Source: an optimization exercise on an open RTL-to-GDS flow (aim: small area). Production flows keep margins and buffers that such runs may drop.
Where RTL was checked, it was by simulation tests only, not by an equivalence proof against the original.
The series may have gaps, and a smaller design here may also do less where the tests do not look.
For runs 2, 3 and 5 to 7, only the layout was checked, not whether the RTL still works.
Treat power and IR drop as tool artefacts here; the default activity estimate runs too high for this design.

## design/flow/constraint.sdc

```tcl
create_clock -name core_clock -period 25.0 [get_ports {pix_clk}]
set_input_delay 5.0000 -clock core_clock [delete_from_list [all_inputs] [get_ports {pix_clk}]]
set_output_delay 5.0000 -clock core_clock [all_outputs]
set_load 0.01 [all_outputs]
```

## design/flow/config.mk

```make
export PLATFORM = sky130hd
export DESIGN_NAME = osd_core
export DESIGN_NICKNAME = osd_core
export VERILOG_FILES = /design/flow/design.v
export SDC_FILE = /design/flow/constraint.sdc
export NUM_CORES = 4
export LEC_CHECK = 0
export CAP_MARGIN = 20
export CORE_MARGIN = 2
export CORE_UTILIZATION = 40
export SLEW_MARGIN = 20
```

## design/flow/run.sh

```bash
#!/bin/bash
# synth_recipe.tcl (not shown) runs the flow's synth.tcl, then flattens the netlist and writes it again
# the make line also repeats each setting of config.mk as NAME=value (left out here)
make -C /OpenROAD-flow-scripts/flow DESIGN_CONFIG=/design/flow/config.mk WORK_HOME=/design/flow/orfs CLKGATE_MAP_FILE= SYNTH_SCRIPT=/design/flow/synth_recipe.tcl finish
```

## design/flow/design.v

```verilog
`timescale 1ns / 1ps
module string_decoder #(
    parameter STRING_LENGTH = 60,
    parameter CHAR_ENCODING = 12,
    parameter DATA_WIDTH = 24,
    parameter PAGES = 2, 
    parameter PNG_W = 64,
    parameter PNG_H = 64,
    parameter LAST_CHAR = 383
    ) (
    input [CHAR_ENCODING*STRING_LENGTH-1 : 0] str, 
    input [STRING_LENGTH*DATA_WIDTH-1 : 0] str_color,
    input [5*CHAR_ENCODING-1:0] data_in,
    input enable_start,
    input [$clog2(STRING_LENGTH)-1:0] char_count,
    output reg [$clog2((LAST_CHAR-31)*6)-1:0] data_addr, 
    output reg [$clog2(PAGES*PNG_W*PNG_H)-1:0] pattern_addr,
    output reg [CHAR_ENCODING-1:0] char_width,
    output reg [CHAR_ENCODING-1:0] char_length,
    output reg [DATA_WIDTH-1:0] char_color 
);
always @(*) begin 
char_width = data_in[3*CHAR_ENCODING-1:2*CHAR_ENCODING];
char_length = data_in[2*CHAR_ENCODING-1:CHAR_ENCODING];
pattern_addr = PNG_W*data_in[4*CHAR_ENCODING-1:3*CHAR_ENCODING] + data_in[5*CHAR_ENCODING-1:4*CHAR_ENCODING] + data_in[CHAR_ENCODING-1:0]*PNG_W*PNG_H;
char_color = str_color[STRING_LENGTH*DATA_WIDTH - DATA_WIDTH*char_count - 1 -: DATA_WIDTH];
case (enable_start) 
1'b0: begin data_addr = 'd0; 
             end
1'b1: begin data_addr = (str[CHAR_ENCODING*STRING_LENGTH - CHAR_ENCODING*char_count - 1 -: CHAR_ENCODING] - 32)*6;
             end
endcase
end
endmodule
`timescale 1ns / 1ps
module modify_pixel #(
    parameter PAGES = 2,
    parameter PNG_W = 64,
    parameter PNG_H = 64,
    parameter FRAME_W = 640,
    parameter FRAME_H = 480,
    parameter STRING_LENGTH = 60,
    parameter DATA_WIDTH = 24,
    parameter MSB_BPP = 8,
    parameter CHAR_ENCODING = 12
    ) (
    input [$clog2(PAGES*PNG_W*PNG_H)-1:0] pattern_addr,
    input [MSB_BPP-1:0] pix_font,
    input [DATA_WIDTH-1:0] char_color,
    input [CHAR_ENCODING-1:0] char_width, 
    input [CHAR_ENCODING-1:0] char_length, 
    input [MSB_BPP-1:0] pix_data,
    input pix_clk, rstb, fval, lval, dval,
    input [$clog2(FRAME_W-2):0] start_x,
    input [$clog2(FRAME_H-2):0] start_y,
    output reg [$clog2(PAGES*PNG_W*PNG_H)-1:0] scan_addr,
    output reg [DATA_WIDTH-1:0] pix_modified, 
    output enable_start,
    output reg [$clog2(STRING_LENGTH)-1:0] char_count,
    output reg fval_out, dval_out, lval_out
);
reg start;
integer line, column, pixel_count;
parameter TOP_VALUE = 2**MSB_BPP - 1;
assign enable_start = start;
always @(posedge pix_clk) begin
    scan_addr <= pattern_addr;
    if (dval == 1) begin
        pixel_count <= pixel_count + 1;
        if ((start_y*FRAME_W + start_x-1 + line*FRAME_W == pixel_count) || start == 1'b1) begin
            start <= 1'b1; 
            if (start == 1'b1) begin
                if (column < char_width ) begin  
                    scan_addr <= pattern_addr + PNG_W*line + column;
                    pix_modified[DATA_WIDTH-1:DATA_WIDTH-MSB_BPP] <= (TOP_VALUE - pix_font)*pix_data/TOP_VALUE + char_color[DATA_WIDTH-1:DATA_WIDTH-MSB_BPP]*pix_font/TOP_VALUE;  
                    pix_modified[DATA_WIDTH-MSB_BPP-1:DATA_WIDTH-MSB_BPP*2] <= (TOP_VALUE - pix_font)*pix_data/TOP_VALUE + char_color[DATA_WIDTH-MSB_BPP-1:DATA_WIDTH-MSB_BPP*2]*pix_font/TOP_VALUE;  
                    pix_modified[DATA_WIDTH-2*MSB_BPP-1:DATA_WIDTH-MSB_BPP*3] <= (TOP_VALUE - pix_font)*pix_data/TOP_VALUE + char_color[DATA_WIDTH-2*MSB_BPP-1:DATA_WIDTH-MSB_BPP*3]*pix_font/TOP_VALUE;  
                    column <= column + 1; 
                end
                else if (column == char_width && line + 1 == char_length) begin  
                    start <= 1'b0;
                    line <= 0;
                    column <= 0;
                end
                else if (char_count + 1 == STRING_LENGTH) begin  
                    start <= 1'b0;
                    char_count <= 0;
                    column <= 0;
                    line <= line + 1;
                    scan_addr <= pattern_addr + PNG_W*line + column;
                    pix_modified[DATA_WIDTH-1:DATA_WIDTH-MSB_BPP] <= (TOP_VALUE - pix_font)*pix_data/TOP_VALUE + char_color[DATA_WIDTH-1:DATA_WIDTH-MSB_BPP]*pix_font/TOP_VALUE;  
                    pix_modified[DATA_WIDTH-MSB_BPP-1:DATA_WIDTH-MSB_BPP*2] <= (TOP_VALUE - pix_font)*pix_data/TOP_VALUE + char_color[DATA_WIDTH-MSB_BPP-1:DATA_WIDTH-MSB_BPP*2]*pix_font/TOP_VALUE;  
                    pix_modified[DATA_WIDTH-2*MSB_BPP-1:DATA_WIDTH-MSB_BPP*3] <= (TOP_VALUE - pix_font)*pix_data/TOP_VALUE + char_color[DATA_WIDTH-2*MSB_BPP-1:DATA_WIDTH-MSB_BPP*3]*pix_font/TOP_VALUE;  
                end
                else begin  
                    char_count <= char_count + 1;
                    column <= 0;
                    scan_addr <= pattern_addr + PNG_W*line + column;
                    pix_modified[DATA_WIDTH-1:DATA_WIDTH-MSB_BPP] <= (TOP_VALUE - pix_font)*pix_data/TOP_VALUE + char_color[DATA_WIDTH-1:DATA_WIDTH-MSB_BPP]*pix_font/TOP_VALUE;  
                    pix_modified[DATA_WIDTH-MSB_BPP-1:DATA_WIDTH-MSB_BPP*2] <= (TOP_VALUE - pix_font)*pix_data/TOP_VALUE + char_color[DATA_WIDTH-MSB_BPP-1:DATA_WIDTH-MSB_BPP*2]*pix_font/TOP_VALUE;  
                    pix_modified[DATA_WIDTH-2*MSB_BPP-1:DATA_WIDTH-MSB_BPP*3] <= (TOP_VALUE - pix_font)*pix_data/TOP_VALUE + char_color[DATA_WIDTH-2*MSB_BPP-1:DATA_WIDTH-MSB_BPP*3]*pix_font/TOP_VALUE;  
                end
            end
            else begin
                pix_modified <= {DATA_WIDTH/MSB_BPP{pix_data}};
            end  
        end
        else begin
            pix_modified <= {DATA_WIDTH/MSB_BPP{pix_data}};
        end
    end
    else begin
        pix_modified <= {DATA_WIDTH/MSB_BPP{pix_data}};
    end
    fval_out <= fval; dval_out <= dval; lval_out <= lval;
    if (fval == 0) begin 
        pixel_count <= 0;
        char_count <= 0;
        column <= 0;
        line <= 0;
    end
    if (rstb == 0) begin
        start <= 1'b0;
        pixel_count <= 0;
        char_count <= 0;
        column <= 0;
        line <= 0;
        scan_addr <= 0;
        pix_modified <= 0;
        fval_out <= 0; dval_out <= 0; lval_out <= 0;
    end
end
endmodule
`timescale 1ns / 1ps
module osd_core #(
    parameter STRING_LENGTH=4,
    parameter CHAR_ENCODING=8,
    parameter LAST_CHAR = 255,
    parameter DATA_WIDTH=24,
    parameter MSB_BPP=8,
    parameter PAGES=1,
    parameter PNG_W=256,
    parameter PNG_H=256,
    parameter FRAME_W=640,
    parameter FRAME_H=480
    ) (
    input pix_clk, rstb,
    input fval, dval, lval,
    input [CHAR_ENCODING*STRING_LENGTH-1:0] str,
    input [STRING_LENGTH*DATA_WIDTH-1:0] str_color,
    input [$clog2(FRAME_W-2):0] start_x,
    input [$clog2(FRAME_H-2):0] start_y,
    input [MSB_BPP-1:0] pix_data,
    output [$clog2((LAST_CHAR-31)*6)-1:0] data_addr,
    input [5*CHAR_ENCODING-1:0] data_in,
    output [$clog2(PAGES*PNG_W*PNG_H)-1:0] scan_addr,
    input [MSB_BPP-1:0] pix_font,
    output [DATA_WIDTH-1:0] pix_modified,
    output fval_out, dval_out, lval_out
);
wire [$clog2(PAGES*PNG_W*PNG_H)-1:0] pattern_add;
wire [DATA_WIDTH-1:0] char_color;
wire [CHAR_ENCODING-1:0] char_lengthh;
wire [CHAR_ENCODING-1:0] char_widthh;
wire [$clog2(STRING_LENGTH)-1:0] char_count;
wire start;
string_decoder #(.STRING_LENGTH(STRING_LENGTH), .CHAR_ENCODING(CHAR_ENCODING), .DATA_WIDTH(DATA_WIDTH), .PAGES(PAGES), .PNG_W(PNG_W), .PNG_H(PNG_H), .LAST_CHAR(LAST_CHAR))
d1 (
    .str(str),
    .str_color(str_color),
    .data_in(data_in),
    .enable_start(start),
    .data_addr(data_addr),
    .pattern_addr(pattern_add),
    .char_length(char_lengthh),
    .char_width(char_widthh),
    .char_count(char_count),
    .char_color(char_color)
);
modify_pixel #(.PAGES(PAGES), .PNG_W(PNG_W), .PNG_H(PNG_H), .FRAME_W(FRAME_W), .FRAME_H(FRAME_H), .STRING_LENGTH(STRING_LENGTH), .DATA_WIDTH(DATA_WIDTH), .MSB_BPP(MSB_BPP), .CHAR_ENCODING(CHAR_ENCODING))
d2 (
    .pattern_addr(pattern_add),
    .pix_font(pix_font),
    .scan_addr(scan_addr),
    .start_x(start_x),
    .start_y(start_y),
    .char_color(char_color),
    .char_length(char_lengthh),
    .char_width(char_widthh),
    .pix_clk(pix_clk),
    .rstb(rstb),
    .fval(fval),
    .lval(lval),
    .dval(dval),
    .pix_data(pix_data),
    .pix_modified(pix_modified),
    .enable_start(start),
    .char_count(char_count),
    .fval_out(fval_out),
    .lval_out(lval_out),
    .dval_out(dval_out)
);
endmodule
```

### M1 wires, run 1

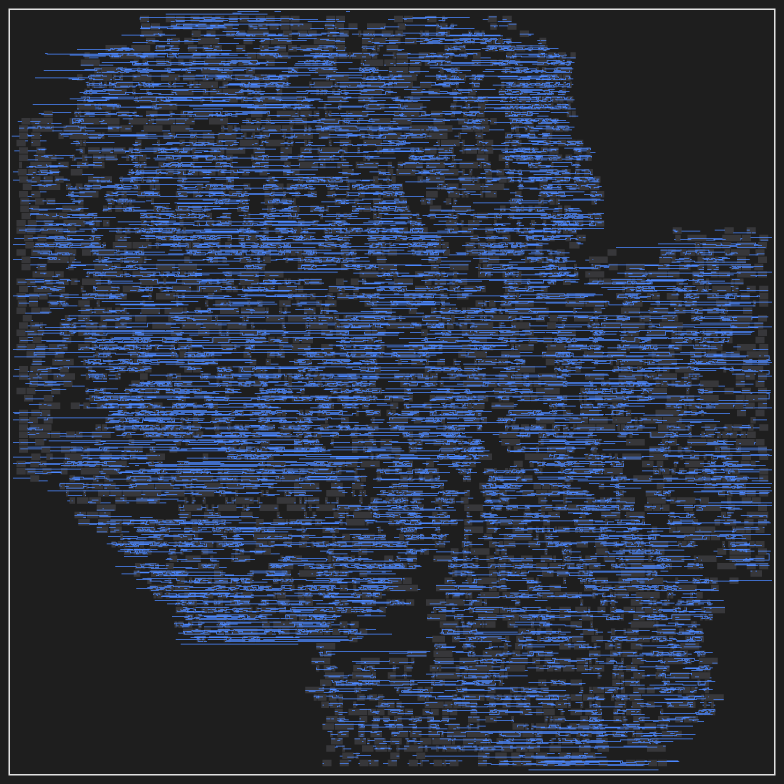
main direction: horizontal
nets with wire on the layer: 4588
share of all routed wire: 50%
longest straight run: 95.7 microns
wire length on this layer: 44.5 mm
DR vias: 29838
drt total wl: 88800 microns
grt met1 use: 31.3%

### Metal 2, run 1

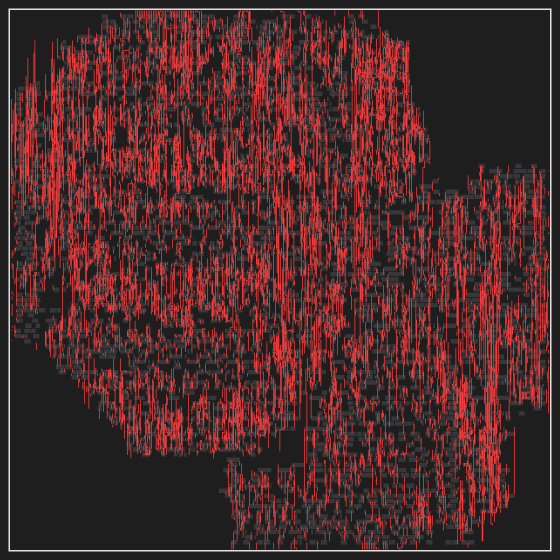
share of all routed wire: 44%
main direction: vertical
wire length on this layer: 39.2 mm
longest straight run: 94.2 microns
M2 GR Usage: 34.1%

### The metal 3 layer, run 1

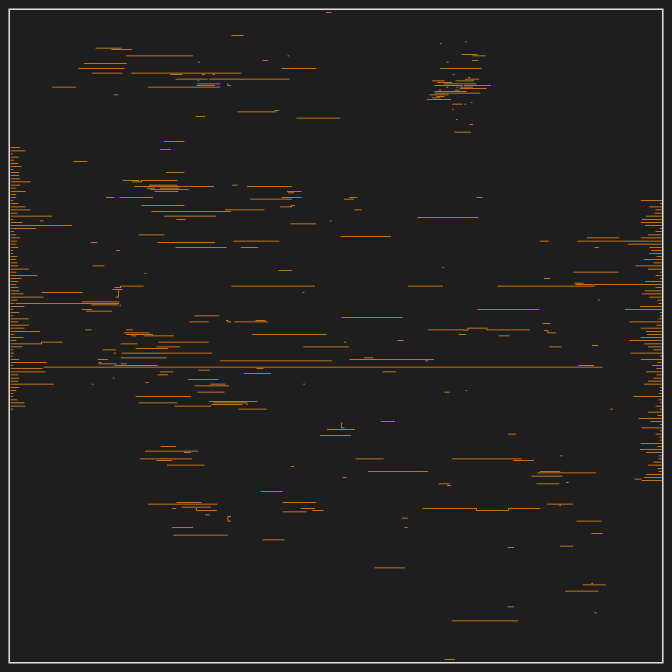
longest straight run: 244 microns
wire length on this layer: 3740 microns
met3 Track Usage GR: 1.74%

==> metrics.yaml, run 1 <==
flow_run:
  maxCapViolCount: 0
logic_synthesis:
  async_flop_share_pct: 0
  yosys.area.top_type: "ha_1"
  ys_warn_count: 2
  synth_top_area_share_pct: 13.8
  yosysUniqueCellTypes: 132
  syn_inst: 4019
  synth.most_common_cell: "inv_1"
  yosys-top-cells-count: "349 x inv_1, 347 x ha_1, 343 x nand2_1"
  synth_ff_type: "dfxtp_1"
  synth-seq-area-share_pct: 9.01
  synth_compound_area_share_pct: 23.5
  yosys.area_share.adder_pct: 24.3
  syn_area_sq_mm: 0.0316
  ys_ff_latch: 142
worst_setup_path:
  cpPeakStageDelay_ps: 810
  r2r.worst_path.cells: 56
  crit_path_start_kind: "primary input"
  cp-startpoint: "str_color[33]"
  r2r-end: "d2.pix_modified[7]"
  crit_buf_inv: 4
  reg2reg_slack_ps: 7490
  worstPathMaxFanout: 13
  worstSetupPathType: "primary input to register"
clocking:
  htreeDepth: 4
  clock_latency_ps: 440
  clk_path_buf_depth: 2
  post_cts_buffers: 0
  cts_buffers: 17
worst_hold_path:
  hold_start: "d2.column[31]"
  hold_path_class: "register to register"
place:
  dp_cells: 5206
  place_congestion: 0.898
  place_ws_ps: 4240
finish:
  seq_cells: 142
  final_layout_size_suffix_gt1_share_pct: 6.21
  nNonClkBuffers: 288
  design.final.nets: 4895
  fin_util_pct: 45.3
  final_cell_mix: "349 x inv_1, 345 x ha_1, 342 x nand2_1"
  diodes: 0
  largestRegisters: "d2.column (32), d2.line (32), d2.pixel_count (32)"
  syn2layout_area_growth_pct: 12.9
  multi_input_area_share_pct: 75.2
  inverters_excl_clock: 352
route:
  avgViaCountPerCell: 5.70
  dr.max_layer_used: "met4"
  wl_met2_microns: 39200
  met1_length_microns: 44500
grt:
  antenna_found_initial: 1
  top_usage_layer: "met2"
  grt_pass1_vias: 27981
timing:
  setup_viol: 0
  slew_viol_final: 0
  clock.fmax_mhz: 49.0
  slew_headroom_pct: 31.7
die:
  fp.dieH_microns: 285
outcome:
  status: "finished clean"
### M4 wires, run 1

The bar under the picture is 100 microns long.
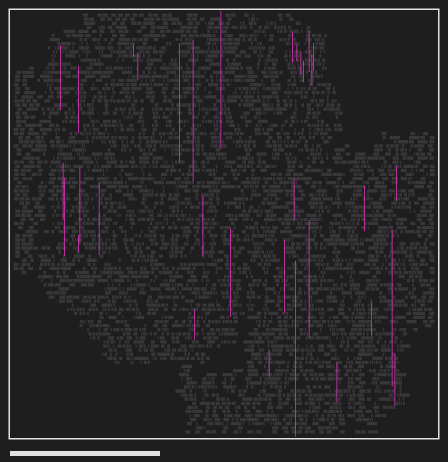

==> inputs of run 2 (changes only) <==
==> design/flow/design.v (replaced) <==
`timescale 1ns / 1ps
module osd_core (
    input pix_clk, rstb,
    input fval, dval, lval,
    input [31:0] str,
    input [95:0] str_color,
    input [10:0] start_x,
    input [9:0] start_y,
    input [7:0] pix_data,
    output [10:0] data_addr,
    input [39:0] data_in,
    output [15:0] scan_addr,
    input [7:0] pix_font,
    output [23:0] pix_modified,
    output fval_out, dval_out, lval_out
);
reg        start;
reg  [1:0] char_count;
reg  [7:0] column;
reg  [8:0] line;
reg  [8:0] prow;
reg  [9:0] pcol;
reg [15:0] scan_r;
reg [23:0] pix_r;
reg        fval_r, dval_r, lval_r;
assign scan_addr = scan_r;
assign pix_modified = pix_r;
assign fval_out = fval_r;
assign dval_out = dval_r;
assign lval_out = lval_r;
reg  [7:0] ch;
reg [23:0] color;
always @(*) begin
    case (char_count)
    2'd0: begin ch = str[31:24]; color = str_color[95:72]; end
    2'd1: begin ch = str[23:16]; color = str_color[71:48]; end
    2'd2: begin ch = str[15:8];  color = str_color[47:24]; end
    default: begin ch = str[7:0]; color = str_color[23:0]; end
    endcase
end
wire [9:0] rec = {2'b00, ch} + {1'b0, ch, 1'b0} + 10'd928;
assign data_addr = start ? {rec, 1'b0} : 11'd0;
wire [7:0] gx = data_in[39:32];
wire [7:0] gy = data_in[31:24];
wire [7:0] gw = data_in[23:16];
wire [7:0] gh = data_in[15:8];
wire col_end   = (column == gw);
wire last_line = ({1'b0, line} + 10'd1 == {2'b00, gh});
wire act       = dval & start & rstb;
wire hold      = act & col_end & last_line;    
wire blend     = act & ~(col_end & last_line);
wire last_char = (char_count == 2'd3);
wire [9:0] trow  = {1'b0, start_y[8:0]} + {1'b0, line};
wire match = (pcol == start_x[9:0]) && ({1'b0, prow} == trow);
wire pwrap = pcol[9] & (&pcol[6:0]);           
wire [7:0] a = pix_font & {8{blend}};
wire [7:0] p = pix_data & {8{rstb}};
wire [7:0] na = ~a;
wire [15:0] x1 = na * p;
wire [8:0]  s1 = {1'b0, x1[15:8]} + {1'b0, x1[7:0]} + 9'd1;
wire [7:0]  q1 = x1[15:8] + {7'd0, s1[8]};
function [7:0] chan;
    input [7:0] c;
    input [7:0] aa;
    input [7:0] qq;
    reg [15:0] x2;
    reg [8:0] s2;
    begin
        x2 = c * aa;
        s2 = {1'b0, x2[15:8]} + {1'b0, x2[7:0]} + 9'd1;
        chan = qq + x2[15:8] + {7'd0, s2[8]};
    end
endfunction
wire [23:0] pix_next = {chan(color[23:16], a, q1), chan(color[15:8], a, q1), chan(color[7:0], a, q1)};
always @(posedge pix_clk) begin
    fval_r <= fval & rstb;
    dval_r <= dval & rstb;
    lval_r <= lval & rstb;
    if (!hold) pix_r <= pix_next;
    scan_r <= ({gy, gx} + (blend ? {line[7:0], column} : 16'd0)) & {16{rstb}};
    if (!rstb)
        start <= 1'b0;
    else if (dval & (match | start))
        start <= ~(start & col_end & (last_line | last_char));
    if (!fval || !rstb) begin
        prow <= 9'd0;
        pcol <= 10'd1;
        char_count <= 2'd0;
        column <= 8'd0;
        line <= 9'd0;
    end else begin
        if (dval) begin
            pcol <= pwrap ? 10'd0 : pcol + 10'd1;
            prow <= prow + {8'd0, pwrap};
        end
        if (act) column <= col_end ? 8'd0 : column + 8'd1;
        if (act & col_end & ~last_line) char_count <= char_count + 2'd1;
        if (hold) line <= 9'd0;
        else if (act & col_end & last_char) line <= line + 9'd1;
    end
end
endmodule
--- a/design/flow/config.mk
+++ b/design/flow/config.mk
@@ -5,6 +5,7 @@
 export SDC_FILE = /design/flow/constraint.sdc
 export NUM_CORES = 4
 export LEC_CHECK = 0
+export ABC_AREA = 1
 export CAP_MARGIN = 20
 export CORE_MARGIN = 2
 export CORE_UTILIZATION = 40
### M4 wires, run 2

The bar under the picture is 50 microns long.
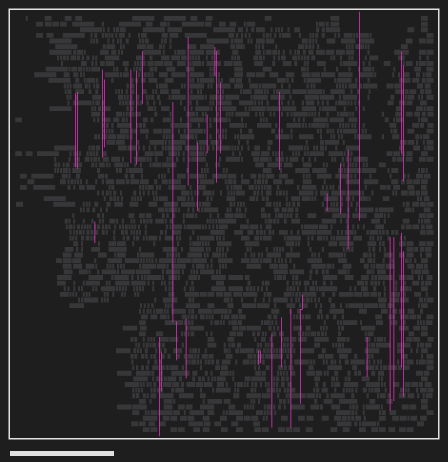
wire length on this layer: 1550 microns
main direction: vertical
DR vias: 15468
drt total wl: 49500 microns

### The metal 3 layer, run 2

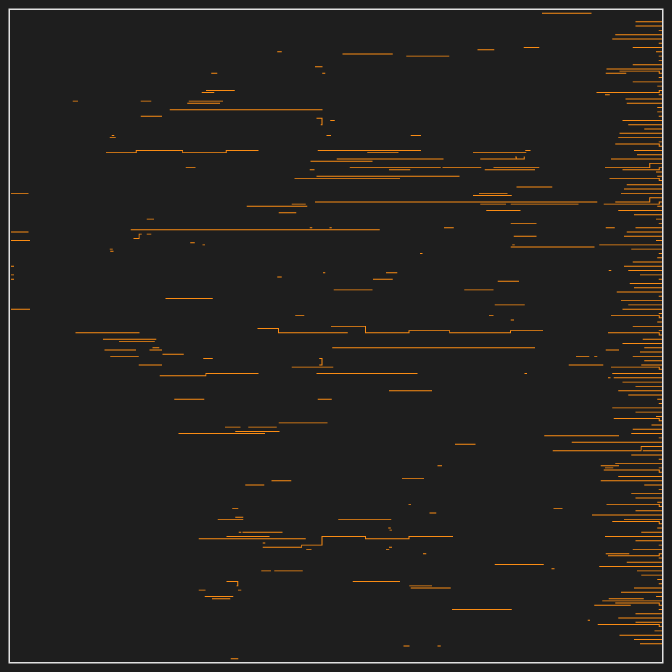
share of all routed wire: 6.2%
main direction: horizontal
wire length on this layer: 3040 microns
nets with wire on the layer: 255
met3 Track Usage GR: 3.64%

==> metrics.yaml, run 2 <==
outcome:
  status: "finished clean"
logic_synthesis:
  synth_ff_type: "dfxtp_1"
  syn_area_sq_mm: 0.0164  # -48%
  synth_area_per_cell_sq_um: 7.05
  yosys.area.top_type: "fa_1"
  yosysUniqueCellTypes: 54  # -59%
  synth_mux_area_share_pct: 0
  yosys-top-cells-count: "578 x nand2_1, 509 x inv_1, 232 x ha_1"
  synth-seq-area-share_pct: 11.4  # +2.4 points
  synthTopCellsByArea: "fa_1 19%, ha_1 18%, nand2_1 13%"
  ys_ff_latch: 82  # -42%
  synthXorXnorAreaFrac_pct: 4.37
  ys_warn_count: 1  # -1
  synth.most_common_cell: "nand2_1"
  synth_compound_area_share_pct: 9.56  # -14 points
  synth_top_family_by_area: "adder cells"
  yosys.area_share.adder_pct: 36.4  # +12 points
  synth_edf_count: 24
  synthSimpleGateAreaFrac_pct: 24.5
  async_flop_share_pct: 0  # unchanged
  synth_top_area_share_pct: 18.8  # +5.0 points
  syn_inst: 2332  # -42%
clocking:
  htreeDepth: 3  # -1
  cts.repair.resized: 0
  clock_sinks: 82
  cts_buffers: 9  # -8
  cts_tree: "done"
  path_clk_slew_ps: 70
  ctsRootBufferMaster: "clkbuf_16"
  clk_path_buf_depth: 2  # unchanged
  post_cts_buffers: 0  # unchanged
  post_cts_hold_buffer_count: 0
  clock_latency_ps: 380  # -60 ps
grt:
  grt_pass1_vias: 15518  # -45%
  grt_first_pass_wirelength_microns: 79200
  top_usage_layer: "met2"
  grt_max_degree: 62
  grt_usage_pct: 23.7
  grt_overflow: 0
  met2_usage_pct: 39.6  # +5.5 points
  antenna_found_initial: 3  # +2
worst_setup_path:
  endpoint: "data_addr[10]"
  r2r-start: "line[0]"
  crit_path_top_delay_cell: "clkdlybuf4s50_1"
  cpPeakStageDelay_ps: 620  # -190 ps
  crit_buf_inv: 6  # +2
  cp.arrival_ps: 8410
  cp_data_required_time_ps: 20000
  r2r.worst_path.cells: 47  # -16%
  crit_chain: "clkdlybuf4s50_1 -> a22o_1 -> o22ai_1 -> inv_1 -> ha_1 -> ha_1 -> inv_1 -> nor2_1 -> nor2_1 -> nor2_1 -> nor2_1 -> inv_1 -> a21oi_1 -> nor2_1 -> inv_1 -> o21ai_0 -> o21ai_0 -> a21oi_1 -> clkdlybuf4s50_1"
  worstPathMaxFanout: 4  # -9
  worstSetupPathType: "primary input to output pin"
  path_delay_family: "buffers and inverters"
  crit_path_start_kind: "primary input"
  cp_common_cell: "nor2_1"
  cp-startpoint: "str[20]"
  reg2reg_slack_ps: 15870  # +8380 ps
  path_depth: 19
  endpoint_kind: "output pin"
  r2r-end: "pix_r[14]"
worst_hold_path:
  hold_path_class: "register to register"
  hold_depth: 1
  min_to: "prow[3]"
  hold_start: "prow[3]"
timing:
  clock.fmax_mhz: 74.6  # +52%
  slew_headroom_pct: 30.3  # -1.4 points
  skew_ps: 11.1
  worst_slew_pin_slew_ps: 1050
  slew_viol_final: 0  # unchanged
  setup_viol: 0  # unchanged
  period_needed_ps: 13410
  post-route-period-util_pct: 53.6
  timing.final.ws_setup_ps: 11590
  hold_violations: 0
  fin_tns_setup_ps: 0
  holdWs_ps: 489
  rsz0062_at_grt: "false"
route:
  ant_nets: 0
  wl_met2_microns: 22500  # -43%
  met1_length_microns: 22400  # -50%
  wl_per_cell_microns: 16.0
  wl_met3_microns: 3040
  drt_iter0_markers: 856
  avgViaCountPerCell: 4.99  # -12%
  dr.max_layer_used: "met4"
  drc: 0
  drt_first_pass_iters: 5
finish:
  seqCellArea_sq_mm: 0.00188
  regMostFlops: "pix_r"
  fin_area_sq_mm: 0.0197
  syn2layout_area_growth_pct: 19.8
  fillers: 4027
  inverters_excl_clock: 521  # +48%
  num-multi-input-gates: 1684
  largestClassByArea: "multi-input gates"
  multi_input_area_sq_mm: 0.0123
  fin_cells: 3099
  diodes: 3  # +3
  nNonClkBuffers: 261  # -9.4%
  largestRegisters: "pix_r (24), scan_r (16), pcol (10)"
  clkCellAreaFrac_pct: 1.40
  design.final.nets: 3155  # -36%
  buf_share_pct: 13.2
  multi_input_area_share_pct: 62.5  # -13 points
  fin_util_pct: 48.3  # +3.0 points
  seq_share_pct: 9.56
  final_common_cell: "nand2_1"
  final_layout_size_suffix_gt1_share_pct: 2.77  # -3.4 points
  final_cell_mix: "578 x nand2_1, 508 x inv_1, 252 x clkdlybuf4s50_1"
  clkbuf_count: 10
  largest_register_ffs: 24
  seq_cells: 82  # -42%
die:
  dieWidth_microns: 207
  start_util_pct: 40.4
  core-area_sq_mm: 0.0407
  tap_cells: 532
  io_pins: 264
  rows: 74
  die-area_sq_mm: 0.0427
  fp.dieH_microns: 207  # -27%
place:
  dp_cells: 3080  # -41%
  place_congestion: 0.914  # +1.7%
  io_buffers: 252
  postPlaceCellArea_sq_mm: 0.0194
  dpl.hpwl_microns: 40800
  place_ws_ps: 11390  # +7150 ps
flow_run:
  maxCapViolCount: 0  # unchanged
### M1 wires, run 2

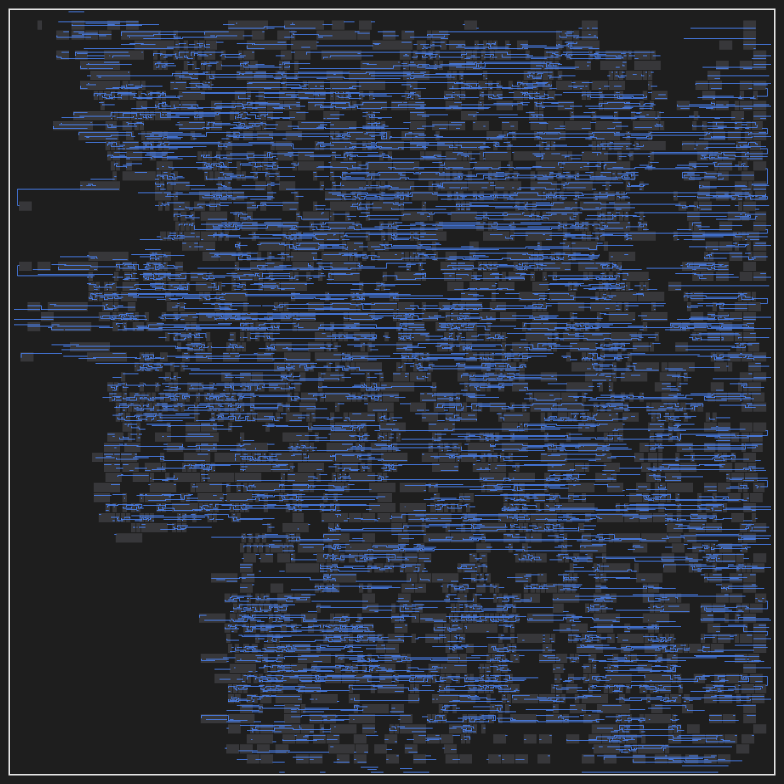
main direction: horizontal
wire length on this layer: 22.4 mm
share of all routed wire: 45%
longest straight run: 63.9 microns
nets with wire on the layer: 2909
grt met1 use: 30.8%

### Track usage over the die, run 2

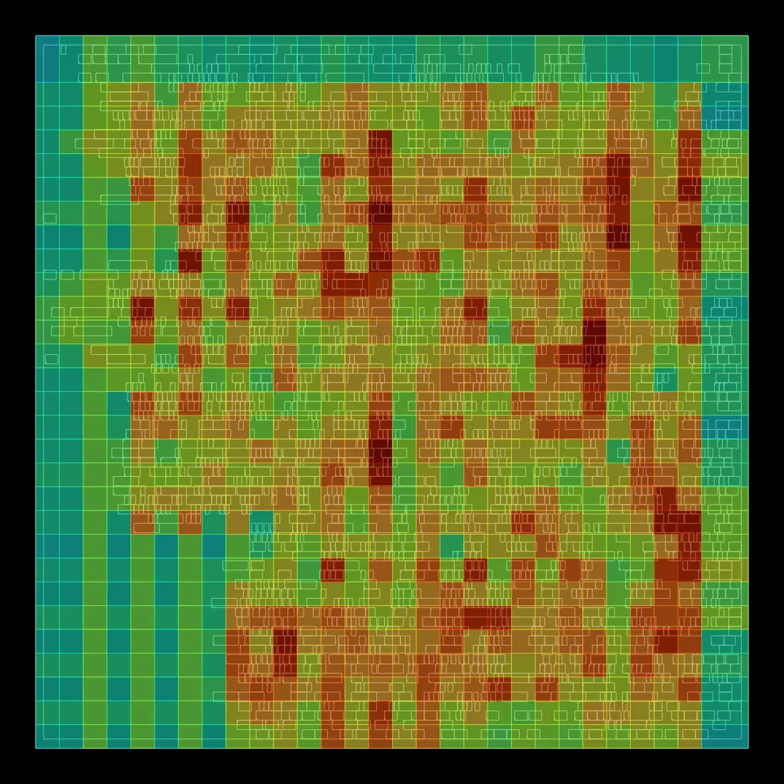

==> inputs of run 3 (changes only) <==
--- a/design/flow/config.mk
+++ b/design/flow/config.mk
@@ -5,7 +5,6 @@
 export SDC_FILE = /design/flow/constraint.sdc
 export NUM_CORES = 4
 export LEC_CHECK = 0
-export ABC_AREA = 1
 export CAP_MARGIN = 20
 export CORE_MARGIN = 2
 export CORE_UTILIZATION = 40
### Track usage over the die, run 3

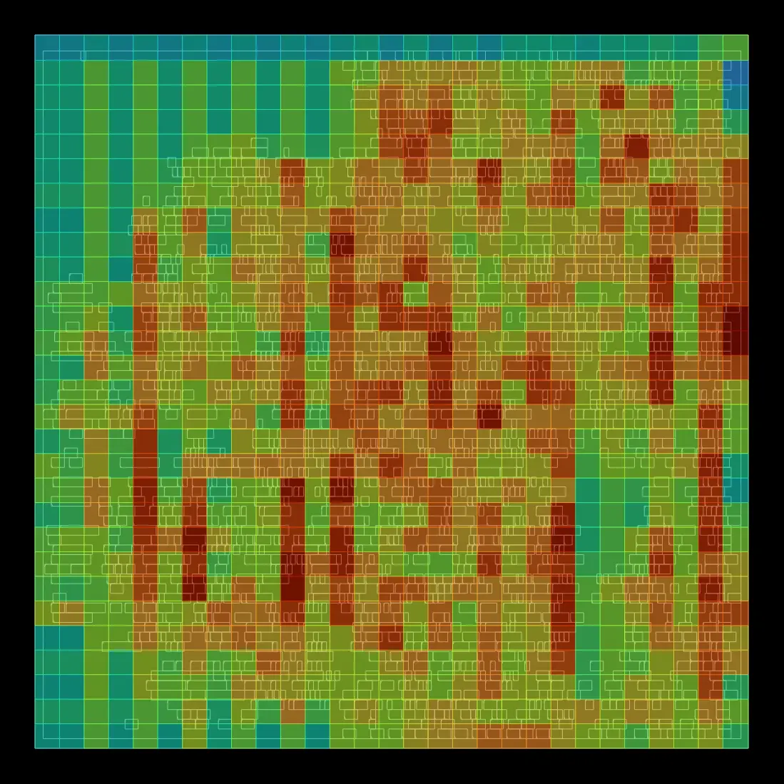
final core occ: 49.5%
drt wl/cell: 18.3 microns

### The metal 3 layer, run 3

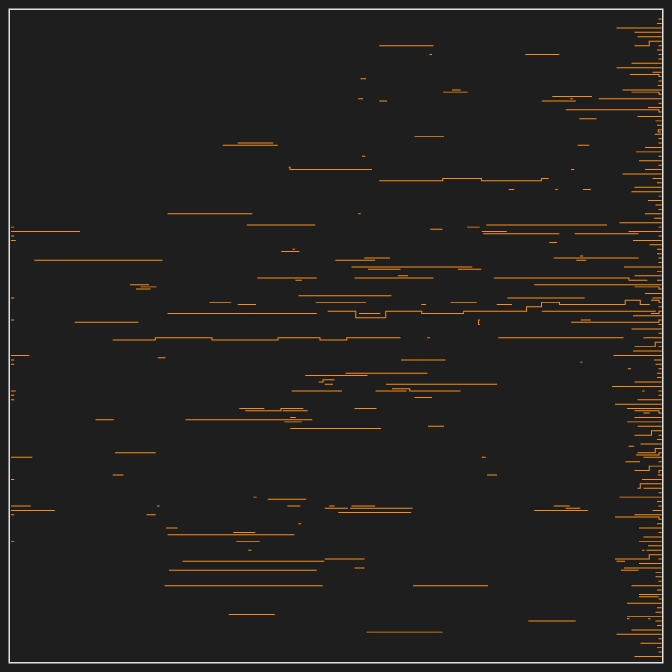
wire length on this layer: 2600 microns
main direction: horizontal
share of all routed wire: 5.5%
longest straight run: 48.3 microns
DR vias: 13473
drt total wl: 47000 microns

### M1 wires, run 3

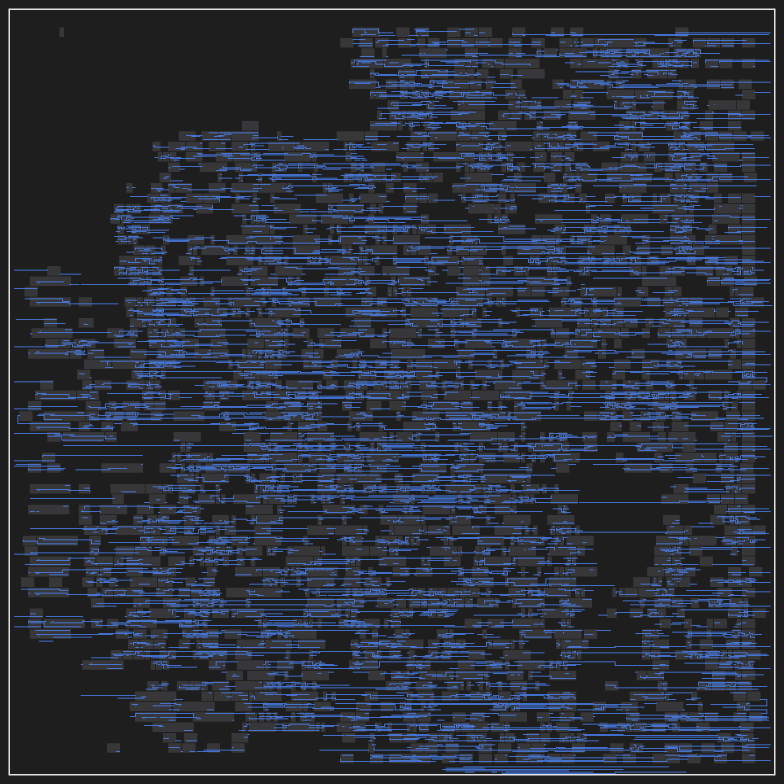
longest straight run: 71.8 microns
main direction: horizontal
grt met1 use: 32.2%

==> metrics.yaml, run 3 <==
worst_setup_path:
  path_depth: 35  # +16
  crit_path_start_kind: "primary input"
  cpPeakStageDelay_ps: 550  # -70 ps
  worstPathMaxFanout: 28  # +24
  reg2reg_slack_ps: 14110  # -1760 ps
  crit_path_top_delay_cell: "fa_1"
finish:
  largestRegisters: "pix_r (24), scan_r (16), pcol (10)"
  largestClassByArea: "multi-input gates"
  final_layout_size_suffix_gt1_share_pct: 3.01  # +0.24 points
  largest_register_ffs: 24  # unchanged
  fin_area_sq_mm: 0.0187  # -4.8%
  num-multi-input-gates: 1438  # -15%
  clkbuf_count: 12  # +2
  design.final.nets: 2648  # -16%
  seqCellArea_sq_mm: 0.00188  # unchanged
  final_common_cell: "inv_1"
  inverters_excl_clock: 254  # -51%
  fin_cells: 2571  # -17%
  final_cell_mix: "253 x inv_1, 252 x clkdlybuf4s50_1, 232 x ha_1"
  seq_cells: 82  # unchanged
  buf_share_pct: 14.1  # +0.91 points
logic_synthesis:
  synth.most_common_cell: "inv_1"
  synthXorXnorAreaFrac_pct: 9.34  # +5.0 points
  ys_warn_count: 1  # unchanged
  synth_top_family_by_area: "adder cells"
  ys_ff_latch: 82  # unchanged
  yosysUniqueCellTypes: 75  # +39%
  syn_inst: 1830  # -22%
  yosys.area_share.adder_pct: 39.6  # +3.2 points
  synth-seq-area-share_pct: 12.2  # +0.76 points
  yosys.area.top_type: "fa_1"
  synthTopCellsByArea: "fa_1 20%, ha_1 19%, dfxtp_1 7.5%"
  synth_edf_count: 24  # unchanged
grt:
  met2_usage_pct: 39.2  # -0.37 points
  grt_first_pass_wirelength_microns: 75400  # -4.7%
  grt_overflow: 0  # unchanged
  grt_pass1_vias: 13800  # -11%
  grt_usage_pct: 23.8  # +0.14 points
  top_usage_layer: "met2"
timing:
  timing.final.ws_setup_ps: 9810  # -1780 ps
  setup_viol: 0  # unchanged
  post-route-period-util_pct: 60.8  # +7.1 points
  clock.fmax_mhz: 65.8  # -12%
  slew_headroom_pct: 30.8  # +0.52 points
  hold_violations: 0  # unchanged
  rsz0062_at_grt: "false"
  slew_viol_final: 0  # unchanged
  worst_slew_pin_slew_ps: 1040  # -7.86 ps
  skew_ps: 13.8  # +2.68 ps
clocking:
  cts.repair.resized: 0  # unchanged
  post_cts_hold_buffer_count: 0  # unchanged
  clock_latency_ps: 380  # about the same
  cts_tree: "done"
  ctsRootBufferMaster: "clkbuf_16"
  post_cts_buffers: 0  # unchanged
  cts_buffers: 9  # unchanged
  htreeDepth: 3  # unchanged
die:
  tap_cells: 511  # -3.9%
  start_util_pct: 40.7  # +0.39 points
  fp.dieH_microns: 200  # -3.1%
  io_pins: 264  # unchanged
  rows: 71  # -4.1%
route:
  avgViaCountPerCell: 5.24  # +5.0%
  drc: 0  # unchanged
  ant_nets: 0  # unchanged
  drt_iter0_markers: 643  # -25%
  dr.max_layer_used: "met5"
worst_hold_path:
  min_to: "prow[8]"
  hold_depth: 2  # +1
  hold_path_class: "register to register"
place:
  postPlaceCellArea_sq_mm: 0.0184  # -4.9%
  dpl.hpwl_microns: 38100  # -6.7%
  place_ws_ps: 9490  # -1900 ps
  dp_cells: 2552  # -17%
  io_buffers: 252  # unchanged
outcome:
  status: "finished clean"
### IR drop map, run 3

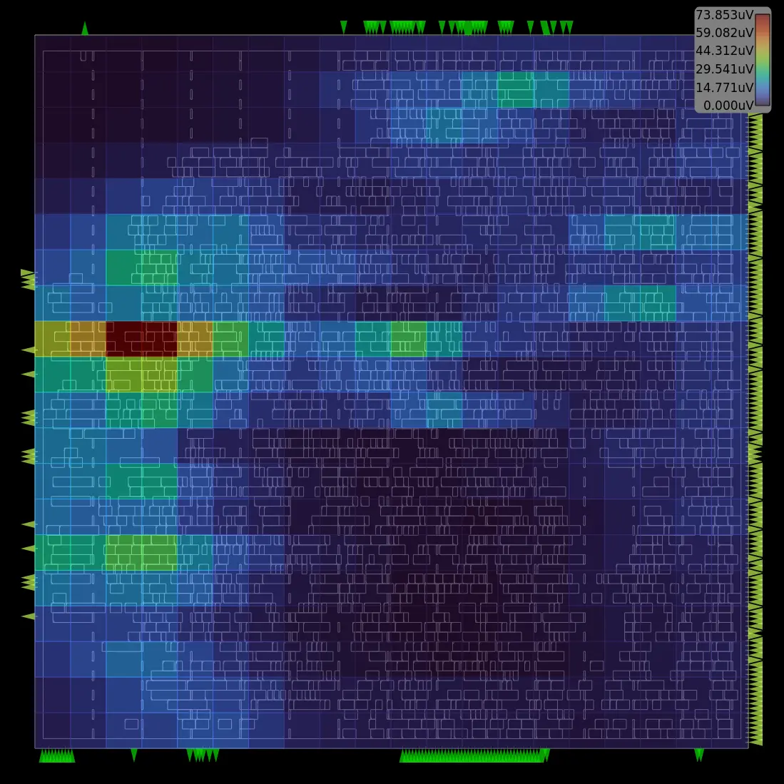

==> run 4: a larger rewrite; changed files in full <==
removed: design/flow/run.sh
==> design/flow/design.v <==
`timescale 1ns / 1ps
module fa (input a, input b, input c, output s, output co);
assign s = a ^ b ^ c;
assign co = (a & b) | (a & c) | (b & c);
endmodule
module ha (input a, input b, output s, output co);
assign s = a ^ b;
assign co = a & b;
endmodule
module rca #(parameter N = 8) (
    input  [N-1:0] a,
    input  [N-1:0] b,
    output [N-1:0] s,
    output         co
);
wire [N:0] c;
ha u0 (.a(a[0]), .b(b[0]), .s(s[0]), .co(c[1]));
genvar i;
generate for (i = 1; i < N; i = i + 1) begin : g
    fa u (.a(a[i]), .b(b[i]), .c(c[i]), .s(s[i]), .co(c[i+1]));
end endgenerate
assign co = c[N];
endmodule
module rcac #(parameter N = 8) (
    input  [N-1:0] a,
    input  [N-1:0] b,
    input          ci,
    output [N-1:0] s
);
wire [N:0] c;
assign c[0] = ci;
genvar i;
generate for (i = 0; i < N - 1; i = i + 1) begin : g
    fa u (.a(a[i]), .b(b[i]), .c(c[i]), .s(s[i]), .co(c[i+1]));
end endgenerate
assign s[N-1] = a[N-1] ^ b[N-1] ^ c[N-1];
endmodule
module inc #(parameter N = 8) (
    input  [N-1:0] a,
    input          ci,
    output [N-1:0] s
);
wire [N:0] c;
assign c[0] = ci;
genvar i;
generate for (i = 0; i < N - 1; i = i + 1) begin : g
    ha u (.a(a[i]), .b(c[i]), .s(s[i]), .co(c[i+1]));
end endgenerate
assign s[N-1] = a[N-1] ^ c[N-1];
endmodule
module inc1 #(parameter N = 8) (
    input  [N-1:0] a,
    output [N-1:0] s
);
wire [N:0] c;
assign s[0] = ~a[0];
assign c[1] = a[0];
genvar i;
generate for (i = 1; i < N - 1; i = i + 1) begin : g
    ha u (.a(a[i]), .b(c[i]), .s(s[i]), .co(c[i+1]));
end endgenerate
assign s[N-1] = a[N-1] ^ c[N-1];
endmodule
module cge #(parameter N = 8) (
    input  [N-1:0] a,
    input  [N-1:0] b,
    output         co
);
wire [N:0] c;
assign c[0] = 1'b1;
genvar i;
generate for (i = 0; i < N; i = i + 1) begin : g
    assign c[i+1] = (a[i] & b[i]) | (a[i] & c[i]) | (b[i] & c[i]);
end endgenerate
assign co = c[N];
endmodule
module rec_addr (
    input  [7:0] ch,
    output [9:0] rec
);
wire [2:0] u = ch[7:5] - 3'd1;
wire sg = ~(ch[7] | ch[6] | ch[5]);
wire [9:0] d = {sg, sg, u, ch[4:0]};
wire [9:0] c;
assign rec[0] = d[0];
ha u1 (.a(d[1]), .b(d[0]), .s(rec[1]), .co(c[2]));
genvar i;
generate for (i = 2; i < 9; i = i + 1) begin : g
    fa u (.a(d[i]), .b(d[i-1]), .c(c[i]), .s(rec[i]), .co(c[i+1]));
end endgenerate
assign rec[9] = c[9];
endmodule
module cgen #(parameter N = 8) (
    input  [N-1:0] an,
    input  [N-1:0] bn,
    output         cn
);
wire [N:0] c;
assign c[0] = 1'b0;
genvar i;
generate for (i = 0; i < N; i = i + 1) begin : g
    assign c[i+1] = (an[i] & bn[i]) | (an[i] & c[i]) | (bn[i] & c[i]);
end endgenerate
assign cn = c[N];
endmodule
module dec #(parameter N = 8) (
    input  [N-1:0] a,
    input          bi,
    output [N-1:0] s
);
wire [N:0] b;
assign b[0] = bi;
genvar i;
generate for (i = 0; i < N; i = i + 1) begin : g
    xor2m u_x (.a(a[i]), .b(b[i]), .y(s[i]));
    assign b[i+1] = ~a[i] & b[i];
end endgenerate
endmodule
module xor2m (input a, input b, output y);
assign y = a ^ b;
endmodule
module han (input an, input bn, output sn, output cn);
xnor2m u_x (.a(an), .b(bn), .y(sn));
or2m u_o (.a(an), .b(bn), .y(cn));
endmodule
module xnor2m (input a, input b, output y);
assign y = ~(a ^ b);
endmodule
module or2m (input a, input b, output y);
assign y = a | b;
endmodule
module triple (
    input  [7:0] x,
    output [9:0] x3
);
wire [9:0] c;
assign x3[0] = x[0];
ha u1 (.a(x[1]), .b(x[0]), .s(x3[1]), .co(c[2]));
genvar i;
generate for (i = 2; i < 8; i = i + 1) begin : g
    fa u (.a(x[i]), .b(x[i-1]), .c(c[i]), .s(x3[i]), .co(c[i+1]));
end endgenerate
ha u8 (.a(x[7]), .b(c[8]), .s(x3[8]), .co(x3[9]));
endmodule
module mul8r4 (
    input  [7:0] x,
    input  [9:0] x3,
    input  [3:0] s1,
    input  [3:0] s2,
    input  [3:0] s3,
    output [15:0] pn
);
    wire ppn0_0 = ~((s1[0] & x[0]) | (s3[0] & x3[0]));
    wire ppn0_1 = ~((s1[0] & x[1]) | (s2[0] & x[0]) | (s3[0] & x3[1]));
    wire ppn0_2 = ~((s1[0] & x[2]) | (s2[0] & x[1]) | (s3[0] & x3[2]));
    wire ppn0_3 = ~((s1[0] & x[3]) | (s2[0] & x[2]) | (s3[0] & x3[3]));
    wire ppn0_4 = ~((s1[0] & x[4]) | (s2[0] & x[3]) | (s3[0] & x3[4]));
    wire ppn0_5 = ~((s1[0] & x[5]) | (s2[0] & x[4]) | (s3[0] & x3[5]));
    wire ppn0_6 = ~((s1[0] & x[6]) | (s2[0] & x[5]) | (s3[0] & x3[6]));
    wire ppn0_7 = ~((s1[0] & x[7]) | (s2[0] & x[6]) | (s3[0] & x3[7]));
    wire ppn0_8 = ~((s2[0] & x[7]) | (s3[0] & x3[8]));
    wire ppn0_9 = ~((s3[0] & x3[9]));
    wire ppn1_0 = ~((s1[1] & x[0]) | (s3[1] & x3[0]));
    wire ppn1_1 = ~((s1[1] & x[1]) | (s2[1] & x[0]) | (s3[1] & x3[1]));
    wire ppn1_2 = ~((s1[1] & x[2]) | (s2[1] & x[1]) | (s3[1] & x3[2]));
    wire ppn1_3 = ~((s1[1] & x[3]) | (s2[1] & x[2]) | (s3[1] & x3[3]));
    wire ppn1_4 = ~((s1[1] & x[4]) | (s2[1] & x[3]) | (s3[1] & x3[4]));
    wire ppn1_5 = ~((s1[1] & x[5]) | (s2[1] & x[4]) | (s3[1] & x3[5]));
    wire ppn1_6 = ~((s1[1] & x[6]) | (s2[1] & x[5]) | (s3[1] & x3[6]));
    wire ppn1_7 = ~((s1[1] & x[7]) | (s2[1] & x[6]) | (s3[1] & x3[7]));
    wire ppn1_8 = ~((s2[1] & x[7]) | (s3[1] & x3[8]));
    wire ppn1_9 = ~((s3[1] & x3[9]));
    wire ppn2_0 = ~((s1[2] & x[0]) | (s3[2] & x3[0]));
    wire ppn2_1 = ~((s1[2] & x[1]) | (s2[2] & x[0]) | (s3[2] & x3[1]));
    wire ppn2_2 = ~((s1[2] & x[2]) | (s2[2] & x[1]) | (s3[2] & x3[2]));
    wire ppn2_3 = ~((s1[2] & x[3]) | (s2[2] & x[2]) | (s3[2] & x3[3]));
    wire ppn2_4 = ~((s1[2] & x[4]) | (s2[2] & x[3]) | (s3[2] & x3[4]));
    wire ppn2_5 = ~((s1[2] & x[5]) | (s2[2] & x[4]) | (s3[2] & x3[5]));
    wire ppn2_6 = ~((s1[2] & x[6]) | (s2[2] & x[5]) | (s3[2] & x3[6]));
    wire ppn2_7 = ~((s1[2] & x[7]) | (s2[2] & x[6]) | (s3[2] & x3[7]));
    wire ppn2_8 = ~((s2[2] & x[7]) | (s3[2] & x3[8]));
    wire ppn2_9 = ~((s3[2] & x3[9]));
    wire ppn3_0 = ~((s1[3] & x[0]) | (s3[3] & x3[0]));
    wire ppn3_1 = ~((s1[3] & x[1]) | (s2[3] & x[0]) | (s3[3] & x3[1]));
    wire ppn3_2 = ~((s1[3] & x[2]) | (s2[3] & x[1]) | (s3[3] & x3[2]));
    wire ppn3_3 = ~((s1[3] & x[3]) | (s2[3] & x[2]) | (s3[3] & x3[3]));
    wire ppn3_4 = ~((s1[3] & x[4]) | (s2[3] & x[3]) | (s3[3] & x3[4]));
    wire ppn3_5 = ~((s1[3] & x[5]) | (s2[3] & x[4]) | (s3[3] & x3[5]));
    wire ppn3_6 = ~((s1[3] & x[6]) | (s2[3] & x[5]) | (s3[3] & x3[6]));
    wire ppn3_7 = ~((s1[3] & x[7]) | (s2[3] & x[6]) | (s3[3] & x3[7]));
    wire ppn3_8 = ~((s2[3] & x[7]) | (s3[3] & x3[8]));
    wire ppn3_9 = ~((s3[3] & x3[9]));
    wire h0_s, h0_c;
    han u_h0 (.an(ppn0_6), .bn(ppn1_4), .sn(h0_s), .cn(h0_c));
    wire f1_s, f1_c;
    fa u_f1 (.a(ppn0_7), .b(ppn1_5), .c(ppn2_3), .s(f1_s), .co(f1_c));
    wire f2_s, f2_c;
    fa u_f2 (.a(ppn0_8), .b(ppn1_6), .c(ppn2_4), .s(f2_s), .co(f2_c));
    wire f3_s, f3_c;
    fa u_f3 (.a(ppn0_9), .b(ppn1_7), .c(ppn2_5), .s(f3_s), .co(f3_c));
    wire h4_s, h4_c;
    han u_h4 (.an(ppn1_8), .bn(ppn2_6), .sn(h4_s), .cn(h4_c));
    wire h5_s, h5_c;
    han u_h5 (.an(ppn1_9), .bn(ppn2_7), .sn(h5_s), .cn(h5_c));
    wire h6_s, h6_c;
    han u_h6 (.an(ppn0_4), .bn(ppn1_2), .sn(h6_s), .cn(h6_c));
    wire f7_s, f7_c;
    fa u_f7 (.a(ppn0_5), .b(ppn1_3), .c(ppn2_1), .s(f7_s), .co(f7_c));
    wire f8_s, f8_c;
    fa u_f8 (.a(h0_s), .b(ppn2_2), .c(ppn3_0), .s(f8_s), .co(f8_c));
    wire f9_s, f9_c;
    fa u_f9 (.a(f1_s), .b(ppn3_1), .c(h0_c), .s(f9_s), .co(f9_c));
    wire f10_s, f10_c;
    fa u_f10 (.a(f2_s), .b(ppn3_2), .c(f1_c), .s(f10_s), .co(f10_c));
    wire f11_s, f11_c;
    fa u_f11 (.a(f3_s), .b(ppn3_3), .c(f2_c), .s(f11_s), .co(f11_c));
    wire f12_s, f12_c;
    fa u_f12 (.a(h4_s), .b(ppn3_4), .c(f3_c), .s(f12_s), .co(f12_c));
    wire f13_s, f13_c;
    fa u_f13 (.a(h5_s), .b(ppn3_5), .c(h4_c), .s(f13_s), .co(f13_c));
    wire f14_s, f14_c;
    fa u_f14 (.a(ppn2_8), .b(ppn3_6), .c(h5_c), .s(f14_s), .co(f14_c));
    wire h15_s, h15_c;
    han u_h15 (.an(ppn2_9), .bn(ppn3_7), .sn(h15_s), .cn(h15_c));
    wire h16_s, h16_c;
    han u_h16 (.an(ppn0_2), .bn(ppn1_0), .sn(h16_s), .cn(h16_c));
    wire f17_s, f17_c;
    fa u_f17 (.a(ppn0_3), .b(ppn1_1), .c(h16_c), .s(f17_s), .co(f17_c));
    wire f18_s, f18_c;
    fa u_f18 (.a(h6_s), .b(ppn2_0), .c(f17_c), .s(f18_s), .co(f18_c));
    wire f19_s, f19_c;
    fa u_f19 (.a(f7_s), .b(h6_c), .c(f18_c), .s(f19_s), .co(f19_c));
    wire f20_s, f20_c;
    fa u_f20 (.a(f8_s), .b(f7_c), .c(f19_c), .s(f20_s), .co(f20_c));
    wire f21_s, f21_c;
    fa u_f21 (.a(f9_s), .b(f8_c), .c(f20_c), .s(f21_s), .co(f21_c));
    wire f22_s, f22_c;
    fa u_f22 (.a(f10_s), .b(f9_c), .c(f21_c), .s(f22_s), .co(f22_c));
    wire f23_s, f23_c;
    fa u_f23 (.a(f11_s), .b(f10_c), .c(f22_c), .s(f23_s), .co(f23_c));
    wire f24_s, f24_c;
    fa u_f24 (.a(f12_s), .b(f11_c), .c(f23_c), .s(f24_s), .co(f24_c));
    wire f25_s, f25_c;
    fa u_f25 (.a(f13_s), .b(f12_c), .c(f24_c), .s(f25_s), .co(f25_c));
    wire f26_s, f26_c;
    fa u_f26 (.a(f14_s), .b(f13_c), .c(f25_c), .s(f26_s), .co(f26_c));
    wire f27_s, f27_c;
    fa u_f27 (.a(h15_s), .b(f14_c), .c(f26_c), .s(f27_s), .co(f27_c));
    wire f28_s, f28_c;
    fa u_f28 (.a(ppn3_8), .b(h15_c), .c(f27_c), .s(f28_s), .co(f28_c));
    wire o15 = ~(ppn3_9 ^ f28_c);
    assign pn = {o15, f28_s, f27_s, f26_s, f25_s, f24_s, f23_s, f22_s, f21_s, f20_s, f19_s, f18_s, f17_s, h16_s, ppn0_1, ppn0_0};
endmodule
`timescale 1ns / 1ps
module osd_core (
    input pix_clk, rstb,
    input fval, dval, lval,
    input [31:0] str,
    input [95:0] str_color,
    input [10:0] start_x,
    input [9:0] start_y,
    input [7:0] pix_data,
    output [10:0] data_addr,
    input [39:0] data_in,
    output [15:0] scan_addr,
    input [7:0] pix_font,
    output [23:0] pix_modified,
    output fval_out, dval_out, lval_out
);
reg        start;         
reg  [1:0] char_count;
reg  [7:0] column;
reg  [8:0] line;
reg  [8:0] prow;          
reg  [9:0] pcol;
reg [15:0] scan_r;
reg [23:0] pix_r;
reg        fval_r, dval_r, lval_r;
assign scan_addr = scan_r;
assign pix_modified = pix_r;
assign fval_out = fval_r;
assign dval_out = dval_r;
assign lval_out = lval_r;
reg  [7:0] ch;
reg [23:0] color;
always @(*) begin
    case (char_count)
    2'd0: begin ch = str[31:24]; color = str_color[95:72]; end
    2'd1: begin ch = str[23:16]; color = str_color[71:48]; end
    2'd2: begin ch = str[15:8];  color = str_color[47:24]; end
    default: begin ch = str[7:0]; color = str_color[23:0]; end
    endcase
end
wire [9:0] rec;
rec_addr u_rec (.ch(ch), .rec(rec));
assign data_addr = {rec & {10{start}}, 1'b0};
wire [7:0] gx = data_in[39:32];
wire [7:0] gy = data_in[31:24];
wire [7:0] gw = data_in[23:16];
wire [7:0] gh = data_in[15:8];
wire [8:0] line_inc;
inc1 #(9) u_line_inc (.a(line), .s(line_inc));
wire col_end   = (column == gw);
wire last_line = (line_inc == {1'b0, gh});
wire act       = dval & start & rstb;
wire hold      = act & col_end & last_line;    
wire blend     = act & ~(col_end & last_line);
wire last_char = char_count[1] & char_count[0];
wire [8:0] trow;
wire       trow_co;
rca #(9) u_trow (.a(start_y[8:0]), .b(line), .s(trow), .co(trow_co));
wire match = (pcol == start_x[9:0]) && (prow == trow) && !trow_co;
wire pwrap = pcol[9] & (&pcol[6:0]);           
wire [7:0] a = pix_font & {8{blend}};
wire [7:0] p = pix_data & {8{rstb}};
wire [3:0] na1, na2, na3;                       
genvar k;
generate for (k = 0; k < 4; k = k + 1) begin : dig_g
    assign na1[k] = ~a[2*k] &  a[2*k+1];
    assign na2[k] =  a[2*k] & ~a[2*k+1];
    assign na3[k] = ~a[2*k] & ~a[2*k+1];
end endgenerate
wire [9:0] p3;
triple u_p3 (.x(p), .x3(p3));
wire [15:0] x1n;
mul8r4 u_m1 (.x(p), .x3(p3), .s1(na1), .s2(na2), .s3(na3), .pn(x1n));
wire c1n;
cgen #(8) u_c1 (.an(x1n[15:8]), .bn(x1n[7:0]), .cn(c1n));
wire [7:0] q1n;
dec #(8) u_q1 (.a(x1n[15:8]), .bi(~c1n), .s(q1n));
wire [9:0] a3;
triple u_a3 (.x(a), .x3(a3));
wire [23:0] pix_next;
generate for (k = 0; k < 3; k = k + 1) begin : ch_g
    wire [7:0] c = color[8*k +: 8];
    wire [3:0] c1, c2, c3;
    genvar j;
    for (j = 0; j < 4; j = j + 1) begin : dig_g
        assign c1[j] =  c[2*j] & ~c[2*j+1];
        assign c2[j] = ~c[2*j] &  c[2*j+1];
        assign c3[j] =  c[2*j] &  c[2*j+1];
    end
    wire [15:0] x2n;
    mul8r4 u_m2 (.x(a), .x3(a3), .s1(c1), .s2(c2), .s3(c3), .pn(x2n));
    wire c2n;
    cgen #(8) u_c2 (.an(x2n[15:8]), .bn(x2n[7:0]), .cn(c2n));
    wire [7:0] outn;
    rcac #(8) u_out (.a(q1n), .b(x2n[15:8]), .ci(c2n), .s(outn));
    assign pix_next[8*k +: 8] = ~outn;
end endgenerate
wire [7:0] column_inc;
inc1 #(8) u_col (.a(column), .s(column_inc));
wire [9:0] pcol_inc;
inc1 #(10) u_pcol (.a(pcol), .s(pcol_inc));
wire [8:0] prow_inc;
inc #(9) u_prow (.a(prow), .ci(pwrap), .s(prow_inc));
wire [15:0] scan_next;
wire scan_co;
rca #(16) u_scan (.a({gy, gx}), .b({line[7:0], column} & {16{blend}}), .s(scan_next), .co(scan_co));
always @(posedge pix_clk) begin
    fval_r <= fval & rstb;
    dval_r <= dval & rstb;
    lval_r <= lval & rstb;
    if (!hold) pix_r <= pix_next;
    scan_r <= scan_next & {16{rstb}};
    if (!rstb)
        start <= 1'b0;
    else if (dval & (match | start))
        start <= ~(start & col_end & (last_line | last_char));
    if (!fval || !rstb) begin
        prow <= 9'd0;
        pcol <= 10'd1;
        char_count <= 2'd0;
        column <= 8'd0;
        line <= 9'd0;
    end else begin
        if (dval) begin
            pcol <= pwrap ? 10'd0 : pcol_inc;
            prow <= prow_inc;
        end
        if (act) column <= col_end ? 8'd0 : column_inc;
        if (act & col_end & ~last_line) char_count <= char_count + 2'd1;
        if (act & col_end & last_char & ~last_line) line <= line_inc;
    end
end
endmodule
==> design/flow/flow/run.sh <==
#!/bin/bash
# The standard layout with area-oriented settings:
#  - port buffers made from the smallest buffer cell (every port still gets one)
#  - synthesis (abc) buffers removed at floorplan
#  - no dummy loads added to the clock tree
# Each tool's output is in the ORFS logs under orfs/logs; make's output is in
# standard_run.log.
set -e
cat >> config.mk <<'EOT'
export BUFFER_PORTS_ARGS = -buffer_cell sky130_fd_sc_hd__buf_1
export REMOVE_ABC_BUFFERS = 1
export CTS_ARGS = -sink_clustering_enable -repair_clock_nets -dont_use_dummy_load -buf_list sky130_fd_sc_hd__clkbuf_8
EOT
bash standard.sh > standard_run.log 2>&1
==> design/flow/standard.sh <==
#!/bin/bash
# synth_recipe.tcl (not shown) runs the flow's synth.tcl, then flattens the netlist and writes it again
# the make line also repeats each setting of config.mk as NAME=value (left out here)
make -C /OpenROAD-flow-scripts/flow DESIGN_CONFIG=/design/flow/config.mk WORK_HOME=/design/flow/orfs CLKGATE_MAP_FILE= SYNTH_SCRIPT=/design/flow/synth_recipe.tcl "${@:-finish}"
==> design/flow/config.mk <==
export PLATFORM = sky130hd
export DESIGN_NAME = osd_core
export DESIGN_NICKNAME = osd_core
export VERILOG_FILES = /design/flow/design.v
export SDC_FILE = /design/flow/constraint.sdc
export NUM_CORES = 4
export LEC_CHECK = 0
export CAP_MARGIN = 0
export CORE_MARGIN = 2
export CORE_UTILIZATION = 40
export GPL_TIMING_DRIVEN = 0
export SLEW_MARGIN = 0
export SYNTH_HIERARCHICAL = 1
export BUFFER_PORTS_ARGS = -buffer_cell sky130_fd_sc_hd__buf_1
export REMOVE_ABC_BUFFERS = 1
export CTS_ARGS = -sink_clustering_enable -repair_clock_nets -dont_use_dummy_load -buf_list sky130_fd_sc_hd__clkbuf_8
### IR drop map, run 4

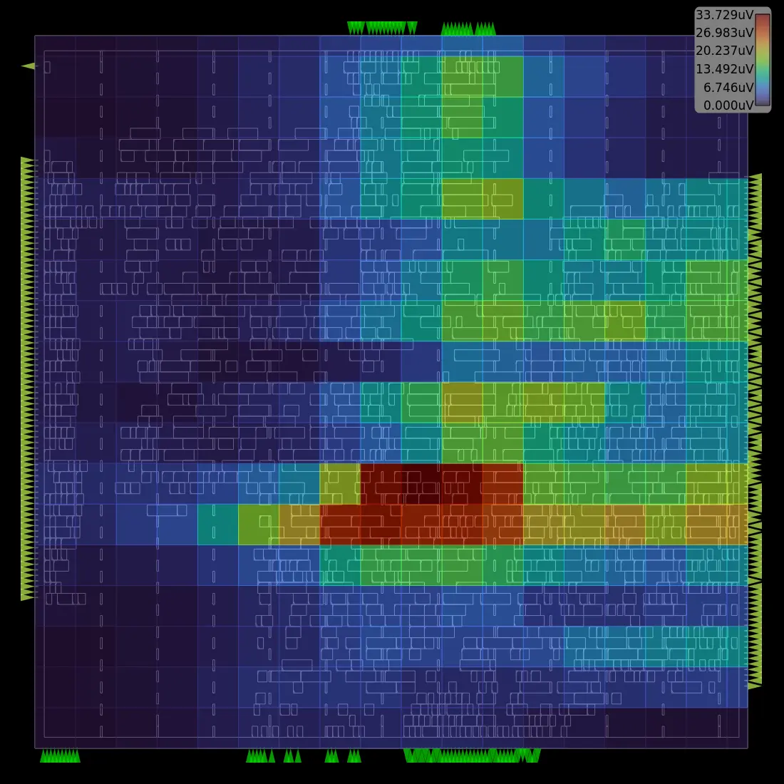

### Track usage over the die, run 4

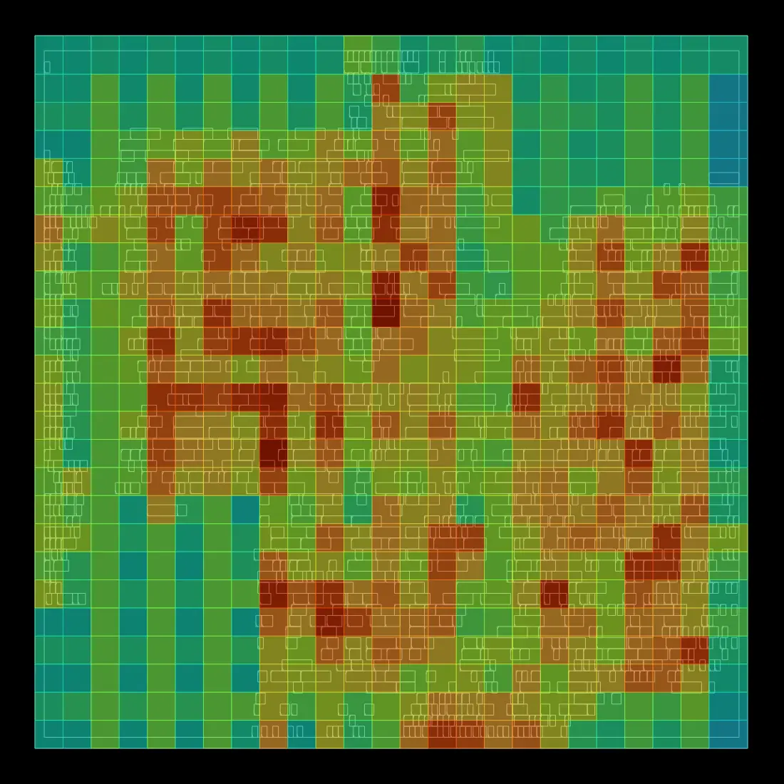
GRT Util Overall: 20.6%
drt wl/cell: 19.7 microns
final core occ: 41.8%
GRT busiest layer: met2
grt met1 use: 27.9%

### M1 wires, run 4

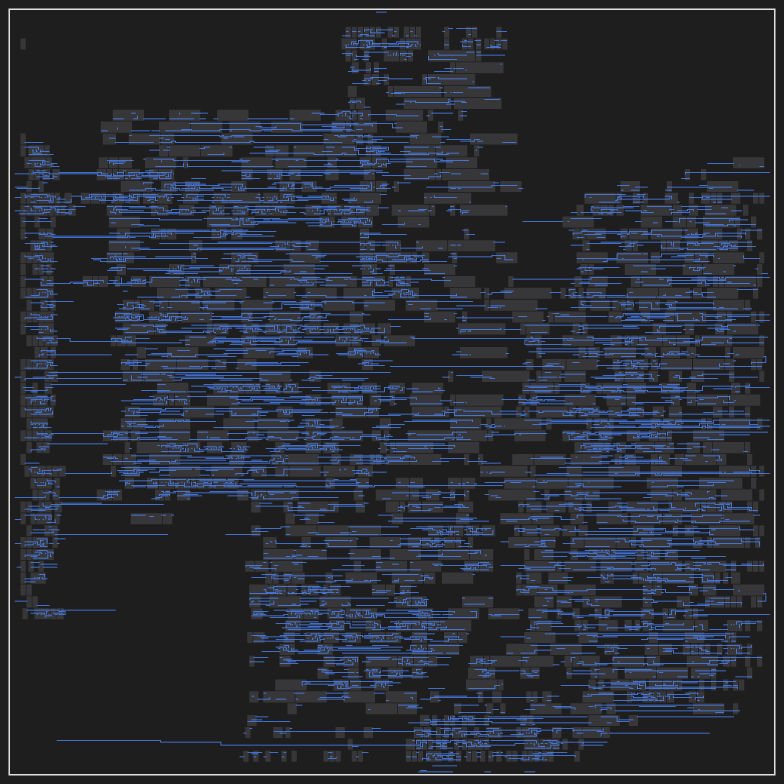
longest straight run: 78.2 microns
nets with wire on the layer: 1411
wire length on this layer: 13400 microns
share of all routed wire: 42%
drt total wl: 32000 microns
DR vias: 9784

==> metrics.yaml, run 4 <==
die:
  start_util_pct: 40.7  # -0.064 points
  tap_cells: 384  # -25%
  die-area_sq_mm: 0.0307
  fp.dieH_microns: 175  # -13%
  dieWidth_microns: 175
  io_pins: 264  # unchanged
  core-area_sq_mm: 0.0288
  rows: 62  # -13%
logic_synthesis:
  syn_inst: 1166  # -36%
  yosys-top-cells-count: "155 x fa_1, 152 x a222oi_1, 73 x buf_4"
  synthSimpleGateAreaFrac_pct: 12.9
  synthTopCellsByArea: "fa_1 27%, a222oi_1 13%, dfxtp_1 9.9%"
  synth_compound_area_share_pct: 20.5
  synth_mux_area_share_pct: 0.769
  yosysUniqueCellTypes: 46  # -39%
  ys_ff_latch: 82  # unchanged
  async_flop_share_pct: 0
  yosys.area.top_type: "fa_1"
  synth_edf_count: 24  # unchanged
  synth.most_common_cell: "fa_1"
  synth_top_family_by_area: "adder cells"
  yosys.area_share.adder_pct: 30.9  # -8.7 points
  synth_ff_type: "dfxtp_1"
  synth_top_area_share_pct: 26.5
  synth-seq-area-share_pct: 16.1  # +3.9 points
  synth_area_per_cell_sq_um: 10.0
  syn_area_sq_mm: 0.0117
  synthXorXnorAreaFrac_pct: 6.29  # -3.0 points
  ys_warn_count: 7  # +6
worst_setup_path:
  cp-startpoint: "data_in[10]"
  crit_buf_inv: 4
  endpoint: "pix_r[15]"
  reg2reg_slack_ps: 9300  # -4810 ps
  path_depth: 38  # +8.6%
  endpoint_kind: "register"
  crit_path_start_kind: "primary input"
  cp_common_cell: "fa_1"
  worstPathMaxFanout: 37  # +32%
  cpPeakStageDelay_ps: 900  # +350 ps
  cp_data_required_time_ps: 25110
  worstSetupPathType: "primary input to register"
  path_delay_family: "adder cells"
  r2r-end: "pix_r[15]"
  cp.arrival_ps: 18930
  crit_path_top_delay_cell: "fa_1"
  r2r.worst_path.cells: 43
  r2r-start: "line[1]"
timing:
  holdWs_ps: 504
  period_needed_ps: 18820
  clock.fmax_mhz: 53.1  # -19%
  rsz0062_at_grt: "false"
  worst_slew_pin_slew_ps: 1330  # +293 ps
  hold_violations: 0  # unchanged
  slew_viol_final: 0  # unchanged
  skew_ps: 26.0  # +12.2 ps
  post-route-period-util_pct: 75.3  # +15 points
  fin_tns_setup_ps: 0
  slew_headroom_pct: 11.2  # -20 points
  timing.final.ws_setup_ps: 6180  # -3630 ps
  setup_viol: 0  # unchanged
finish:
  multi_input_area_share_pct: 69.6
  final_cell_mix: "252 x buf_1, 155 x fa_1, 152 x a222oi_1"
  final_layout_size_suffix_gt1_share_pct: 2.25  # -0.76 points
  fin_area_sq_mm: 0.0120  # -36%
  clkbuf_count: 9  # -3
  syn2layout_area_growth_pct: 2.77
  clkCellAreaFrac_pct: 1.03
  largestRegisters: "pix_r (24), scan_r (16), pcol (10)"
  multi_input_area_sq_mm: 0.00838
  fillers: 2881
  inverters_excl_clock: 42  # -83%
  buf_share_pct: 8.38  # -5.7 points
  num-multi-input-gates: 856  # -40%
  largestClassByArea: "multi-input gates"
  seqCellArea_sq_mm: 0.00188  # unchanged
  seq_cells: 82  # unchanged
  regMostFlops: "pix_r"
  nNonClkBuffers: 255
  final_common_cell: "buf_1"
  diodes: 0
  seq_share_pct: 15.6
  fin_cells: 1628  # -37%
  largest_register_ffs: 24  # unchanged
  design.final.nets: 1652  # -38%
worst_hold_path:
  hold_path_class: "register to register"
  hold_start: "column[2]"
  hold_depth: 2  # unchanged
  min_to: "column[2]"
clocking:
  post_cts_hold_buffer_count: 0  # unchanged
  htreeDepth: 3  # unchanged
  clock_latency_ps: 360  # -20 ps
  post_cts_buffers: 0  # unchanged
  clk_path_buf_depth: 2
  path_clk_slew_ps: 80
  cts_tree: "done"
  clock_sinks: 82
  cts.repair.resized: 0  # unchanged
  ctsRootBufferMaster: "clkbuf_8"
  cts_buffers: 9  # unchanged
grt:
  grt_overflow: 0  # unchanged
  met3_usage_pct: 3.18
  met2_usage_pct: 34.4  # -4.9 points
  grt_pass1_vias: 9568  # -31%
  grt_max_degree: 63
  antenna_found_initial: 0
  grt_first_pass_wirelength_microns: 50700  # -33%
route:
  drc: 0  # unchanged
  met1_length_microns: 13400
  avgViaCountPerCell: 6.01  # +15%
  ant_nets: 0  # unchanged
  dr.max_layer_used: "met4"
  drt_iter0_markers: 1555  # +140%
  drt_first_pass_iters: 13
  wl_met3_microns: 2930
  wl_met2_microns: 15100
place:
  place_ws_ps: 5850  # -3640 ps
  io_buffers: 252  # unchanged
  dp_cells: 1619  # -37%
  postPlaceCellArea_sq_mm: 0.0119  # -35%
  dpl.hpwl_microns: 24800  # -35%
  place_congestion: 0.896
outcome:
  status: "finished clean"
flow_run:
  maxCapViolCount: 0
### Metal 2, run 4

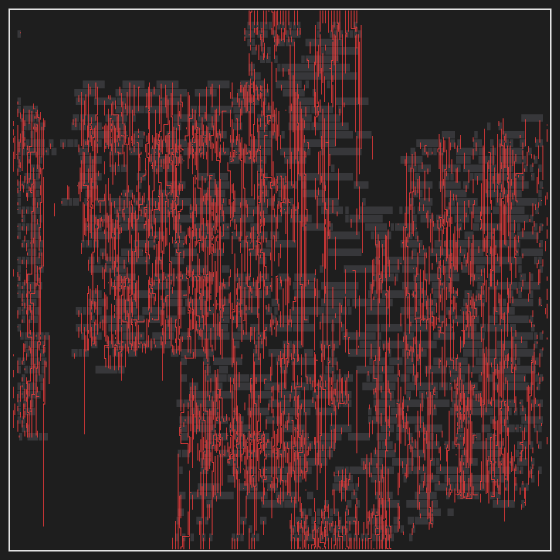

==> inputs of run 5 (changes only) <==
--- a/design/flow/design.v
+++ b/design/flow/design.v
@@ -30,10 +30,9 @@
 wire [N:0] c;
 assign c[0] = ci;
 genvar i;
-generate for (i = 0; i < N - 1; i = i + 1) begin : g
+generate for (i = 0; i < N; i = i + 1) begin : g
     fa u (.a(a[i]), .b(b[i]), .c(c[i]), .s(s[i]), .co(c[i+1]));
 end endgenerate
-assign s[N-1] = a[N-1] ^ b[N-1] ^ c[N-1];
 endmodule
 module inc #(parameter N = 8) (
     input  [N-1:0] a,
@@ -281,19 +280,16 @@
 assign fval_out = fval_r;
 assign dval_out = dval_r;
 assign lval_out = lval_r;
-reg  [7:0] ch;
-reg [23:0] color;
-always @(*) begin
-    case (char_count)
-    2'd0: begin ch = str[31:24]; color = str_color[95:72]; end
-    2'd1: begin ch = str[23:16]; color = str_color[71:48]; end
-    2'd2: begin ch = str[15:8];  color = str_color[47:24]; end
-    default: begin ch = str[7:0]; color = str_color[23:0]; end
-    endcase
-end
+wire [3:0] sel = {4{start}} & {char_count == 2'd3, char_count == 2'd2,
+                              char_count == 2'd1, char_count == 2'd0};
+wire  [7:0] chm = ({8{sel[0]}} & str[31:24]) | ({8{sel[1]}} & str[23:16]) |
+                  ({8{sel[2]}} & str[15:8])  | ({8{sel[3]}} & str[7:0]);
+wire  [7:0] ch = {chm[7:6], chm[5] | ~start, chm[4:0]};
+wire [23:0] color = ({24{sel[0]}} & str_color[95:72]) | ({24{sel[1]}} & str_color[71:48]) |
+                    ({24{sel[2]}} & str_color[47:24]) | ({24{sel[3]}} & str_color[23:0]);
 wire [9:0] rec;
 rec_addr u_rec (.ch(ch), .rec(rec));
-assign data_addr = {rec & {10{start}}, 1'b0};
+assign data_addr = {rec, 1'b0};
 wire [7:0] gx = data_in[39:32];
 wire [7:0] gy = data_in[31:24];
 wire [7:0] gw = data_in[23:16];
@@ -312,13 +308,13 @@
 wire match = (pcol == start_x[9:0]) && (prow == trow) && !trow_co;
 wire pwrap = pcol[9] & (&pcol[6:0]);           
 wire [7:0] a = pix_font & {8{blend}};
-wire [7:0] p = pix_data & {8{rstb}};
+wire [7:0] p = pix_data;
 wire [3:0] na1, na2, na3;                       
 genvar k;
 generate for (k = 0; k < 4; k = k + 1) begin : dig_g
     assign na1[k] = ~a[2*k] &  a[2*k+1];
     assign na2[k] =  a[2*k] & ~a[2*k+1];
-    assign na3[k] = ~a[2*k] & ~a[2*k+1];
+    assign na3[k] = ~a[2*k] & ~a[2*k+1] & rstb;    
 end endgenerate
 wire [9:0] p3;
 triple u_p3 (.x(p), .x3(p3));
--- a/design/flow/flow/run.sh
+++ b/design/flow/flow/run.sh
@@ -9,6 +9,7 @@
 cat >> config.mk <<'EOT'
 export BUFFER_PORTS_ARGS = -buffer_cell sky130_fd_sc_hd__buf_1
 export REMOVE_ABC_BUFFERS = 1
+export RECOVER_POWER = 100
 export CTS_ARGS = -sink_clustering_enable -repair_clock_nets -dont_use_dummy_load -buf_list sky130_fd_sc_hd__clkbuf_8
 EOT
 bash standard.sh > standard_run.log 2>&1
--- a/design/flow/config.mk
+++ b/design/flow/config.mk
@@ -9,8 +9,10 @@
 export CORE_MARGIN = 2
 export CORE_UTILIZATION = 40
 export GPL_TIMING_DRIVEN = 0
+export PLACE_DENSITY = 0.45
 export SLEW_MARGIN = 0
 export SYNTH_HIERARCHICAL = 1
 export BUFFER_PORTS_ARGS = -buffer_cell sky130_fd_sc_hd__buf_1
 export REMOVE_ABC_BUFFERS = 1
+export RECOVER_POWER = 100
 export CTS_ARGS = -sink_clustering_enable -repair_clock_nets -dont_use_dummy_load -buf_list sky130_fd_sc_hd__clkbuf_8
### Metal 2, run 5

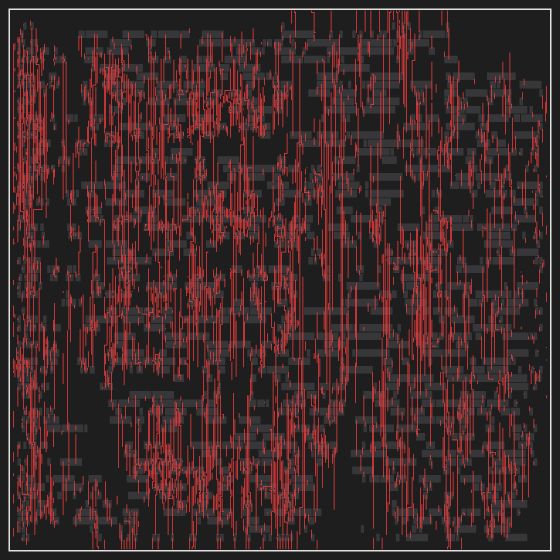
share of all routed wire: 46%
nets with wire on the layer: 1345
main direction: vertical
wire length on this layer: 15700 microns
drt total wl: 34000 microns
M2 GR Usage: 36.5%

### Signal wires by layer, run 5

The bar under the picture is 50 microns long. Two of the layers only.
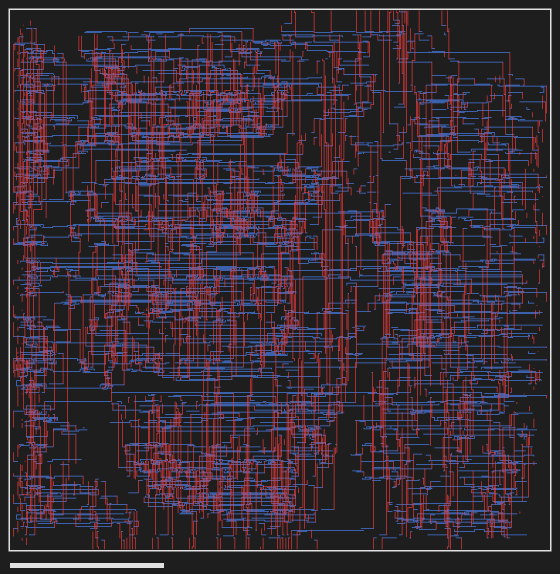
legend:
  met1:
    colour: blue
    wire_length: 15700 microns
  met2:
    colour: red
    wire_length: 15700 microns
DR vias: 9696
drt wl/cell: 20.8 microns
GRT Util Overall: 22.3%

==> metrics.yaml, run 5 <==
grt:
  grt_pass1_vias: 9636  # +0.71%
  top_usage_layer: "met2"
  antenna_found_initial: 0  # unchanged
  grt_first_pass_wirelength_microns: 54300  # +7.2%
timing:
  setup_viol: 0  # unchanged
  fin_tns_setup_ps: 0  # unchanged
  rsz0062_at_grt: "false"
  period_needed_ps: 19750  # +933 ps
  hold_violations: 0  # unchanged
  slew_viol_final: 67  # +67
  clock.fmax_mhz: 50.6  # -4.7%
  worst_slew_pin_slew_ps: 1680  # +351 ps
worst_setup_path:
  worstPathMaxFanout: 26  # -30%
  cpPeakStageDelay_ps: 950  # +50 ps
  cp_data_required_time_ps: 25130  # +20 ps
  reg2reg_slack_ps: 8270  # -1030 ps
  endpoint: "pix_r[7]"
  cp_common_cell: "fa_1"
  r2r-end: "pix_r[7]"
logic_synthesis:
  synth_top_area_share_pct: 27.0  # +0.49 points
  synth_compound_area_share_pct: 22.1  # +1.5 points
  synthSimpleGateAreaFrac_pct: 11.4  # -1.5 points
  synth_mux_area_share_pct: 0.769  # about the same
  ys_warn_count: 7  # unchanged
  syn_area_sq_mm: 0.0117  # about the same
  syn_inst: 1178  # +1.0%
  synth_top_family_by_area: "adder cells"
  async_flop_share_pct: 0  # unchanged
  yosys-top-cells-count: "158 x fa_1, 121 x a222oi_1, 94 x a22oi_1"
  synth.most_common_cell: "fa_1"
  synth_area_per_cell_sq_um: 9.95  # -0.92%
  synth_edf_count: 24  # unchanged
  yosysUniqueCellTypes: 49  # +6.5%
worst_hold_path:
  hold_start: "column[2]"
  hold_path_class: "register to register"
finish:
  largestRegisters: "pix_r (24), scan_r (16), pcol (10)"
  fin_cells: 1637  # +0.55%
  clkbuf_count: 9  # unchanged
  buf_share_pct: 8.10  # -0.28 points
  seq_cells: 82  # unchanged
  fillers: 2951  # +2.4%
  syn2layout_area_growth_pct: 2.11
  seqCellArea_sq_mm: 0.00188  # about the same
  design.final.nets: 1664  # +0.73%
  inverters_excl_clock: 42  # unchanged
  num-multi-input-gates: 866  # +1.2%
  diodes: 0  # unchanged
  fin_util_pct: 41.6  # -0.23 points
  regMostFlops: "pix_r"
clocking:
  post_cts_hold_buffer_count: 0  # unchanged
  htreeDepth: 3  # unchanged
  clock_latency_ps: 360  # about the same
  ctsRootBufferMaster: "clkbuf_8"
  clk_path_buf_depth: 2  # unchanged
  path_clk_slew_ps: 90  # about the same
place:
  postPlaceCellArea_sq_mm: 0.0119  # -0.30%
outcome:
  failed_checks: "capacitance limit, slew limit"
  status: "failed layout checks"
route:
  wl_met3_microns: 2380  # -19%
die:
  dieWidth_microns: 175  # about the same
  start_util_pct: 40.7  # about the same
  fp.dieH_microns: 175  # about the same
  die-area_sq_mm: 0.0307  # about the same
  io_pins: 264  # unchanged
flow_run:
  maxCapViolCount: 2  # +2
### M1 wires, run 5

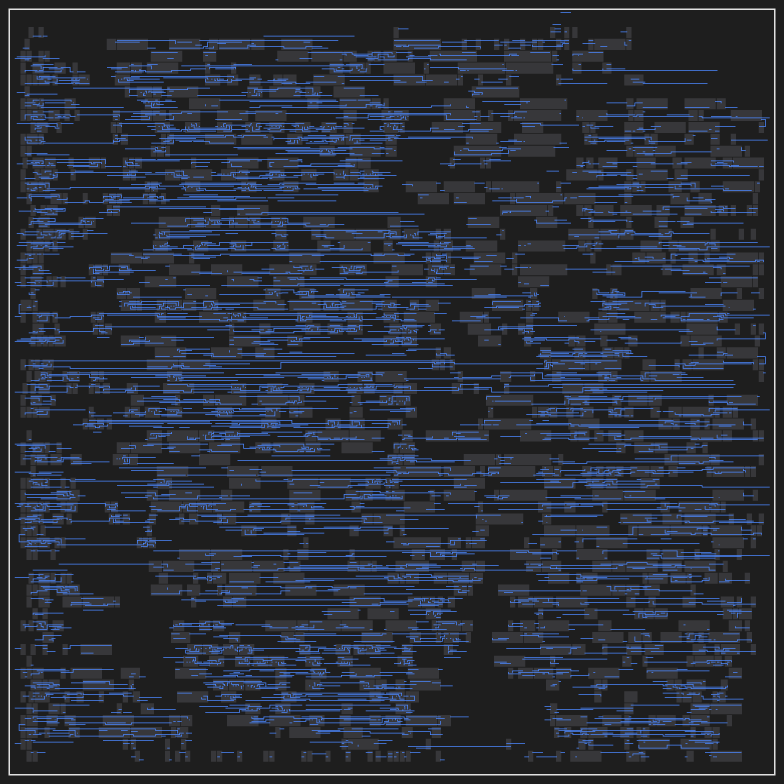
nets with wire on the layer: 1444
longest straight run: 96.6 microns
main direction: horizontal
share of all routed wire: 46%
wire length on this layer: 15700 microns
grt met1 use: 32.0%

### IR drop map, run 5

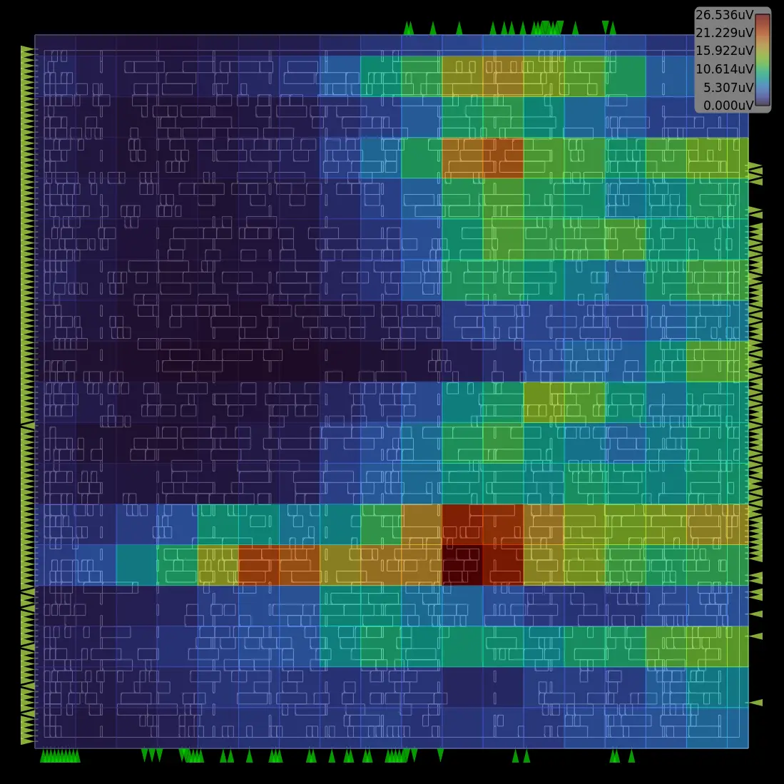

==> inputs of run 6 (changes only) <==
--- a/design/flow/design.v
+++ b/design/flow/design.v
@@ -95,13 +95,16 @@
     output         cn
 );
 wire [N:0] c;
-assign c[0] = 1'b0;
+assign c[1] = an[0] & bn[0];
 genvar i;
-generate for (i = 0; i < N; i = i + 1) begin : g
-    assign c[i+1] = (an[i] & bn[i]) | (an[i] & c[i]) | (bn[i] & c[i]);
+generate for (i = 1; i < N; i = i + 1) begin : g
+    maj u (.a(an[i]), .b(bn[i]), .c(c[i]), .y(c[i+1]));
 end endgenerate
 assign cn = c[N];
 endmodule
+module maj (input a, input b, input c, output y);
+assign y = (a & b) | (a & c) | (b & c);
+endmodule
 module dec #(parameter N = 8) (
     input  [N-1:0] a,
     input          bi,
@@ -280,13 +283,17 @@
 assign fval_out = fval_r;
 assign dval_out = dval_r;
 assign lval_out = lval_r;
-wire [3:0] sel = {4{start}} & {char_count == 2'd3, char_count == 2'd2,
-                              char_count == 2'd1, char_count == 2'd0};
-wire  [7:0] chm = ({8{sel[0]}} & str[31:24]) | ({8{sel[1]}} & str[23:16]) |
-                  ({8{sel[2]}} & str[15:8])  | ({8{sel[3]}} & str[7:0]);
-wire  [7:0] ch = {chm[7:6], chm[5] | ~start, chm[4:0]};
-wire [23:0] color = ({24{sel[0]}} & str_color[95:72]) | ({24{sel[1]}} & str_color[71:48]) |
-                    ({24{sel[2]}} & str_color[47:24]) | ({24{sel[3]}} & str_color[23:0]);
+reg  [7:0] chm;
+reg [23:0] color;
+always @(*) begin
+    case (char_count)
+    2'd0:    begin chm = str[31:24]; color = str_color[95:72]; end
+    2'd1:    begin chm = str[23:16]; color = str_color[71:48]; end
+    2'd2:    begin chm = str[15:8];  color = str_color[47:24]; end
+    default: begin chm = str[7:0];   color = str_color[23:0];  end
+    endcase
+end
+wire [7:0] ch = {chm[7:6] & {2{start}}, chm[5] | ~start, chm[4:0] & {5{start}}};
 wire [9:0] rec;
 rec_addr u_rec (.ch(ch), .rec(rec));
 assign data_addr = {rec, 1'b0};
--- a/design/flow/flow/run.sh
+++ b/design/flow/flow/run.sh
@@ -9,7 +9,6 @@
 cat >> config.mk <<'EOT'
 export BUFFER_PORTS_ARGS = -buffer_cell sky130_fd_sc_hd__buf_1
 export REMOVE_ABC_BUFFERS = 1
-export RECOVER_POWER = 100
 export CTS_ARGS = -sink_clustering_enable -repair_clock_nets -dont_use_dummy_load -buf_list sky130_fd_sc_hd__clkbuf_8
 EOT
 bash standard.sh > standard_run.log 2>&1
--- a/design/flow/config.mk
+++ b/design/flow/config.mk
@@ -9,10 +9,8 @@
 export CORE_MARGIN = 2
 export CORE_UTILIZATION = 40
 export GPL_TIMING_DRIVEN = 0
-export PLACE_DENSITY = 0.45
 export SLEW_MARGIN = 0
 export SYNTH_HIERARCHICAL = 1
 export BUFFER_PORTS_ARGS = -buffer_cell sky130_fd_sc_hd__buf_1
 export REMOVE_ABC_BUFFERS = 1
-export RECOVER_POWER = 100
 export CTS_ARGS = -sink_clustering_enable -repair_clock_nets -dont_use_dummy_load -buf_list sky130_fd_sc_hd__clkbuf_8
### IR drop map, run 6

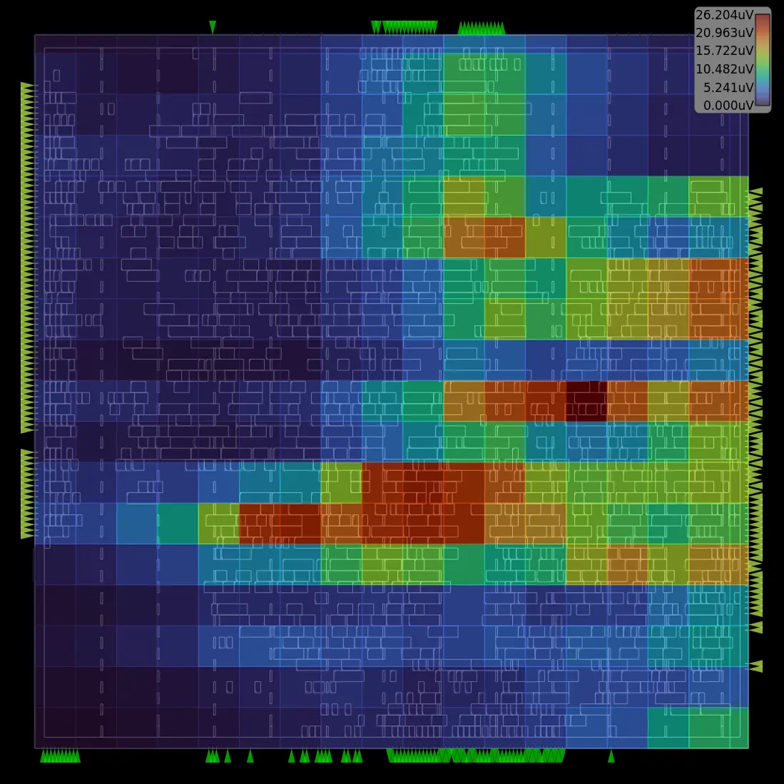

### M4 wires, run 6

The bar under the picture is 50 microns long.
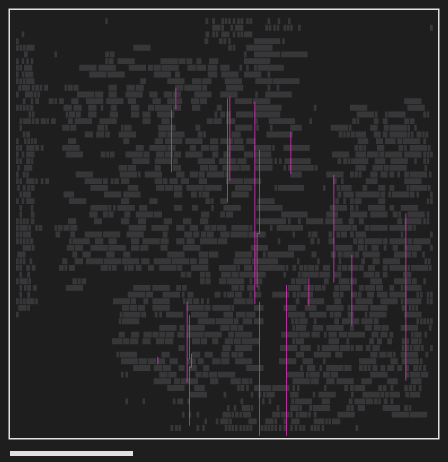
main direction: vertical
share of all routed wire: 2.0%
drt total wl: 31600 microns
DR vias: 9362

### Track usage over the die, run 6

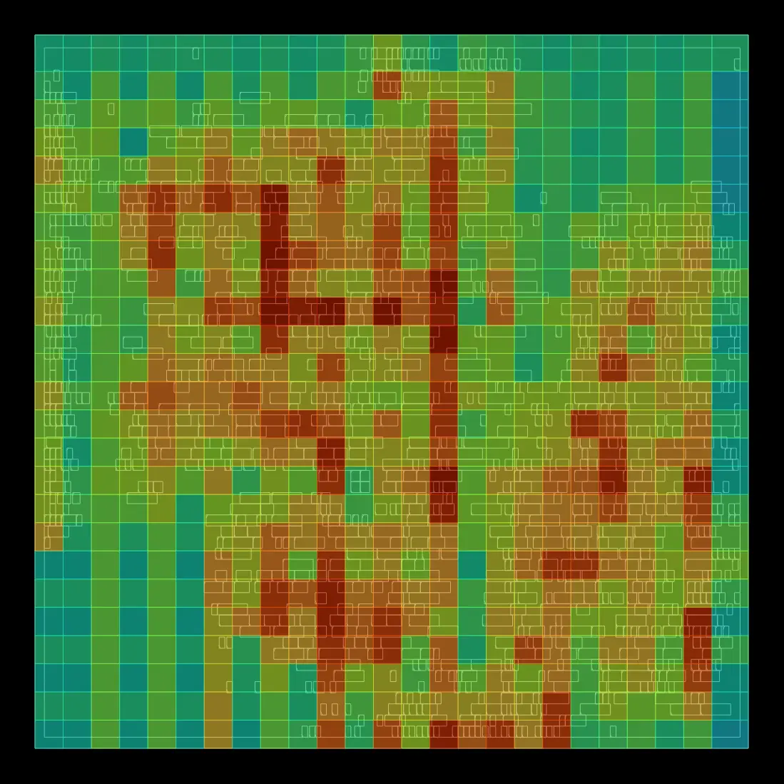
met3 Track Usage GR: 2.97%
GRT Util Overall: 20.6%
M2 GR Usage: 34.1%
final core occ: 41.6%
grt met1 use: 28.4%

==> metrics.yaml, run 6 <==
grt:
  grt_overflow: 0
  top_usage_layer: "met2"
  grt_first_pass_wirelength_microns: 50200  # -7.6%
  antenna_found_initial: 0  # unchanged
  grt_max_degree: 54
  grt_pass1_vias: 9310  # -3.4%
worst_setup_path:
  reg2reg_slack_ps: 8800  # +530 ps
  cpPeakStageDelay_ps: 900  # -50 ps
  worstSetupPathType: "primary input to register"
  cp_data_required_time_ps: 25120  # about the same
  path_depth: 35
  r2r.worst_path.cells: 40
  cp.arrival_ps: 19400
  r2r-end: "pix_r[23]"
  cp_common_cell: "fa_1"
  worstPathMaxFanout: 37  # +42%
  endpoint: "pix_r[23]"
  path_delay_family: "adder cells"
finish:
  largestRegisters: "pix_r (24), scan_r (16), pcol (10)"
  seqCellArea_sq_mm: 0.00188  # about the same
  syn2layout_area_growth_pct: 2.56
  final_layout_size_suffix_gt1_share_pct: 4.38
  fin_cells: 1594  # -2.6%
  design.final.nets: 1621  # -2.6%
  clkCellAreaFrac_pct: 1.04
  diodes: 0  # unchanged
  seq_cells: 82  # unchanged
  inverters_excl_clock: 38  # -9.5%
  clkbuf_count: 9  # unchanged
  buf_share_pct: 8.33  # +0.23 points
  fillers: 2843  # -3.7%
  largest_register_ffs: 24
  regMostFlops: "pix_r"
  multi_input_area_sq_mm: 0.00831
  num-multi-input-gates: 827  # -4.5%
logic_synthesis:
  synth_top_area_share_pct: 27.2  # +0.21 points
  synthSimpleGateAreaFrac_pct: 11.9  # +0.47 points
  synth_edf_count: 24  # unchanged
  synth.most_common_cell: "fa_1"
  async_flop_share_pct: 0  # unchanged
  synth-seq-area-share_pct: 16.2
  synth_mux_area_share_pct: 0.775  # +0.0059 points
  syn_inst: 1133  # -3.8%
  yosysUniqueCellTypes: 44  # -10%
  yosys-top-cells-count: "158 x fa_1, 144 x a222oi_1, 74 x buf_4"
  syn_area_sq_mm: 0.0116  # -0.76%
  synth_compound_area_share_pct: 18.5  # -3.5 points
  ys_warn_count: 7  # unchanged
  synth_area_per_cell_sq_um: 10.3  # +3.2%
  synth_top_family_by_area: "adder cells"
die:
  rows: 62
  tap_cells: 384
  start_util_pct: 40.5  # -0.20 points
  dieWidth_microns: 175  # -0.37%
  fp.dieH_microns: 175  # -0.37%
  io_pins: 264  # unchanged
  die-area_sq_mm: 0.0305  # -0.74%
clocking:
  cts_tree: "done"
  ctsRootBufferMaster: "clkbuf_8"
  clock_latency_ps: 360  # about the same
  path_clk_slew_ps: 100  # about the same
  htreeDepth: 3  # unchanged
  post_cts_hold_buffer_count: 0  # unchanged
  clk_path_buf_depth: 2  # unchanged
worst_hold_path:
  hold_start: "pcol[8]"
  hold_path_class: "register to register"
route:
  wl_met3_microns: 2740  # +15%
  drc: 0
  wl_per_cell_microns: 19.8  # -4.6%
  drt_iter0_markers: 1467
place:
  place_ws_ps: 5400
  postPlaceCellArea_sq_mm: 0.0118  # -0.61%
  dpl.hpwl_microns: 24300
  io_buffers: 252
timing:
  fin_tns_setup_ps: 0  # unchanged
  worst_slew_pin_slew_ps: 1310  # -371 ps
  hold_violations: 0  # unchanged
  rsz0062_at_grt: "false"
  slew_viol_final: 0  # -100%
  post-route-period-util_pct: 77.1
  clock.fmax_mhz: 51.9  # +2.4%
  slew_headroom_pct: 12.6
  period_needed_ps: 19280  # -472 ps
  timing.final.ws_setup_ps: 5720
  setup_viol: 0  # unchanged
flow_run:
  maxCapViolCount: 0  # -2
outcome:
  status: "finished clean"
==> inputs of run 7 (changes only) <==
--- a/design/flow/flow/run.sh
+++ b/design/flow/flow/run.sh
@@ -9,6 +9,6 @@
 cat >> config.mk <<'EOT'
 export BUFFER_PORTS_ARGS = -buffer_cell sky130_fd_sc_hd__buf_1
 export REMOVE_ABC_BUFFERS = 1
-export CTS_ARGS = -sink_clustering_enable -repair_clock_nets -dont_use_dummy_load -buf_list sky130_fd_sc_hd__clkbuf_8
+export CTS_ARGS = -sink_clustering_enable -repair_clock_nets -dont_use_dummy_load -buf_list sky130_fd_sc_hd__clkbuf_4 -root_buf sky130_fd_sc_hd__clkbuf_8 -sink_clustering_size 7 -sink_clustering_max_diameter 50
 EOT
 bash standard.sh > standard_run.log 2>&1
--- a/design/flow/config.mk
+++ b/design/flow/config.mk
@@ -13,4 +13,4 @@
 export SYNTH_HIERARCHICAL = 1
 export BUFFER_PORTS_ARGS = -buffer_cell sky130_fd_sc_hd__buf_1
 export REMOVE_ABC_BUFFERS = 1
-export CTS_ARGS = -sink_clustering_enable -repair_clock_nets -dont_use_dummy_load -buf_list sky130_fd_sc_hd__clkbuf_8
+export CTS_ARGS = -sink_clustering_enable -repair_clock_nets -dont_use_dummy_load -buf_list sky130_fd_sc_hd__clkbuf_4 -root_buf sky130_fd_sc_hd__clkbuf_8 -sink_clustering_size 7 -sink_clustering_max_diameter 50
### The metal 3 layer, run 7

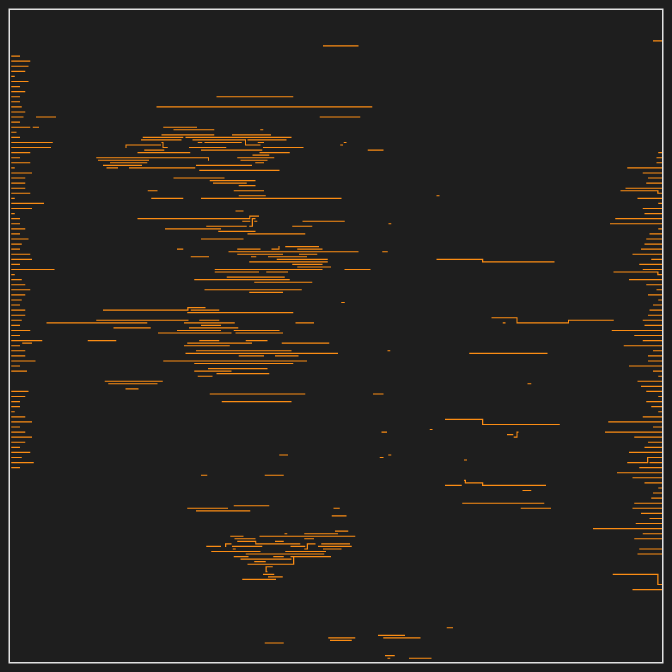
wire length on this layer: 2740 microns
nets with wire on the layer: 286
main direction: horizontal
longest straight run: 57.5 microns
share of all routed wire: 8.7%

### M1 wires, run 7

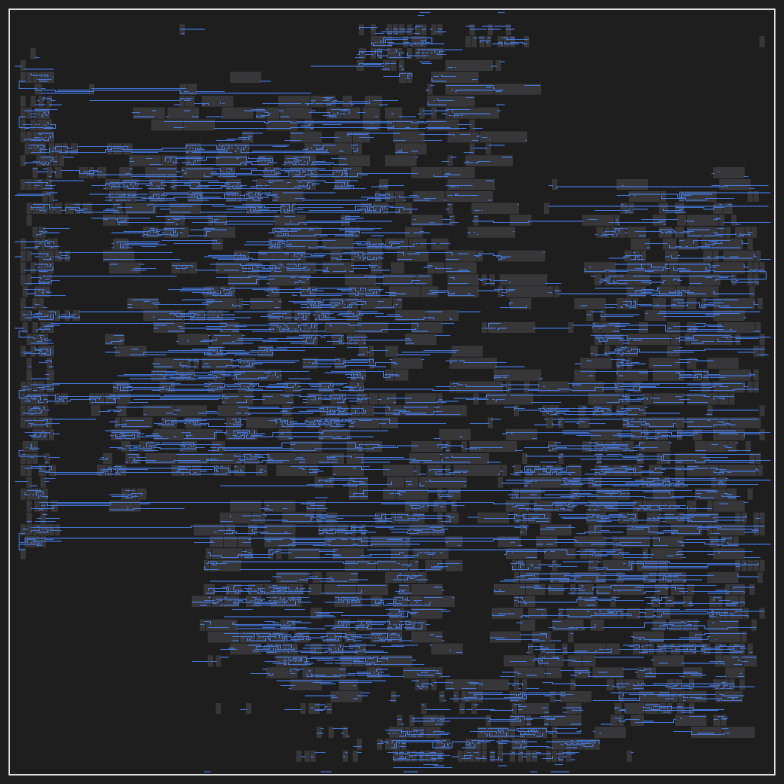
wire length on this layer: 13400 microns
longest straight run: 113 microns
main direction: horizontal
nets with wire on the layer: 1409
share of all routed wire: 42%

==> metrics.yaml, run 7 <==
timing:
  fin_tns_setup_ps: 0  # unchanged
  post-route-period-util_pct: 77.1  # unchanged
  setup_viol: 0  # unchanged
  clock.fmax_mhz: 51.9  # unchanged
  period_needed_ps: 19280  # unchanged
  timing.final.ws_setup_ps: 5720  # unchanged
  hold_violations: 0  # unchanged
  rsz0062_at_grt: "false"
finish:
  largest_register_ffs: 24  # unchanged
  fillers: 2843  # unchanged
  clkCellAreaFrac_pct: 1.04  # unchanged
  final_layout_size_suffix_gt1_share_pct: 4.38  # unchanged
  largestRegisters: "pix_r (24), scan_r (16), pcol (10)"
  multi_input_area_sq_mm: 0.00831  # unchanged
  seqCellArea_sq_mm: 0.00188  # unchanged
  design.final.nets: 1621  # unchanged
  fin_cells: 1594  # unchanged
flow_run:
  maxCapViolCount: 0  # unchanged
worst_setup_path:
  reg2reg_slack_ps: 8800  # about the same
  r2r-end: "pix_r[23]"
  endpoint: "pix_r[23]"
  cp.arrival_ps: 19400  # about the same
  path_delay_family: "adder cells"
  r2r.worst_path.cells: 40  # unchanged
grt:
  grt_first_pass_wirelength_microns: 50200  # unchanged
  met2_usage_pct: 34.1  # unchanged
  grt_usage_pct: 20.6  # unchanged
  top_usage_layer: "met2"
  grt_overflow: 0  # unchanged
  grt_max_degree: 54  # unchanged
logic_synthesis:
  synth_edf_count: 24  # unchanged
  synth-seq-area-share_pct: 16.2  # unchanged
  synth_compound_area_share_pct: 18.5  # unchanged
  async_flop_share_pct: 0  # unchanged
  synth_mux_area_share_pct: 0.775  # unchanged
  synth_top_family_by_area: "adder cells"
  synthSimpleGateAreaFrac_pct: 11.9  # unchanged
  yosys-top-cells-count: "158 x fa_1, 144 x a222oi_1, 74 x buf_4"
  synth_top_area_share_pct: 27.2  # unchanged
  synth.most_common_cell: "fa_1"
outcome:
  status: "finished clean"
clocking:
  cts_tree: "done"
  htreeDepth: 3  # unchanged
  ctsRootBufferMaster: "clkbuf_8"
  post_cts_hold_buffer_count: 0  # unchanged
  clock_latency_ps: 360  # about the same
die:
  rows: 62  # unchanged
  start_util_pct: 40.5  # unchanged
  tap_cells: 384  # unchanged
  io_pins: 264  # unchanged
  dieWidth_microns: 175  # unchanged
route:
  drc: 0  # unchanged
  drt_iter0_markers: 1467  # unchanged
  wl_met3_microns: 2740  # unchanged
place:
  io_buffers: 252  # unchanged
  place_ws_ps: 5400  # unchanged
worst_hold_path:
  hold_start: "pcol[8]"
### Metal 2, run 7

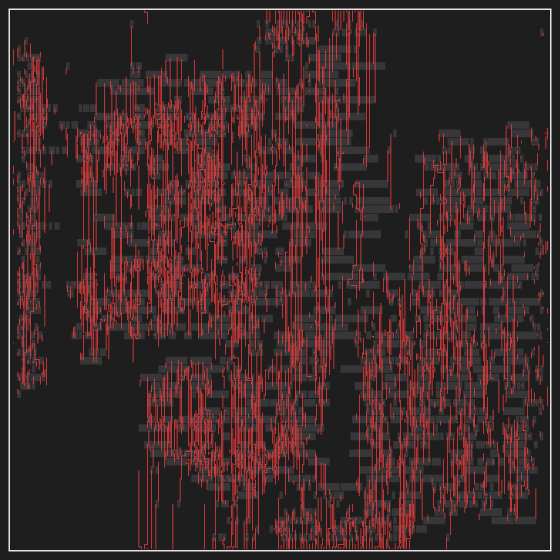
share of all routed wire: 47%
nets with wire on the layer: 1346
longest straight run: 113 microns
wire length on this layer: 14900 microns
main direction: vertical

==> inputs of run 8 (changes only) <==
--- a/design/flow/design.v
+++ b/design/flow/design.v
@@ -121,6 +121,18 @@
 module xor2m (input a, input b, output y);
 assign y = a ^ b;
 endmodule
+module mux4h (input [3:0] s, input [3:0] d, output y);
+assign y = |(s & d);
+endmodule
+module dig (input b0, input b1, output s1, output s2, output s3);
+assign s1 = b0 & ~b1;
+assign s2 = ~b0 & b1;
+assign s3 = b0 & b1;
+assign lo = b0;
+endmodule
+module eqn #(parameter N = 8) (input [N-1:0] a, input [N-1:0] b, output y);
+assign y = ~|(a ^ b);
+endmodule
 module han (input an, input bn, output sn, output cn);
 xnor2m u_x (.a(an), .b(bn), .y(sn));
 or2m u_o (.a(an), .b(bn), .y(cn));
@@ -150,9 +162,10 @@
     input  [3:0] s1,
     input  [3:0] s2,
     input  [3:0] s3,
+    input  [3:0] d0,
     output [15:0] pn
 );
-    wire ppn0_0 = ~((s1[0] & x[0]) | (s3[0] & x3[0]));
+    wire ppn0_0 = ~(d0[0] & x[0]);
     wire ppn0_1 = ~((s1[0] & x[1]) | (s2[0] & x[0]) | (s3[0] & x3[1]));
     wire ppn0_2 = ~((s1[0] & x[2]) | (s2[0] & x[1]) | (s3[0] & x3[2]));
     wire ppn0_3 = ~((s1[0] & x[3]) | (s2[0] & x[2]) | (s3[0] & x3[3]));
@@ -162,7 +175,7 @@
     wire ppn0_7 = ~((s1[0] & x[7]) | (s2[0] & x[6]) | (s3[0] & x3[7]));
     wire ppn0_8 = ~((s2[0] & x[7]) | (s3[0] & x3[8]));
     wire ppn0_9 = ~((s3[0] & x3[9]));
-    wire ppn1_0 = ~((s1[1] & x[0]) | (s3[1] & x3[0]));
+    wire ppn1_0 = ~(d0[1] & x[0]);
     wire ppn1_1 = ~((s1[1] & x[1]) | (s2[1] & x[0]) | (s3[1] & x3[1]));
     wire ppn1_2 = ~((s1[1] & x[2]) | (s2[1] & x[1]) | (s3[1] & x3[2]));
     wire ppn1_3 = ~((s1[1] & x[3]) | (s2[1] & x[2]) | (s3[1] & x3[3]));
@@ -172,7 +185,7 @@
     wire ppn1_7 = ~((s1[1] & x[7]) | (s2[1] & x[6]) | (s3[1] & x3[7]));
     wire ppn1_8 = ~((s2[1] & x[7]) | (s3[1] & x3[8]));
     wire ppn1_9 = ~((s3[1] & x3[9]));
-    wire ppn2_0 = ~((s1[2] & x[0]) | (s3[2] & x3[0]));
+    wire ppn2_0 = ~(d0[2] & x[0]);
     wire ppn2_1 = ~((s1[2] & x[1]) | (s2[2] & x[0]) | (s3[2] & x3[1]));
     wire ppn2_2 = ~((s1[2] & x[2]) | (s2[2] & x[1]) | (s3[2] & x3[2]));
     wire ppn2_3 = ~((s1[2] & x[3]) | (s2[2] & x[2]) | (s3[2] & x3[3]));
@@ -182,7 +195,7 @@
     wire ppn2_7 = ~((s1[2] & x[7]) | (s2[2] & x[6]) | (s3[2] & x3[7]));
     wire ppn2_8 = ~((s2[2] & x[7]) | (s3[2] & x3[8]));
     wire ppn2_9 = ~((s3[2] & x3[9]));
-    wire ppn3_0 = ~((s1[3] & x[0]) | (s3[3] & x3[0]));
+    wire ppn3_0 = ~(d0[3] & x[0]);
     wire ppn3_1 = ~((s1[3] & x[1]) | (s2[3] & x[0]) | (s3[3] & x3[1]));
     wire ppn3_2 = ~((s1[3] & x[2]) | (s2[3] & x[1]) | (s3[3] & x3[2]));
     wire ppn3_3 = ~((s1[3] & x[3]) | (s2[3] & x[2]) | (s3[3] & x3[3]));
@@ -283,17 +296,18 @@
 assign fval_out = fval_r;
 assign dval_out = dval_r;
 assign lval_out = lval_r;
-reg  [7:0] chm;
-reg [23:0] color;
-always @(*) begin
-    case (char_count)
-    2'd0:    begin chm = str[31:24]; color = str_color[95:72]; end
-    2'd1:    begin chm = str[23:16]; color = str_color[71:48]; end
-    2'd2:    begin chm = str[15:8];  color = str_color[47:24]; end
-    default: begin chm = str[7:0];   color = str_color[23:0];  end
-    endcase
-end
-wire [7:0] ch = {chm[7:6] & {2{start}}, chm[5] | ~start, chm[4:0] & {5{start}}};
+wire [3:0] csel = {char_count == 2'd3, char_count == 2'd2, char_count == 2'd1, char_count == 2'd0};
+wire [3:0] ssel = csel & {4{start}};
+wire  [7:0] chm;
+wire [23:0] color;
+genvar k;
+generate for (k = 0; k < 8; k = k + 1) begin : chm_g
+    mux4h u (.s(ssel), .d({str[k], str[8+k], str[16+k], str[24+k]}), .y(chm[k]));
+end endgenerate
+generate for (k = 0; k < 24; k = k + 1) begin : color_g
+    mux4h u (.s(csel), .d({str_color[k], str_color[24+k], str_color[48+k], str_color[72+k]}), .y(color[k]));
+end endgenerate
+wire [7:0] ch = {chm[7:6], chm[5] | ~start, chm[4:0]};
 wire [9:0] rec;
 rec_addr u_rec (.ch(ch), .rec(rec));
 assign data_addr = {rec, 1'b0};
@@ -303,8 +317,9 @@
 wire [7:0] gh = data_in[15:8];
 wire [8:0] line_inc;
 inc1 #(9) u_line_inc (.a(line), .s(line_inc));
-wire col_end   = (column == gw);
-wire last_line = (line_inc == {1'b0, gh});
+wire col_end, last_line;
+eqn #(8) u_col_end (.a(column), .b(gw), .y(col_end));
+eqn #(9) u_last_line (.a(line_inc), .b({1'b0, gh}), .y(last_line));
 wire act       = dval & start & rstb;
 wire hold      = act & col_end & last_line;    
 wire blend     = act & ~(col_end & last_line);
@@ -312,12 +327,14 @@
 wire [8:0] trow;
 wire       trow_co;
 rca #(9) u_trow (.a(start_y[8:0]), .b(line), .s(trow), .co(trow_co));
-wire match = (pcol == start_x[9:0]) && (prow == trow) && !trow_co;
+wire col_hit, row_hit;
+eqn #(10) u_col_hit (.a(pcol), .b(start_x[9:0]), .y(col_hit));
+eqn #(9) u_row_hit (.a(prow), .b(trow), .y(row_hit));
+wire match = col_hit & row_hit & ~trow_co;
 wire pwrap = pcol[9] & (&pcol[6:0]);           
 wire [7:0] a = pix_font & {8{blend}};
 wire [7:0] p = pix_data;
 wire [3:0] na1, na2, na3;                       
-genvar k;
 generate for (k = 0; k < 4; k = k + 1) begin : dig_g
     assign na1[k] = ~a[2*k] &  a[2*k+1];
     assign na2[k] =  a[2*k] & ~a[2*k+1];
@@ -326,7 +343,7 @@
 wire [9:0] p3;
 triple u_p3 (.x(p), .x3(p3));
 wire [15:0] x1n;
-mul8r4 u_m1 (.x(p), .x3(p3), .s1(na1), .s2(na2), .s3(na3), .pn(x1n));
+mul8r4 u_m1 (.x(p), .x3(p3), .s1(na1), .s2(na2), .s3(na3), .d0(na1 | na3), .pn(x1n));
 wire c1n;
 cgen #(8) u_c1 (.an(x1n[15:8]), .bn(x1n[7:0]), .cn(c1n));
 wire [7:0] q1n;
@@ -339,24 +356,28 @@
     wire [3:0] c1, c2, c3;
     genvar j;
     for (j = 0; j < 4; j = j + 1) begin : dig_g
-        assign c1[j] =  c[2*j] & ~c[2*j+1];
-        assign c2[j] = ~c[2*j] &  c[2*j+1];
-        assign c3[j] =  c[2*j] &  c[2*j+1];
+        dig u (.b0(c[2*j]), .b1(c[2*j+1]), .s1(c1[j]), .s2(c2[j]), .s3(c3[j]));
     end
     wire [15:0] x2n;
-    mul8r4 u_m2 (.x(a), .x3(a3), .s1(c1), .s2(c2), .s3(c3), .pn(x2n));
+    mul8r4 u_m2 (.x(a), .x3(a3), .s1(c1), .s2(c2), .s3(c3), .d0({c[6], c[4], c[2], c[0]}), .pn(x2n));
     wire c2n;
     cgen #(8) u_c2 (.an(x2n[15:8]), .bn(x2n[7:0]), .cn(c2n));
     wire [7:0] outn;
     rcac #(8) u_out (.a(q1n), .b(x2n[15:8]), .ci(c2n), .s(outn));
     assign pix_next[8*k +: 8] = ~outn;
 end endgenerate
+wire run = fval & rstb;                         
+wire pw = dval & pwrap;
+wire col_adv = act & ~col_end;
+wire col_clr = ~run | (act & col_end);
+wire line_adv = act & col_end & last_char & ~last_line;
+wire cc_adv = act & col_end & ~last_line;
 wire [7:0] column_inc;
-inc1 #(8) u_col (.a(column), .s(column_inc));
+inc #(8) u_col (.a(column), .ci(col_adv), .s(column_inc));
 wire [9:0] pcol_inc;
-inc1 #(10) u_pcol (.a(pcol), .s(pcol_inc));
+inc #(10) u_pcol (.a(pcol), .ci(dval), .s(pcol_inc));
 wire [8:0] prow_inc;
-inc #(9) u_prow (.a(prow), .ci(pwrap), .s(prow_inc));
+inc #(9) u_prow (.a(prow), .ci(pw), .s(prow_inc));
 wire [15:0] scan_next;
 wire scan_co;
 rca #(16) u_scan (.a({gy, gx}), .b({line[7:0], column} & {16{blend}}), .s(scan_next), .co(scan_co));
@@ -370,20 +391,13 @@
         start <= 1'b0;
     else if (dval & (match | start))
         start <= ~(start & col_end & (last_line | last_char));
-    if (!fval || !rstb) begin
-        prow <= 9'd0;
-        pcol <= 10'd1;
-        char_count <= 2'd0;
-        column <= 8'd0;
+    column <= column_inc & {8{~col_clr}};
+    pcol <= run ? (pcol_inc & {10{~pw}}) : 10'd1;
+    prow <= prow_inc & {9{run}};
+    char_count <= (char_count + {1'b0, cc_adv}) & {2{run}};
+    if (!run)
         line <= 9'd0;
-    end else begin
-        if (dval) begin
-            pcol <= pwrap ? 10'd0 : pcol_inc;
-            prow <= prow_inc;
-        end
-        if (act) column <= col_end ? 8'd0 : column_inc;
-        if (act & col_end & ~last_line) char_count <= char_count + 2'd1;
-        if (act & col_end & last_char & ~last_line) line <= line_inc;
-    end
+    else if (line_adv)
+        line <= line_inc;
 end
 endmodule
--- a/design/flow/flow/run.sh
+++ b/design/flow/flow/run.sh
@@ -9,6 +9,7 @@
 cat >> config.mk <<'EOT'
 export BUFFER_PORTS_ARGS = -buffer_cell sky130_fd_sc_hd__buf_1
 export REMOVE_ABC_BUFFERS = 1
-export CTS_ARGS = -sink_clustering_enable -repair_clock_nets -dont_use_dummy_load -buf_list sky130_fd_sc_hd__clkbuf_4 -root_buf sky130_fd_sc_hd__clkbuf_8 -sink_clustering_size 7 -sink_clustering_max_diameter 50
+export RECOVER_POWER = 100
+export CTS_ARGS = -sink_clustering_enable -repair_clock_nets -dont_use_dummy_load -buf_list sky130_fd_sc_hd__clkbuf_8
 EOT
 bash standard.sh > standard_run.log 2>&1
==> design/flow/config.mk (replaced) <==
export PLATFORM = sky130hd
export DESIGN_NAME = osd_core
export DESIGN_NICKNAME = osd_core
export VERILOG_FILES = /design/flow/design.v
export SDC_FILE = /design/flow/constraint.sdc
export NUM_CORES = 4
export LEC_CHECK = 0
export CAP_MARGIN = 20
export CORE_MARGIN = 2
export CORE_UTILIZATION = 40
export GPL_TIMING_DRIVEN = 0
export SLEW_MARGIN = 20
export SYNTH_HIERARCHICAL = 1
export BUFFER_PORTS_ARGS = -buffer_cell sky130_fd_sc_hd__buf_1
export REMOVE_ABC_BUFFERS = 1
export RECOVER_POWER = 100
export CTS_ARGS = -sink_clustering_enable -repair_clock_nets -dont_use_dummy_load -buf_list sky130_fd_sc_hd__clkbuf_8
### IR drop map, run 8

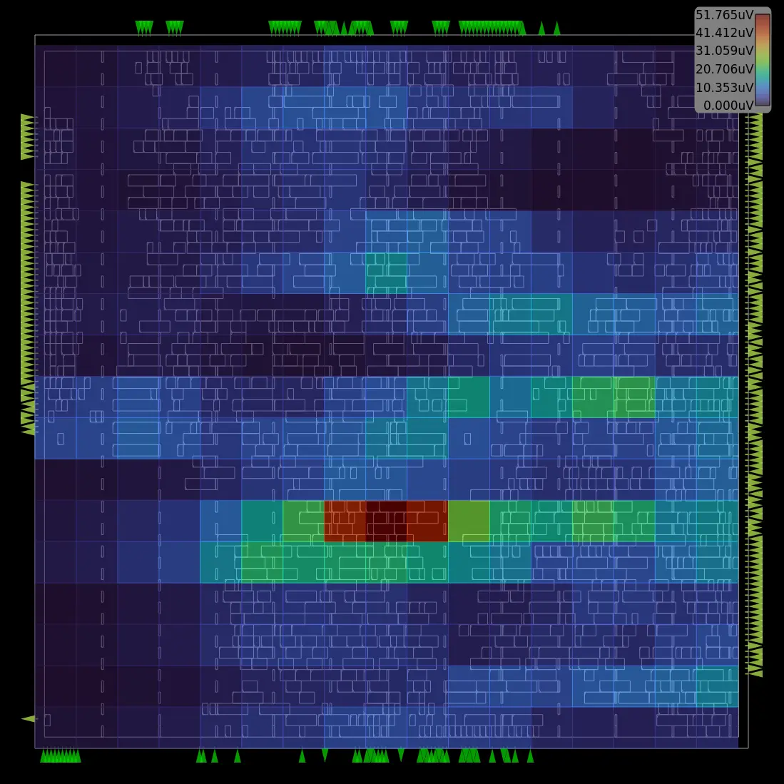

### Metal 2, run 8

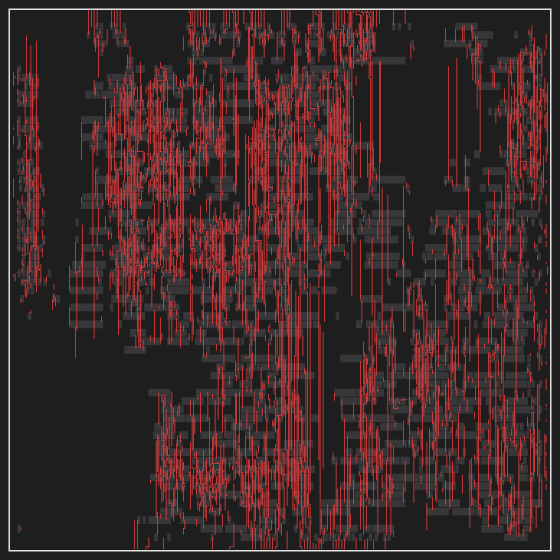
nets with wire on the layer: 1325
share of all routed wire: 48%
wire length on this layer: 14800 microns
main direction: vertical
longest straight run: 69.0 microns
M2 GR Usage: 34.6%
DR vias: 8938
drt total wl: 30600 microns

### M4 wires, run 8

The bar under the picture is 50 microns long.
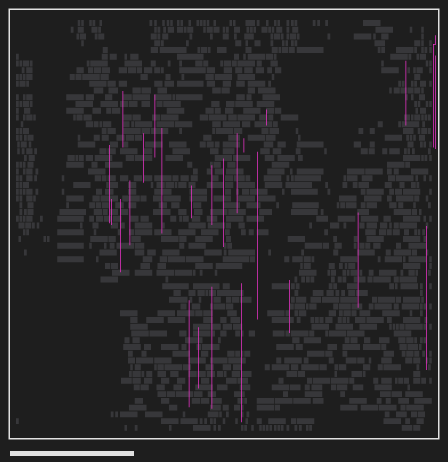
main direction: vertical
nets with wire on the layer: 23
share of all routed wire: 2.6%
wire length on this layer: 787 microns

==> metrics.yaml, run 8 <==
outcome:
  status: "failed layout checks"
  failed_checks: "capacitance limit, slew limit"
finish:
  buf_share_pct: 8.46
  clkCellAreaFrac_pct: 1.05  # +0.015 points
  fin_cells: 1550  # -2.8%
  clkbuf_count: 9
  largest_register_ffs: 24  # unchanged
  seqCellArea_sq_mm: 0.00188  # unchanged
  fillers: 2725  # -4.2%
  design.final.nets: 1582  # -2.4%
  fin_util_pct: 42.2
  largestRegisters: "pix_r (24), scan_r (16), pcol (10)"
  final_layout_size_suffix_gt1_share_pct: 6.83  # +2.4 points
  multi_input_area_sq_mm: 0.00816  # -1.7%
clocking:
  clock_latency_ps: 390  # +30 ps
  post_cts_buffers: 0
  cts_tree: "done"
  clock_sinks: 82
  ctsRootBufferMaster: "clkbuf_8"
  post_cts_hold_buffer_count: 0  # unchanged
  cts_buffers: 9
  htreeDepth: 3  # unchanged
worst_setup_path:
  path_delay_family: "adder cells"
  endpoint: "pix_r[15]"
  cp.arrival_ps: 20150  # +750 ps
  r2r-end: "pix_r[15]"
  reg2reg_slack_ps: 7950  # -850 ps
  cpPeakStageDelay_ps: 1410
  cp_common_cell: "fa_1"
  crit_path_start_kind: "primary input"
  r2r.worst_path.cells: 42  # +5.0%
die:
  tap_cells: 378  # -1.6%
  rows: 61  # -1.6%
  fp.dieH_microns: 173
  io_pins: 264  # unchanged
  start_util_pct: 40.8  # +0.27 points
  core-area_sq_mm: 0.0279
  dieWidth_microns: 173  # -1.1%
timing:
  timing.final.ws_setup_ps: 4980  # -734 ps
  clock.fmax_mhz: 50.0  # -3.7%
  holdWs_ps: 534
  setup_viol: 0  # unchanged
  post-route-period-util_pct: 80.1  # +2.9 points
  hold_violations: 0  # unchanged
  period_needed_ps: 20020  # +734 ps
  slew_viol_final: 98
  slew_headroom_pct: -16.3
  fin_tns_setup_ps: 0  # unchanged
  rsz0062_at_grt: "false"
grt:
  grt_max_degree: 42  # -22%
  grtUsageMet1_pct: 27.1
  antenna_found_initial: 0
  grt_overflow: 0  # unchanged
  met3_usage_pct: 3.23
  top_usage_layer: "met2"
  grt_usage_pct: 20.5  # -0.16 points
  grt_first_pass_wirelength_microns: 49000  # -2.4%
route:
  drt_iter0_markers: 1499  # +2.2%
  ant_nets: 0
  avgViaCountPerCell: 5.77
  wl_met3_microns: 2470  # -10%
  drc: 0  # unchanged
flow_run:
  maxCapViolCount: 3  # +3
place:
  dpl.hpwl_microns: 23900
  place_ws_ps: 5850  # +454 ps
  io_buffers: 252  # unchanged
worst_hold_path:
  hold_start: "line[2]"

==> screenshots <==
Track usage over the die.
Plate I
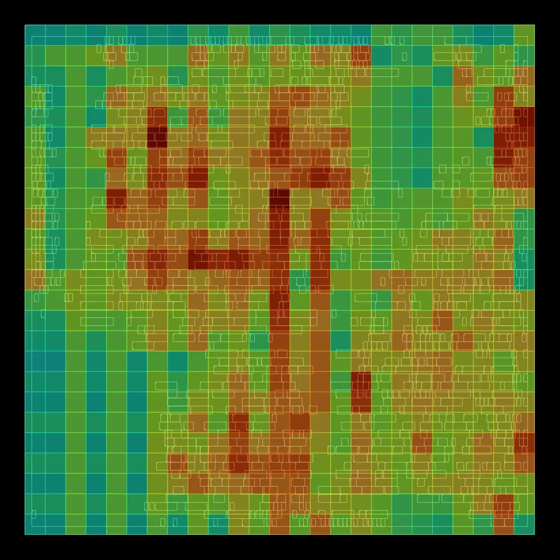
Plate II
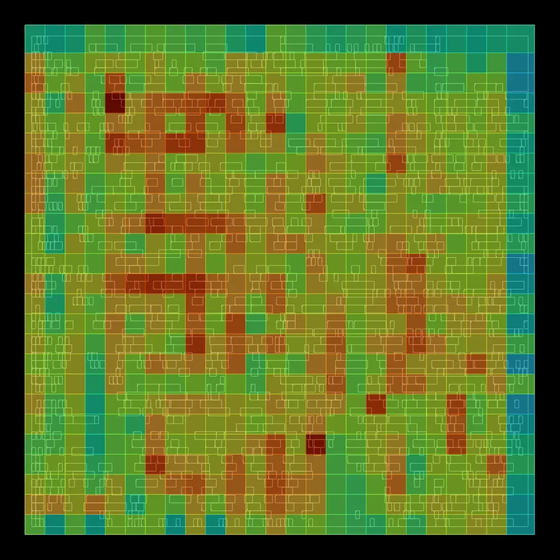
Plate III
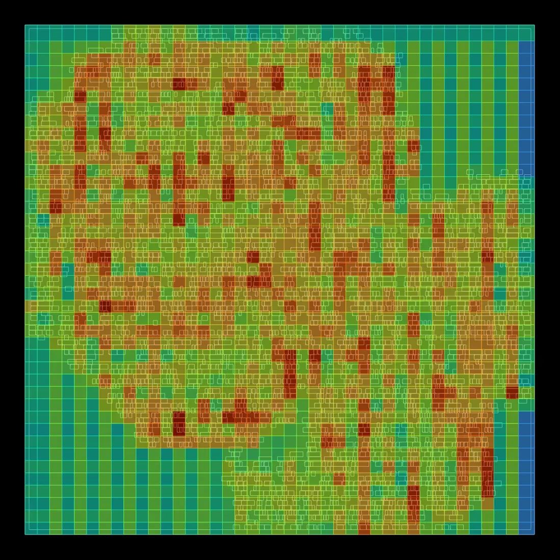
Plate III: run 1
Plate I: run 8
Plate II: run 5
- least wire per cell: Plate III

re-timing with driven ports:
The results above use ideal ports. As a check the final layouts listed here were re-extracted and re-timed, cells and wires unchanged. Step 1 sets driving cells, clkbuf_16 on the clock port and buf_2 on the other inputs (assumed; they add their load-dependent delay and slew). Step 2 moves the port delays by t, midway between the first and last clock arrival at a register: inputs arrive t later, outputs are due t later. That takes back most of the time a late clock gives input paths. Three values: no drivers, after step 1, after step 2; two values: the first two.
| run | t, ns | setup slack, ns | clock arrival spread, ns | worst register clock-pin slew, ns |
|---|---|---|---|---|
| run 1 | 0.476 | 4.574 / 4.586 / 4.110 | 0.015 / 0.015 | 0.07 / 0.07 |
| run 2 | 0.435 | 11.589 / 11.557 / 11.310 | 0.011 / 0.011 | 0.08 / 0.08 |
| run 3 | 0.426 | 9.812 / 9.831 / 9.405 | 0.018 / 0.017 | 0.08 / 0.08 |
| run 4 | 0.379 | 6.179 / 6.184 / 5.806 | 0.027 / 0.027 | 0.09 / 0.09 |
| run 5 | 0.388 | 5.246 / 5.262 / 4.874 | 0.027 / 0.028 | 0.09 / 0.09 |
| run 6 | 0.388 | 5.718 / 5.736 / 5.349 | 0.028 / 0.027 | 0.10 / 0.10 |
| run 7 | 0.388 | 5.718 / 5.736 / 5.349 | 0.028 / 0.027 | 0.10 / 0.10 |
| run 8 | 0.408 | 4.983 / 4.993 / 4.585 | 0.047 / 0.046 | 0.12 / 0.12 |
For run 1, which loses most, drivers alone change the setup slack by +0.012 ns; drivers and shift together by -0.464 ns.
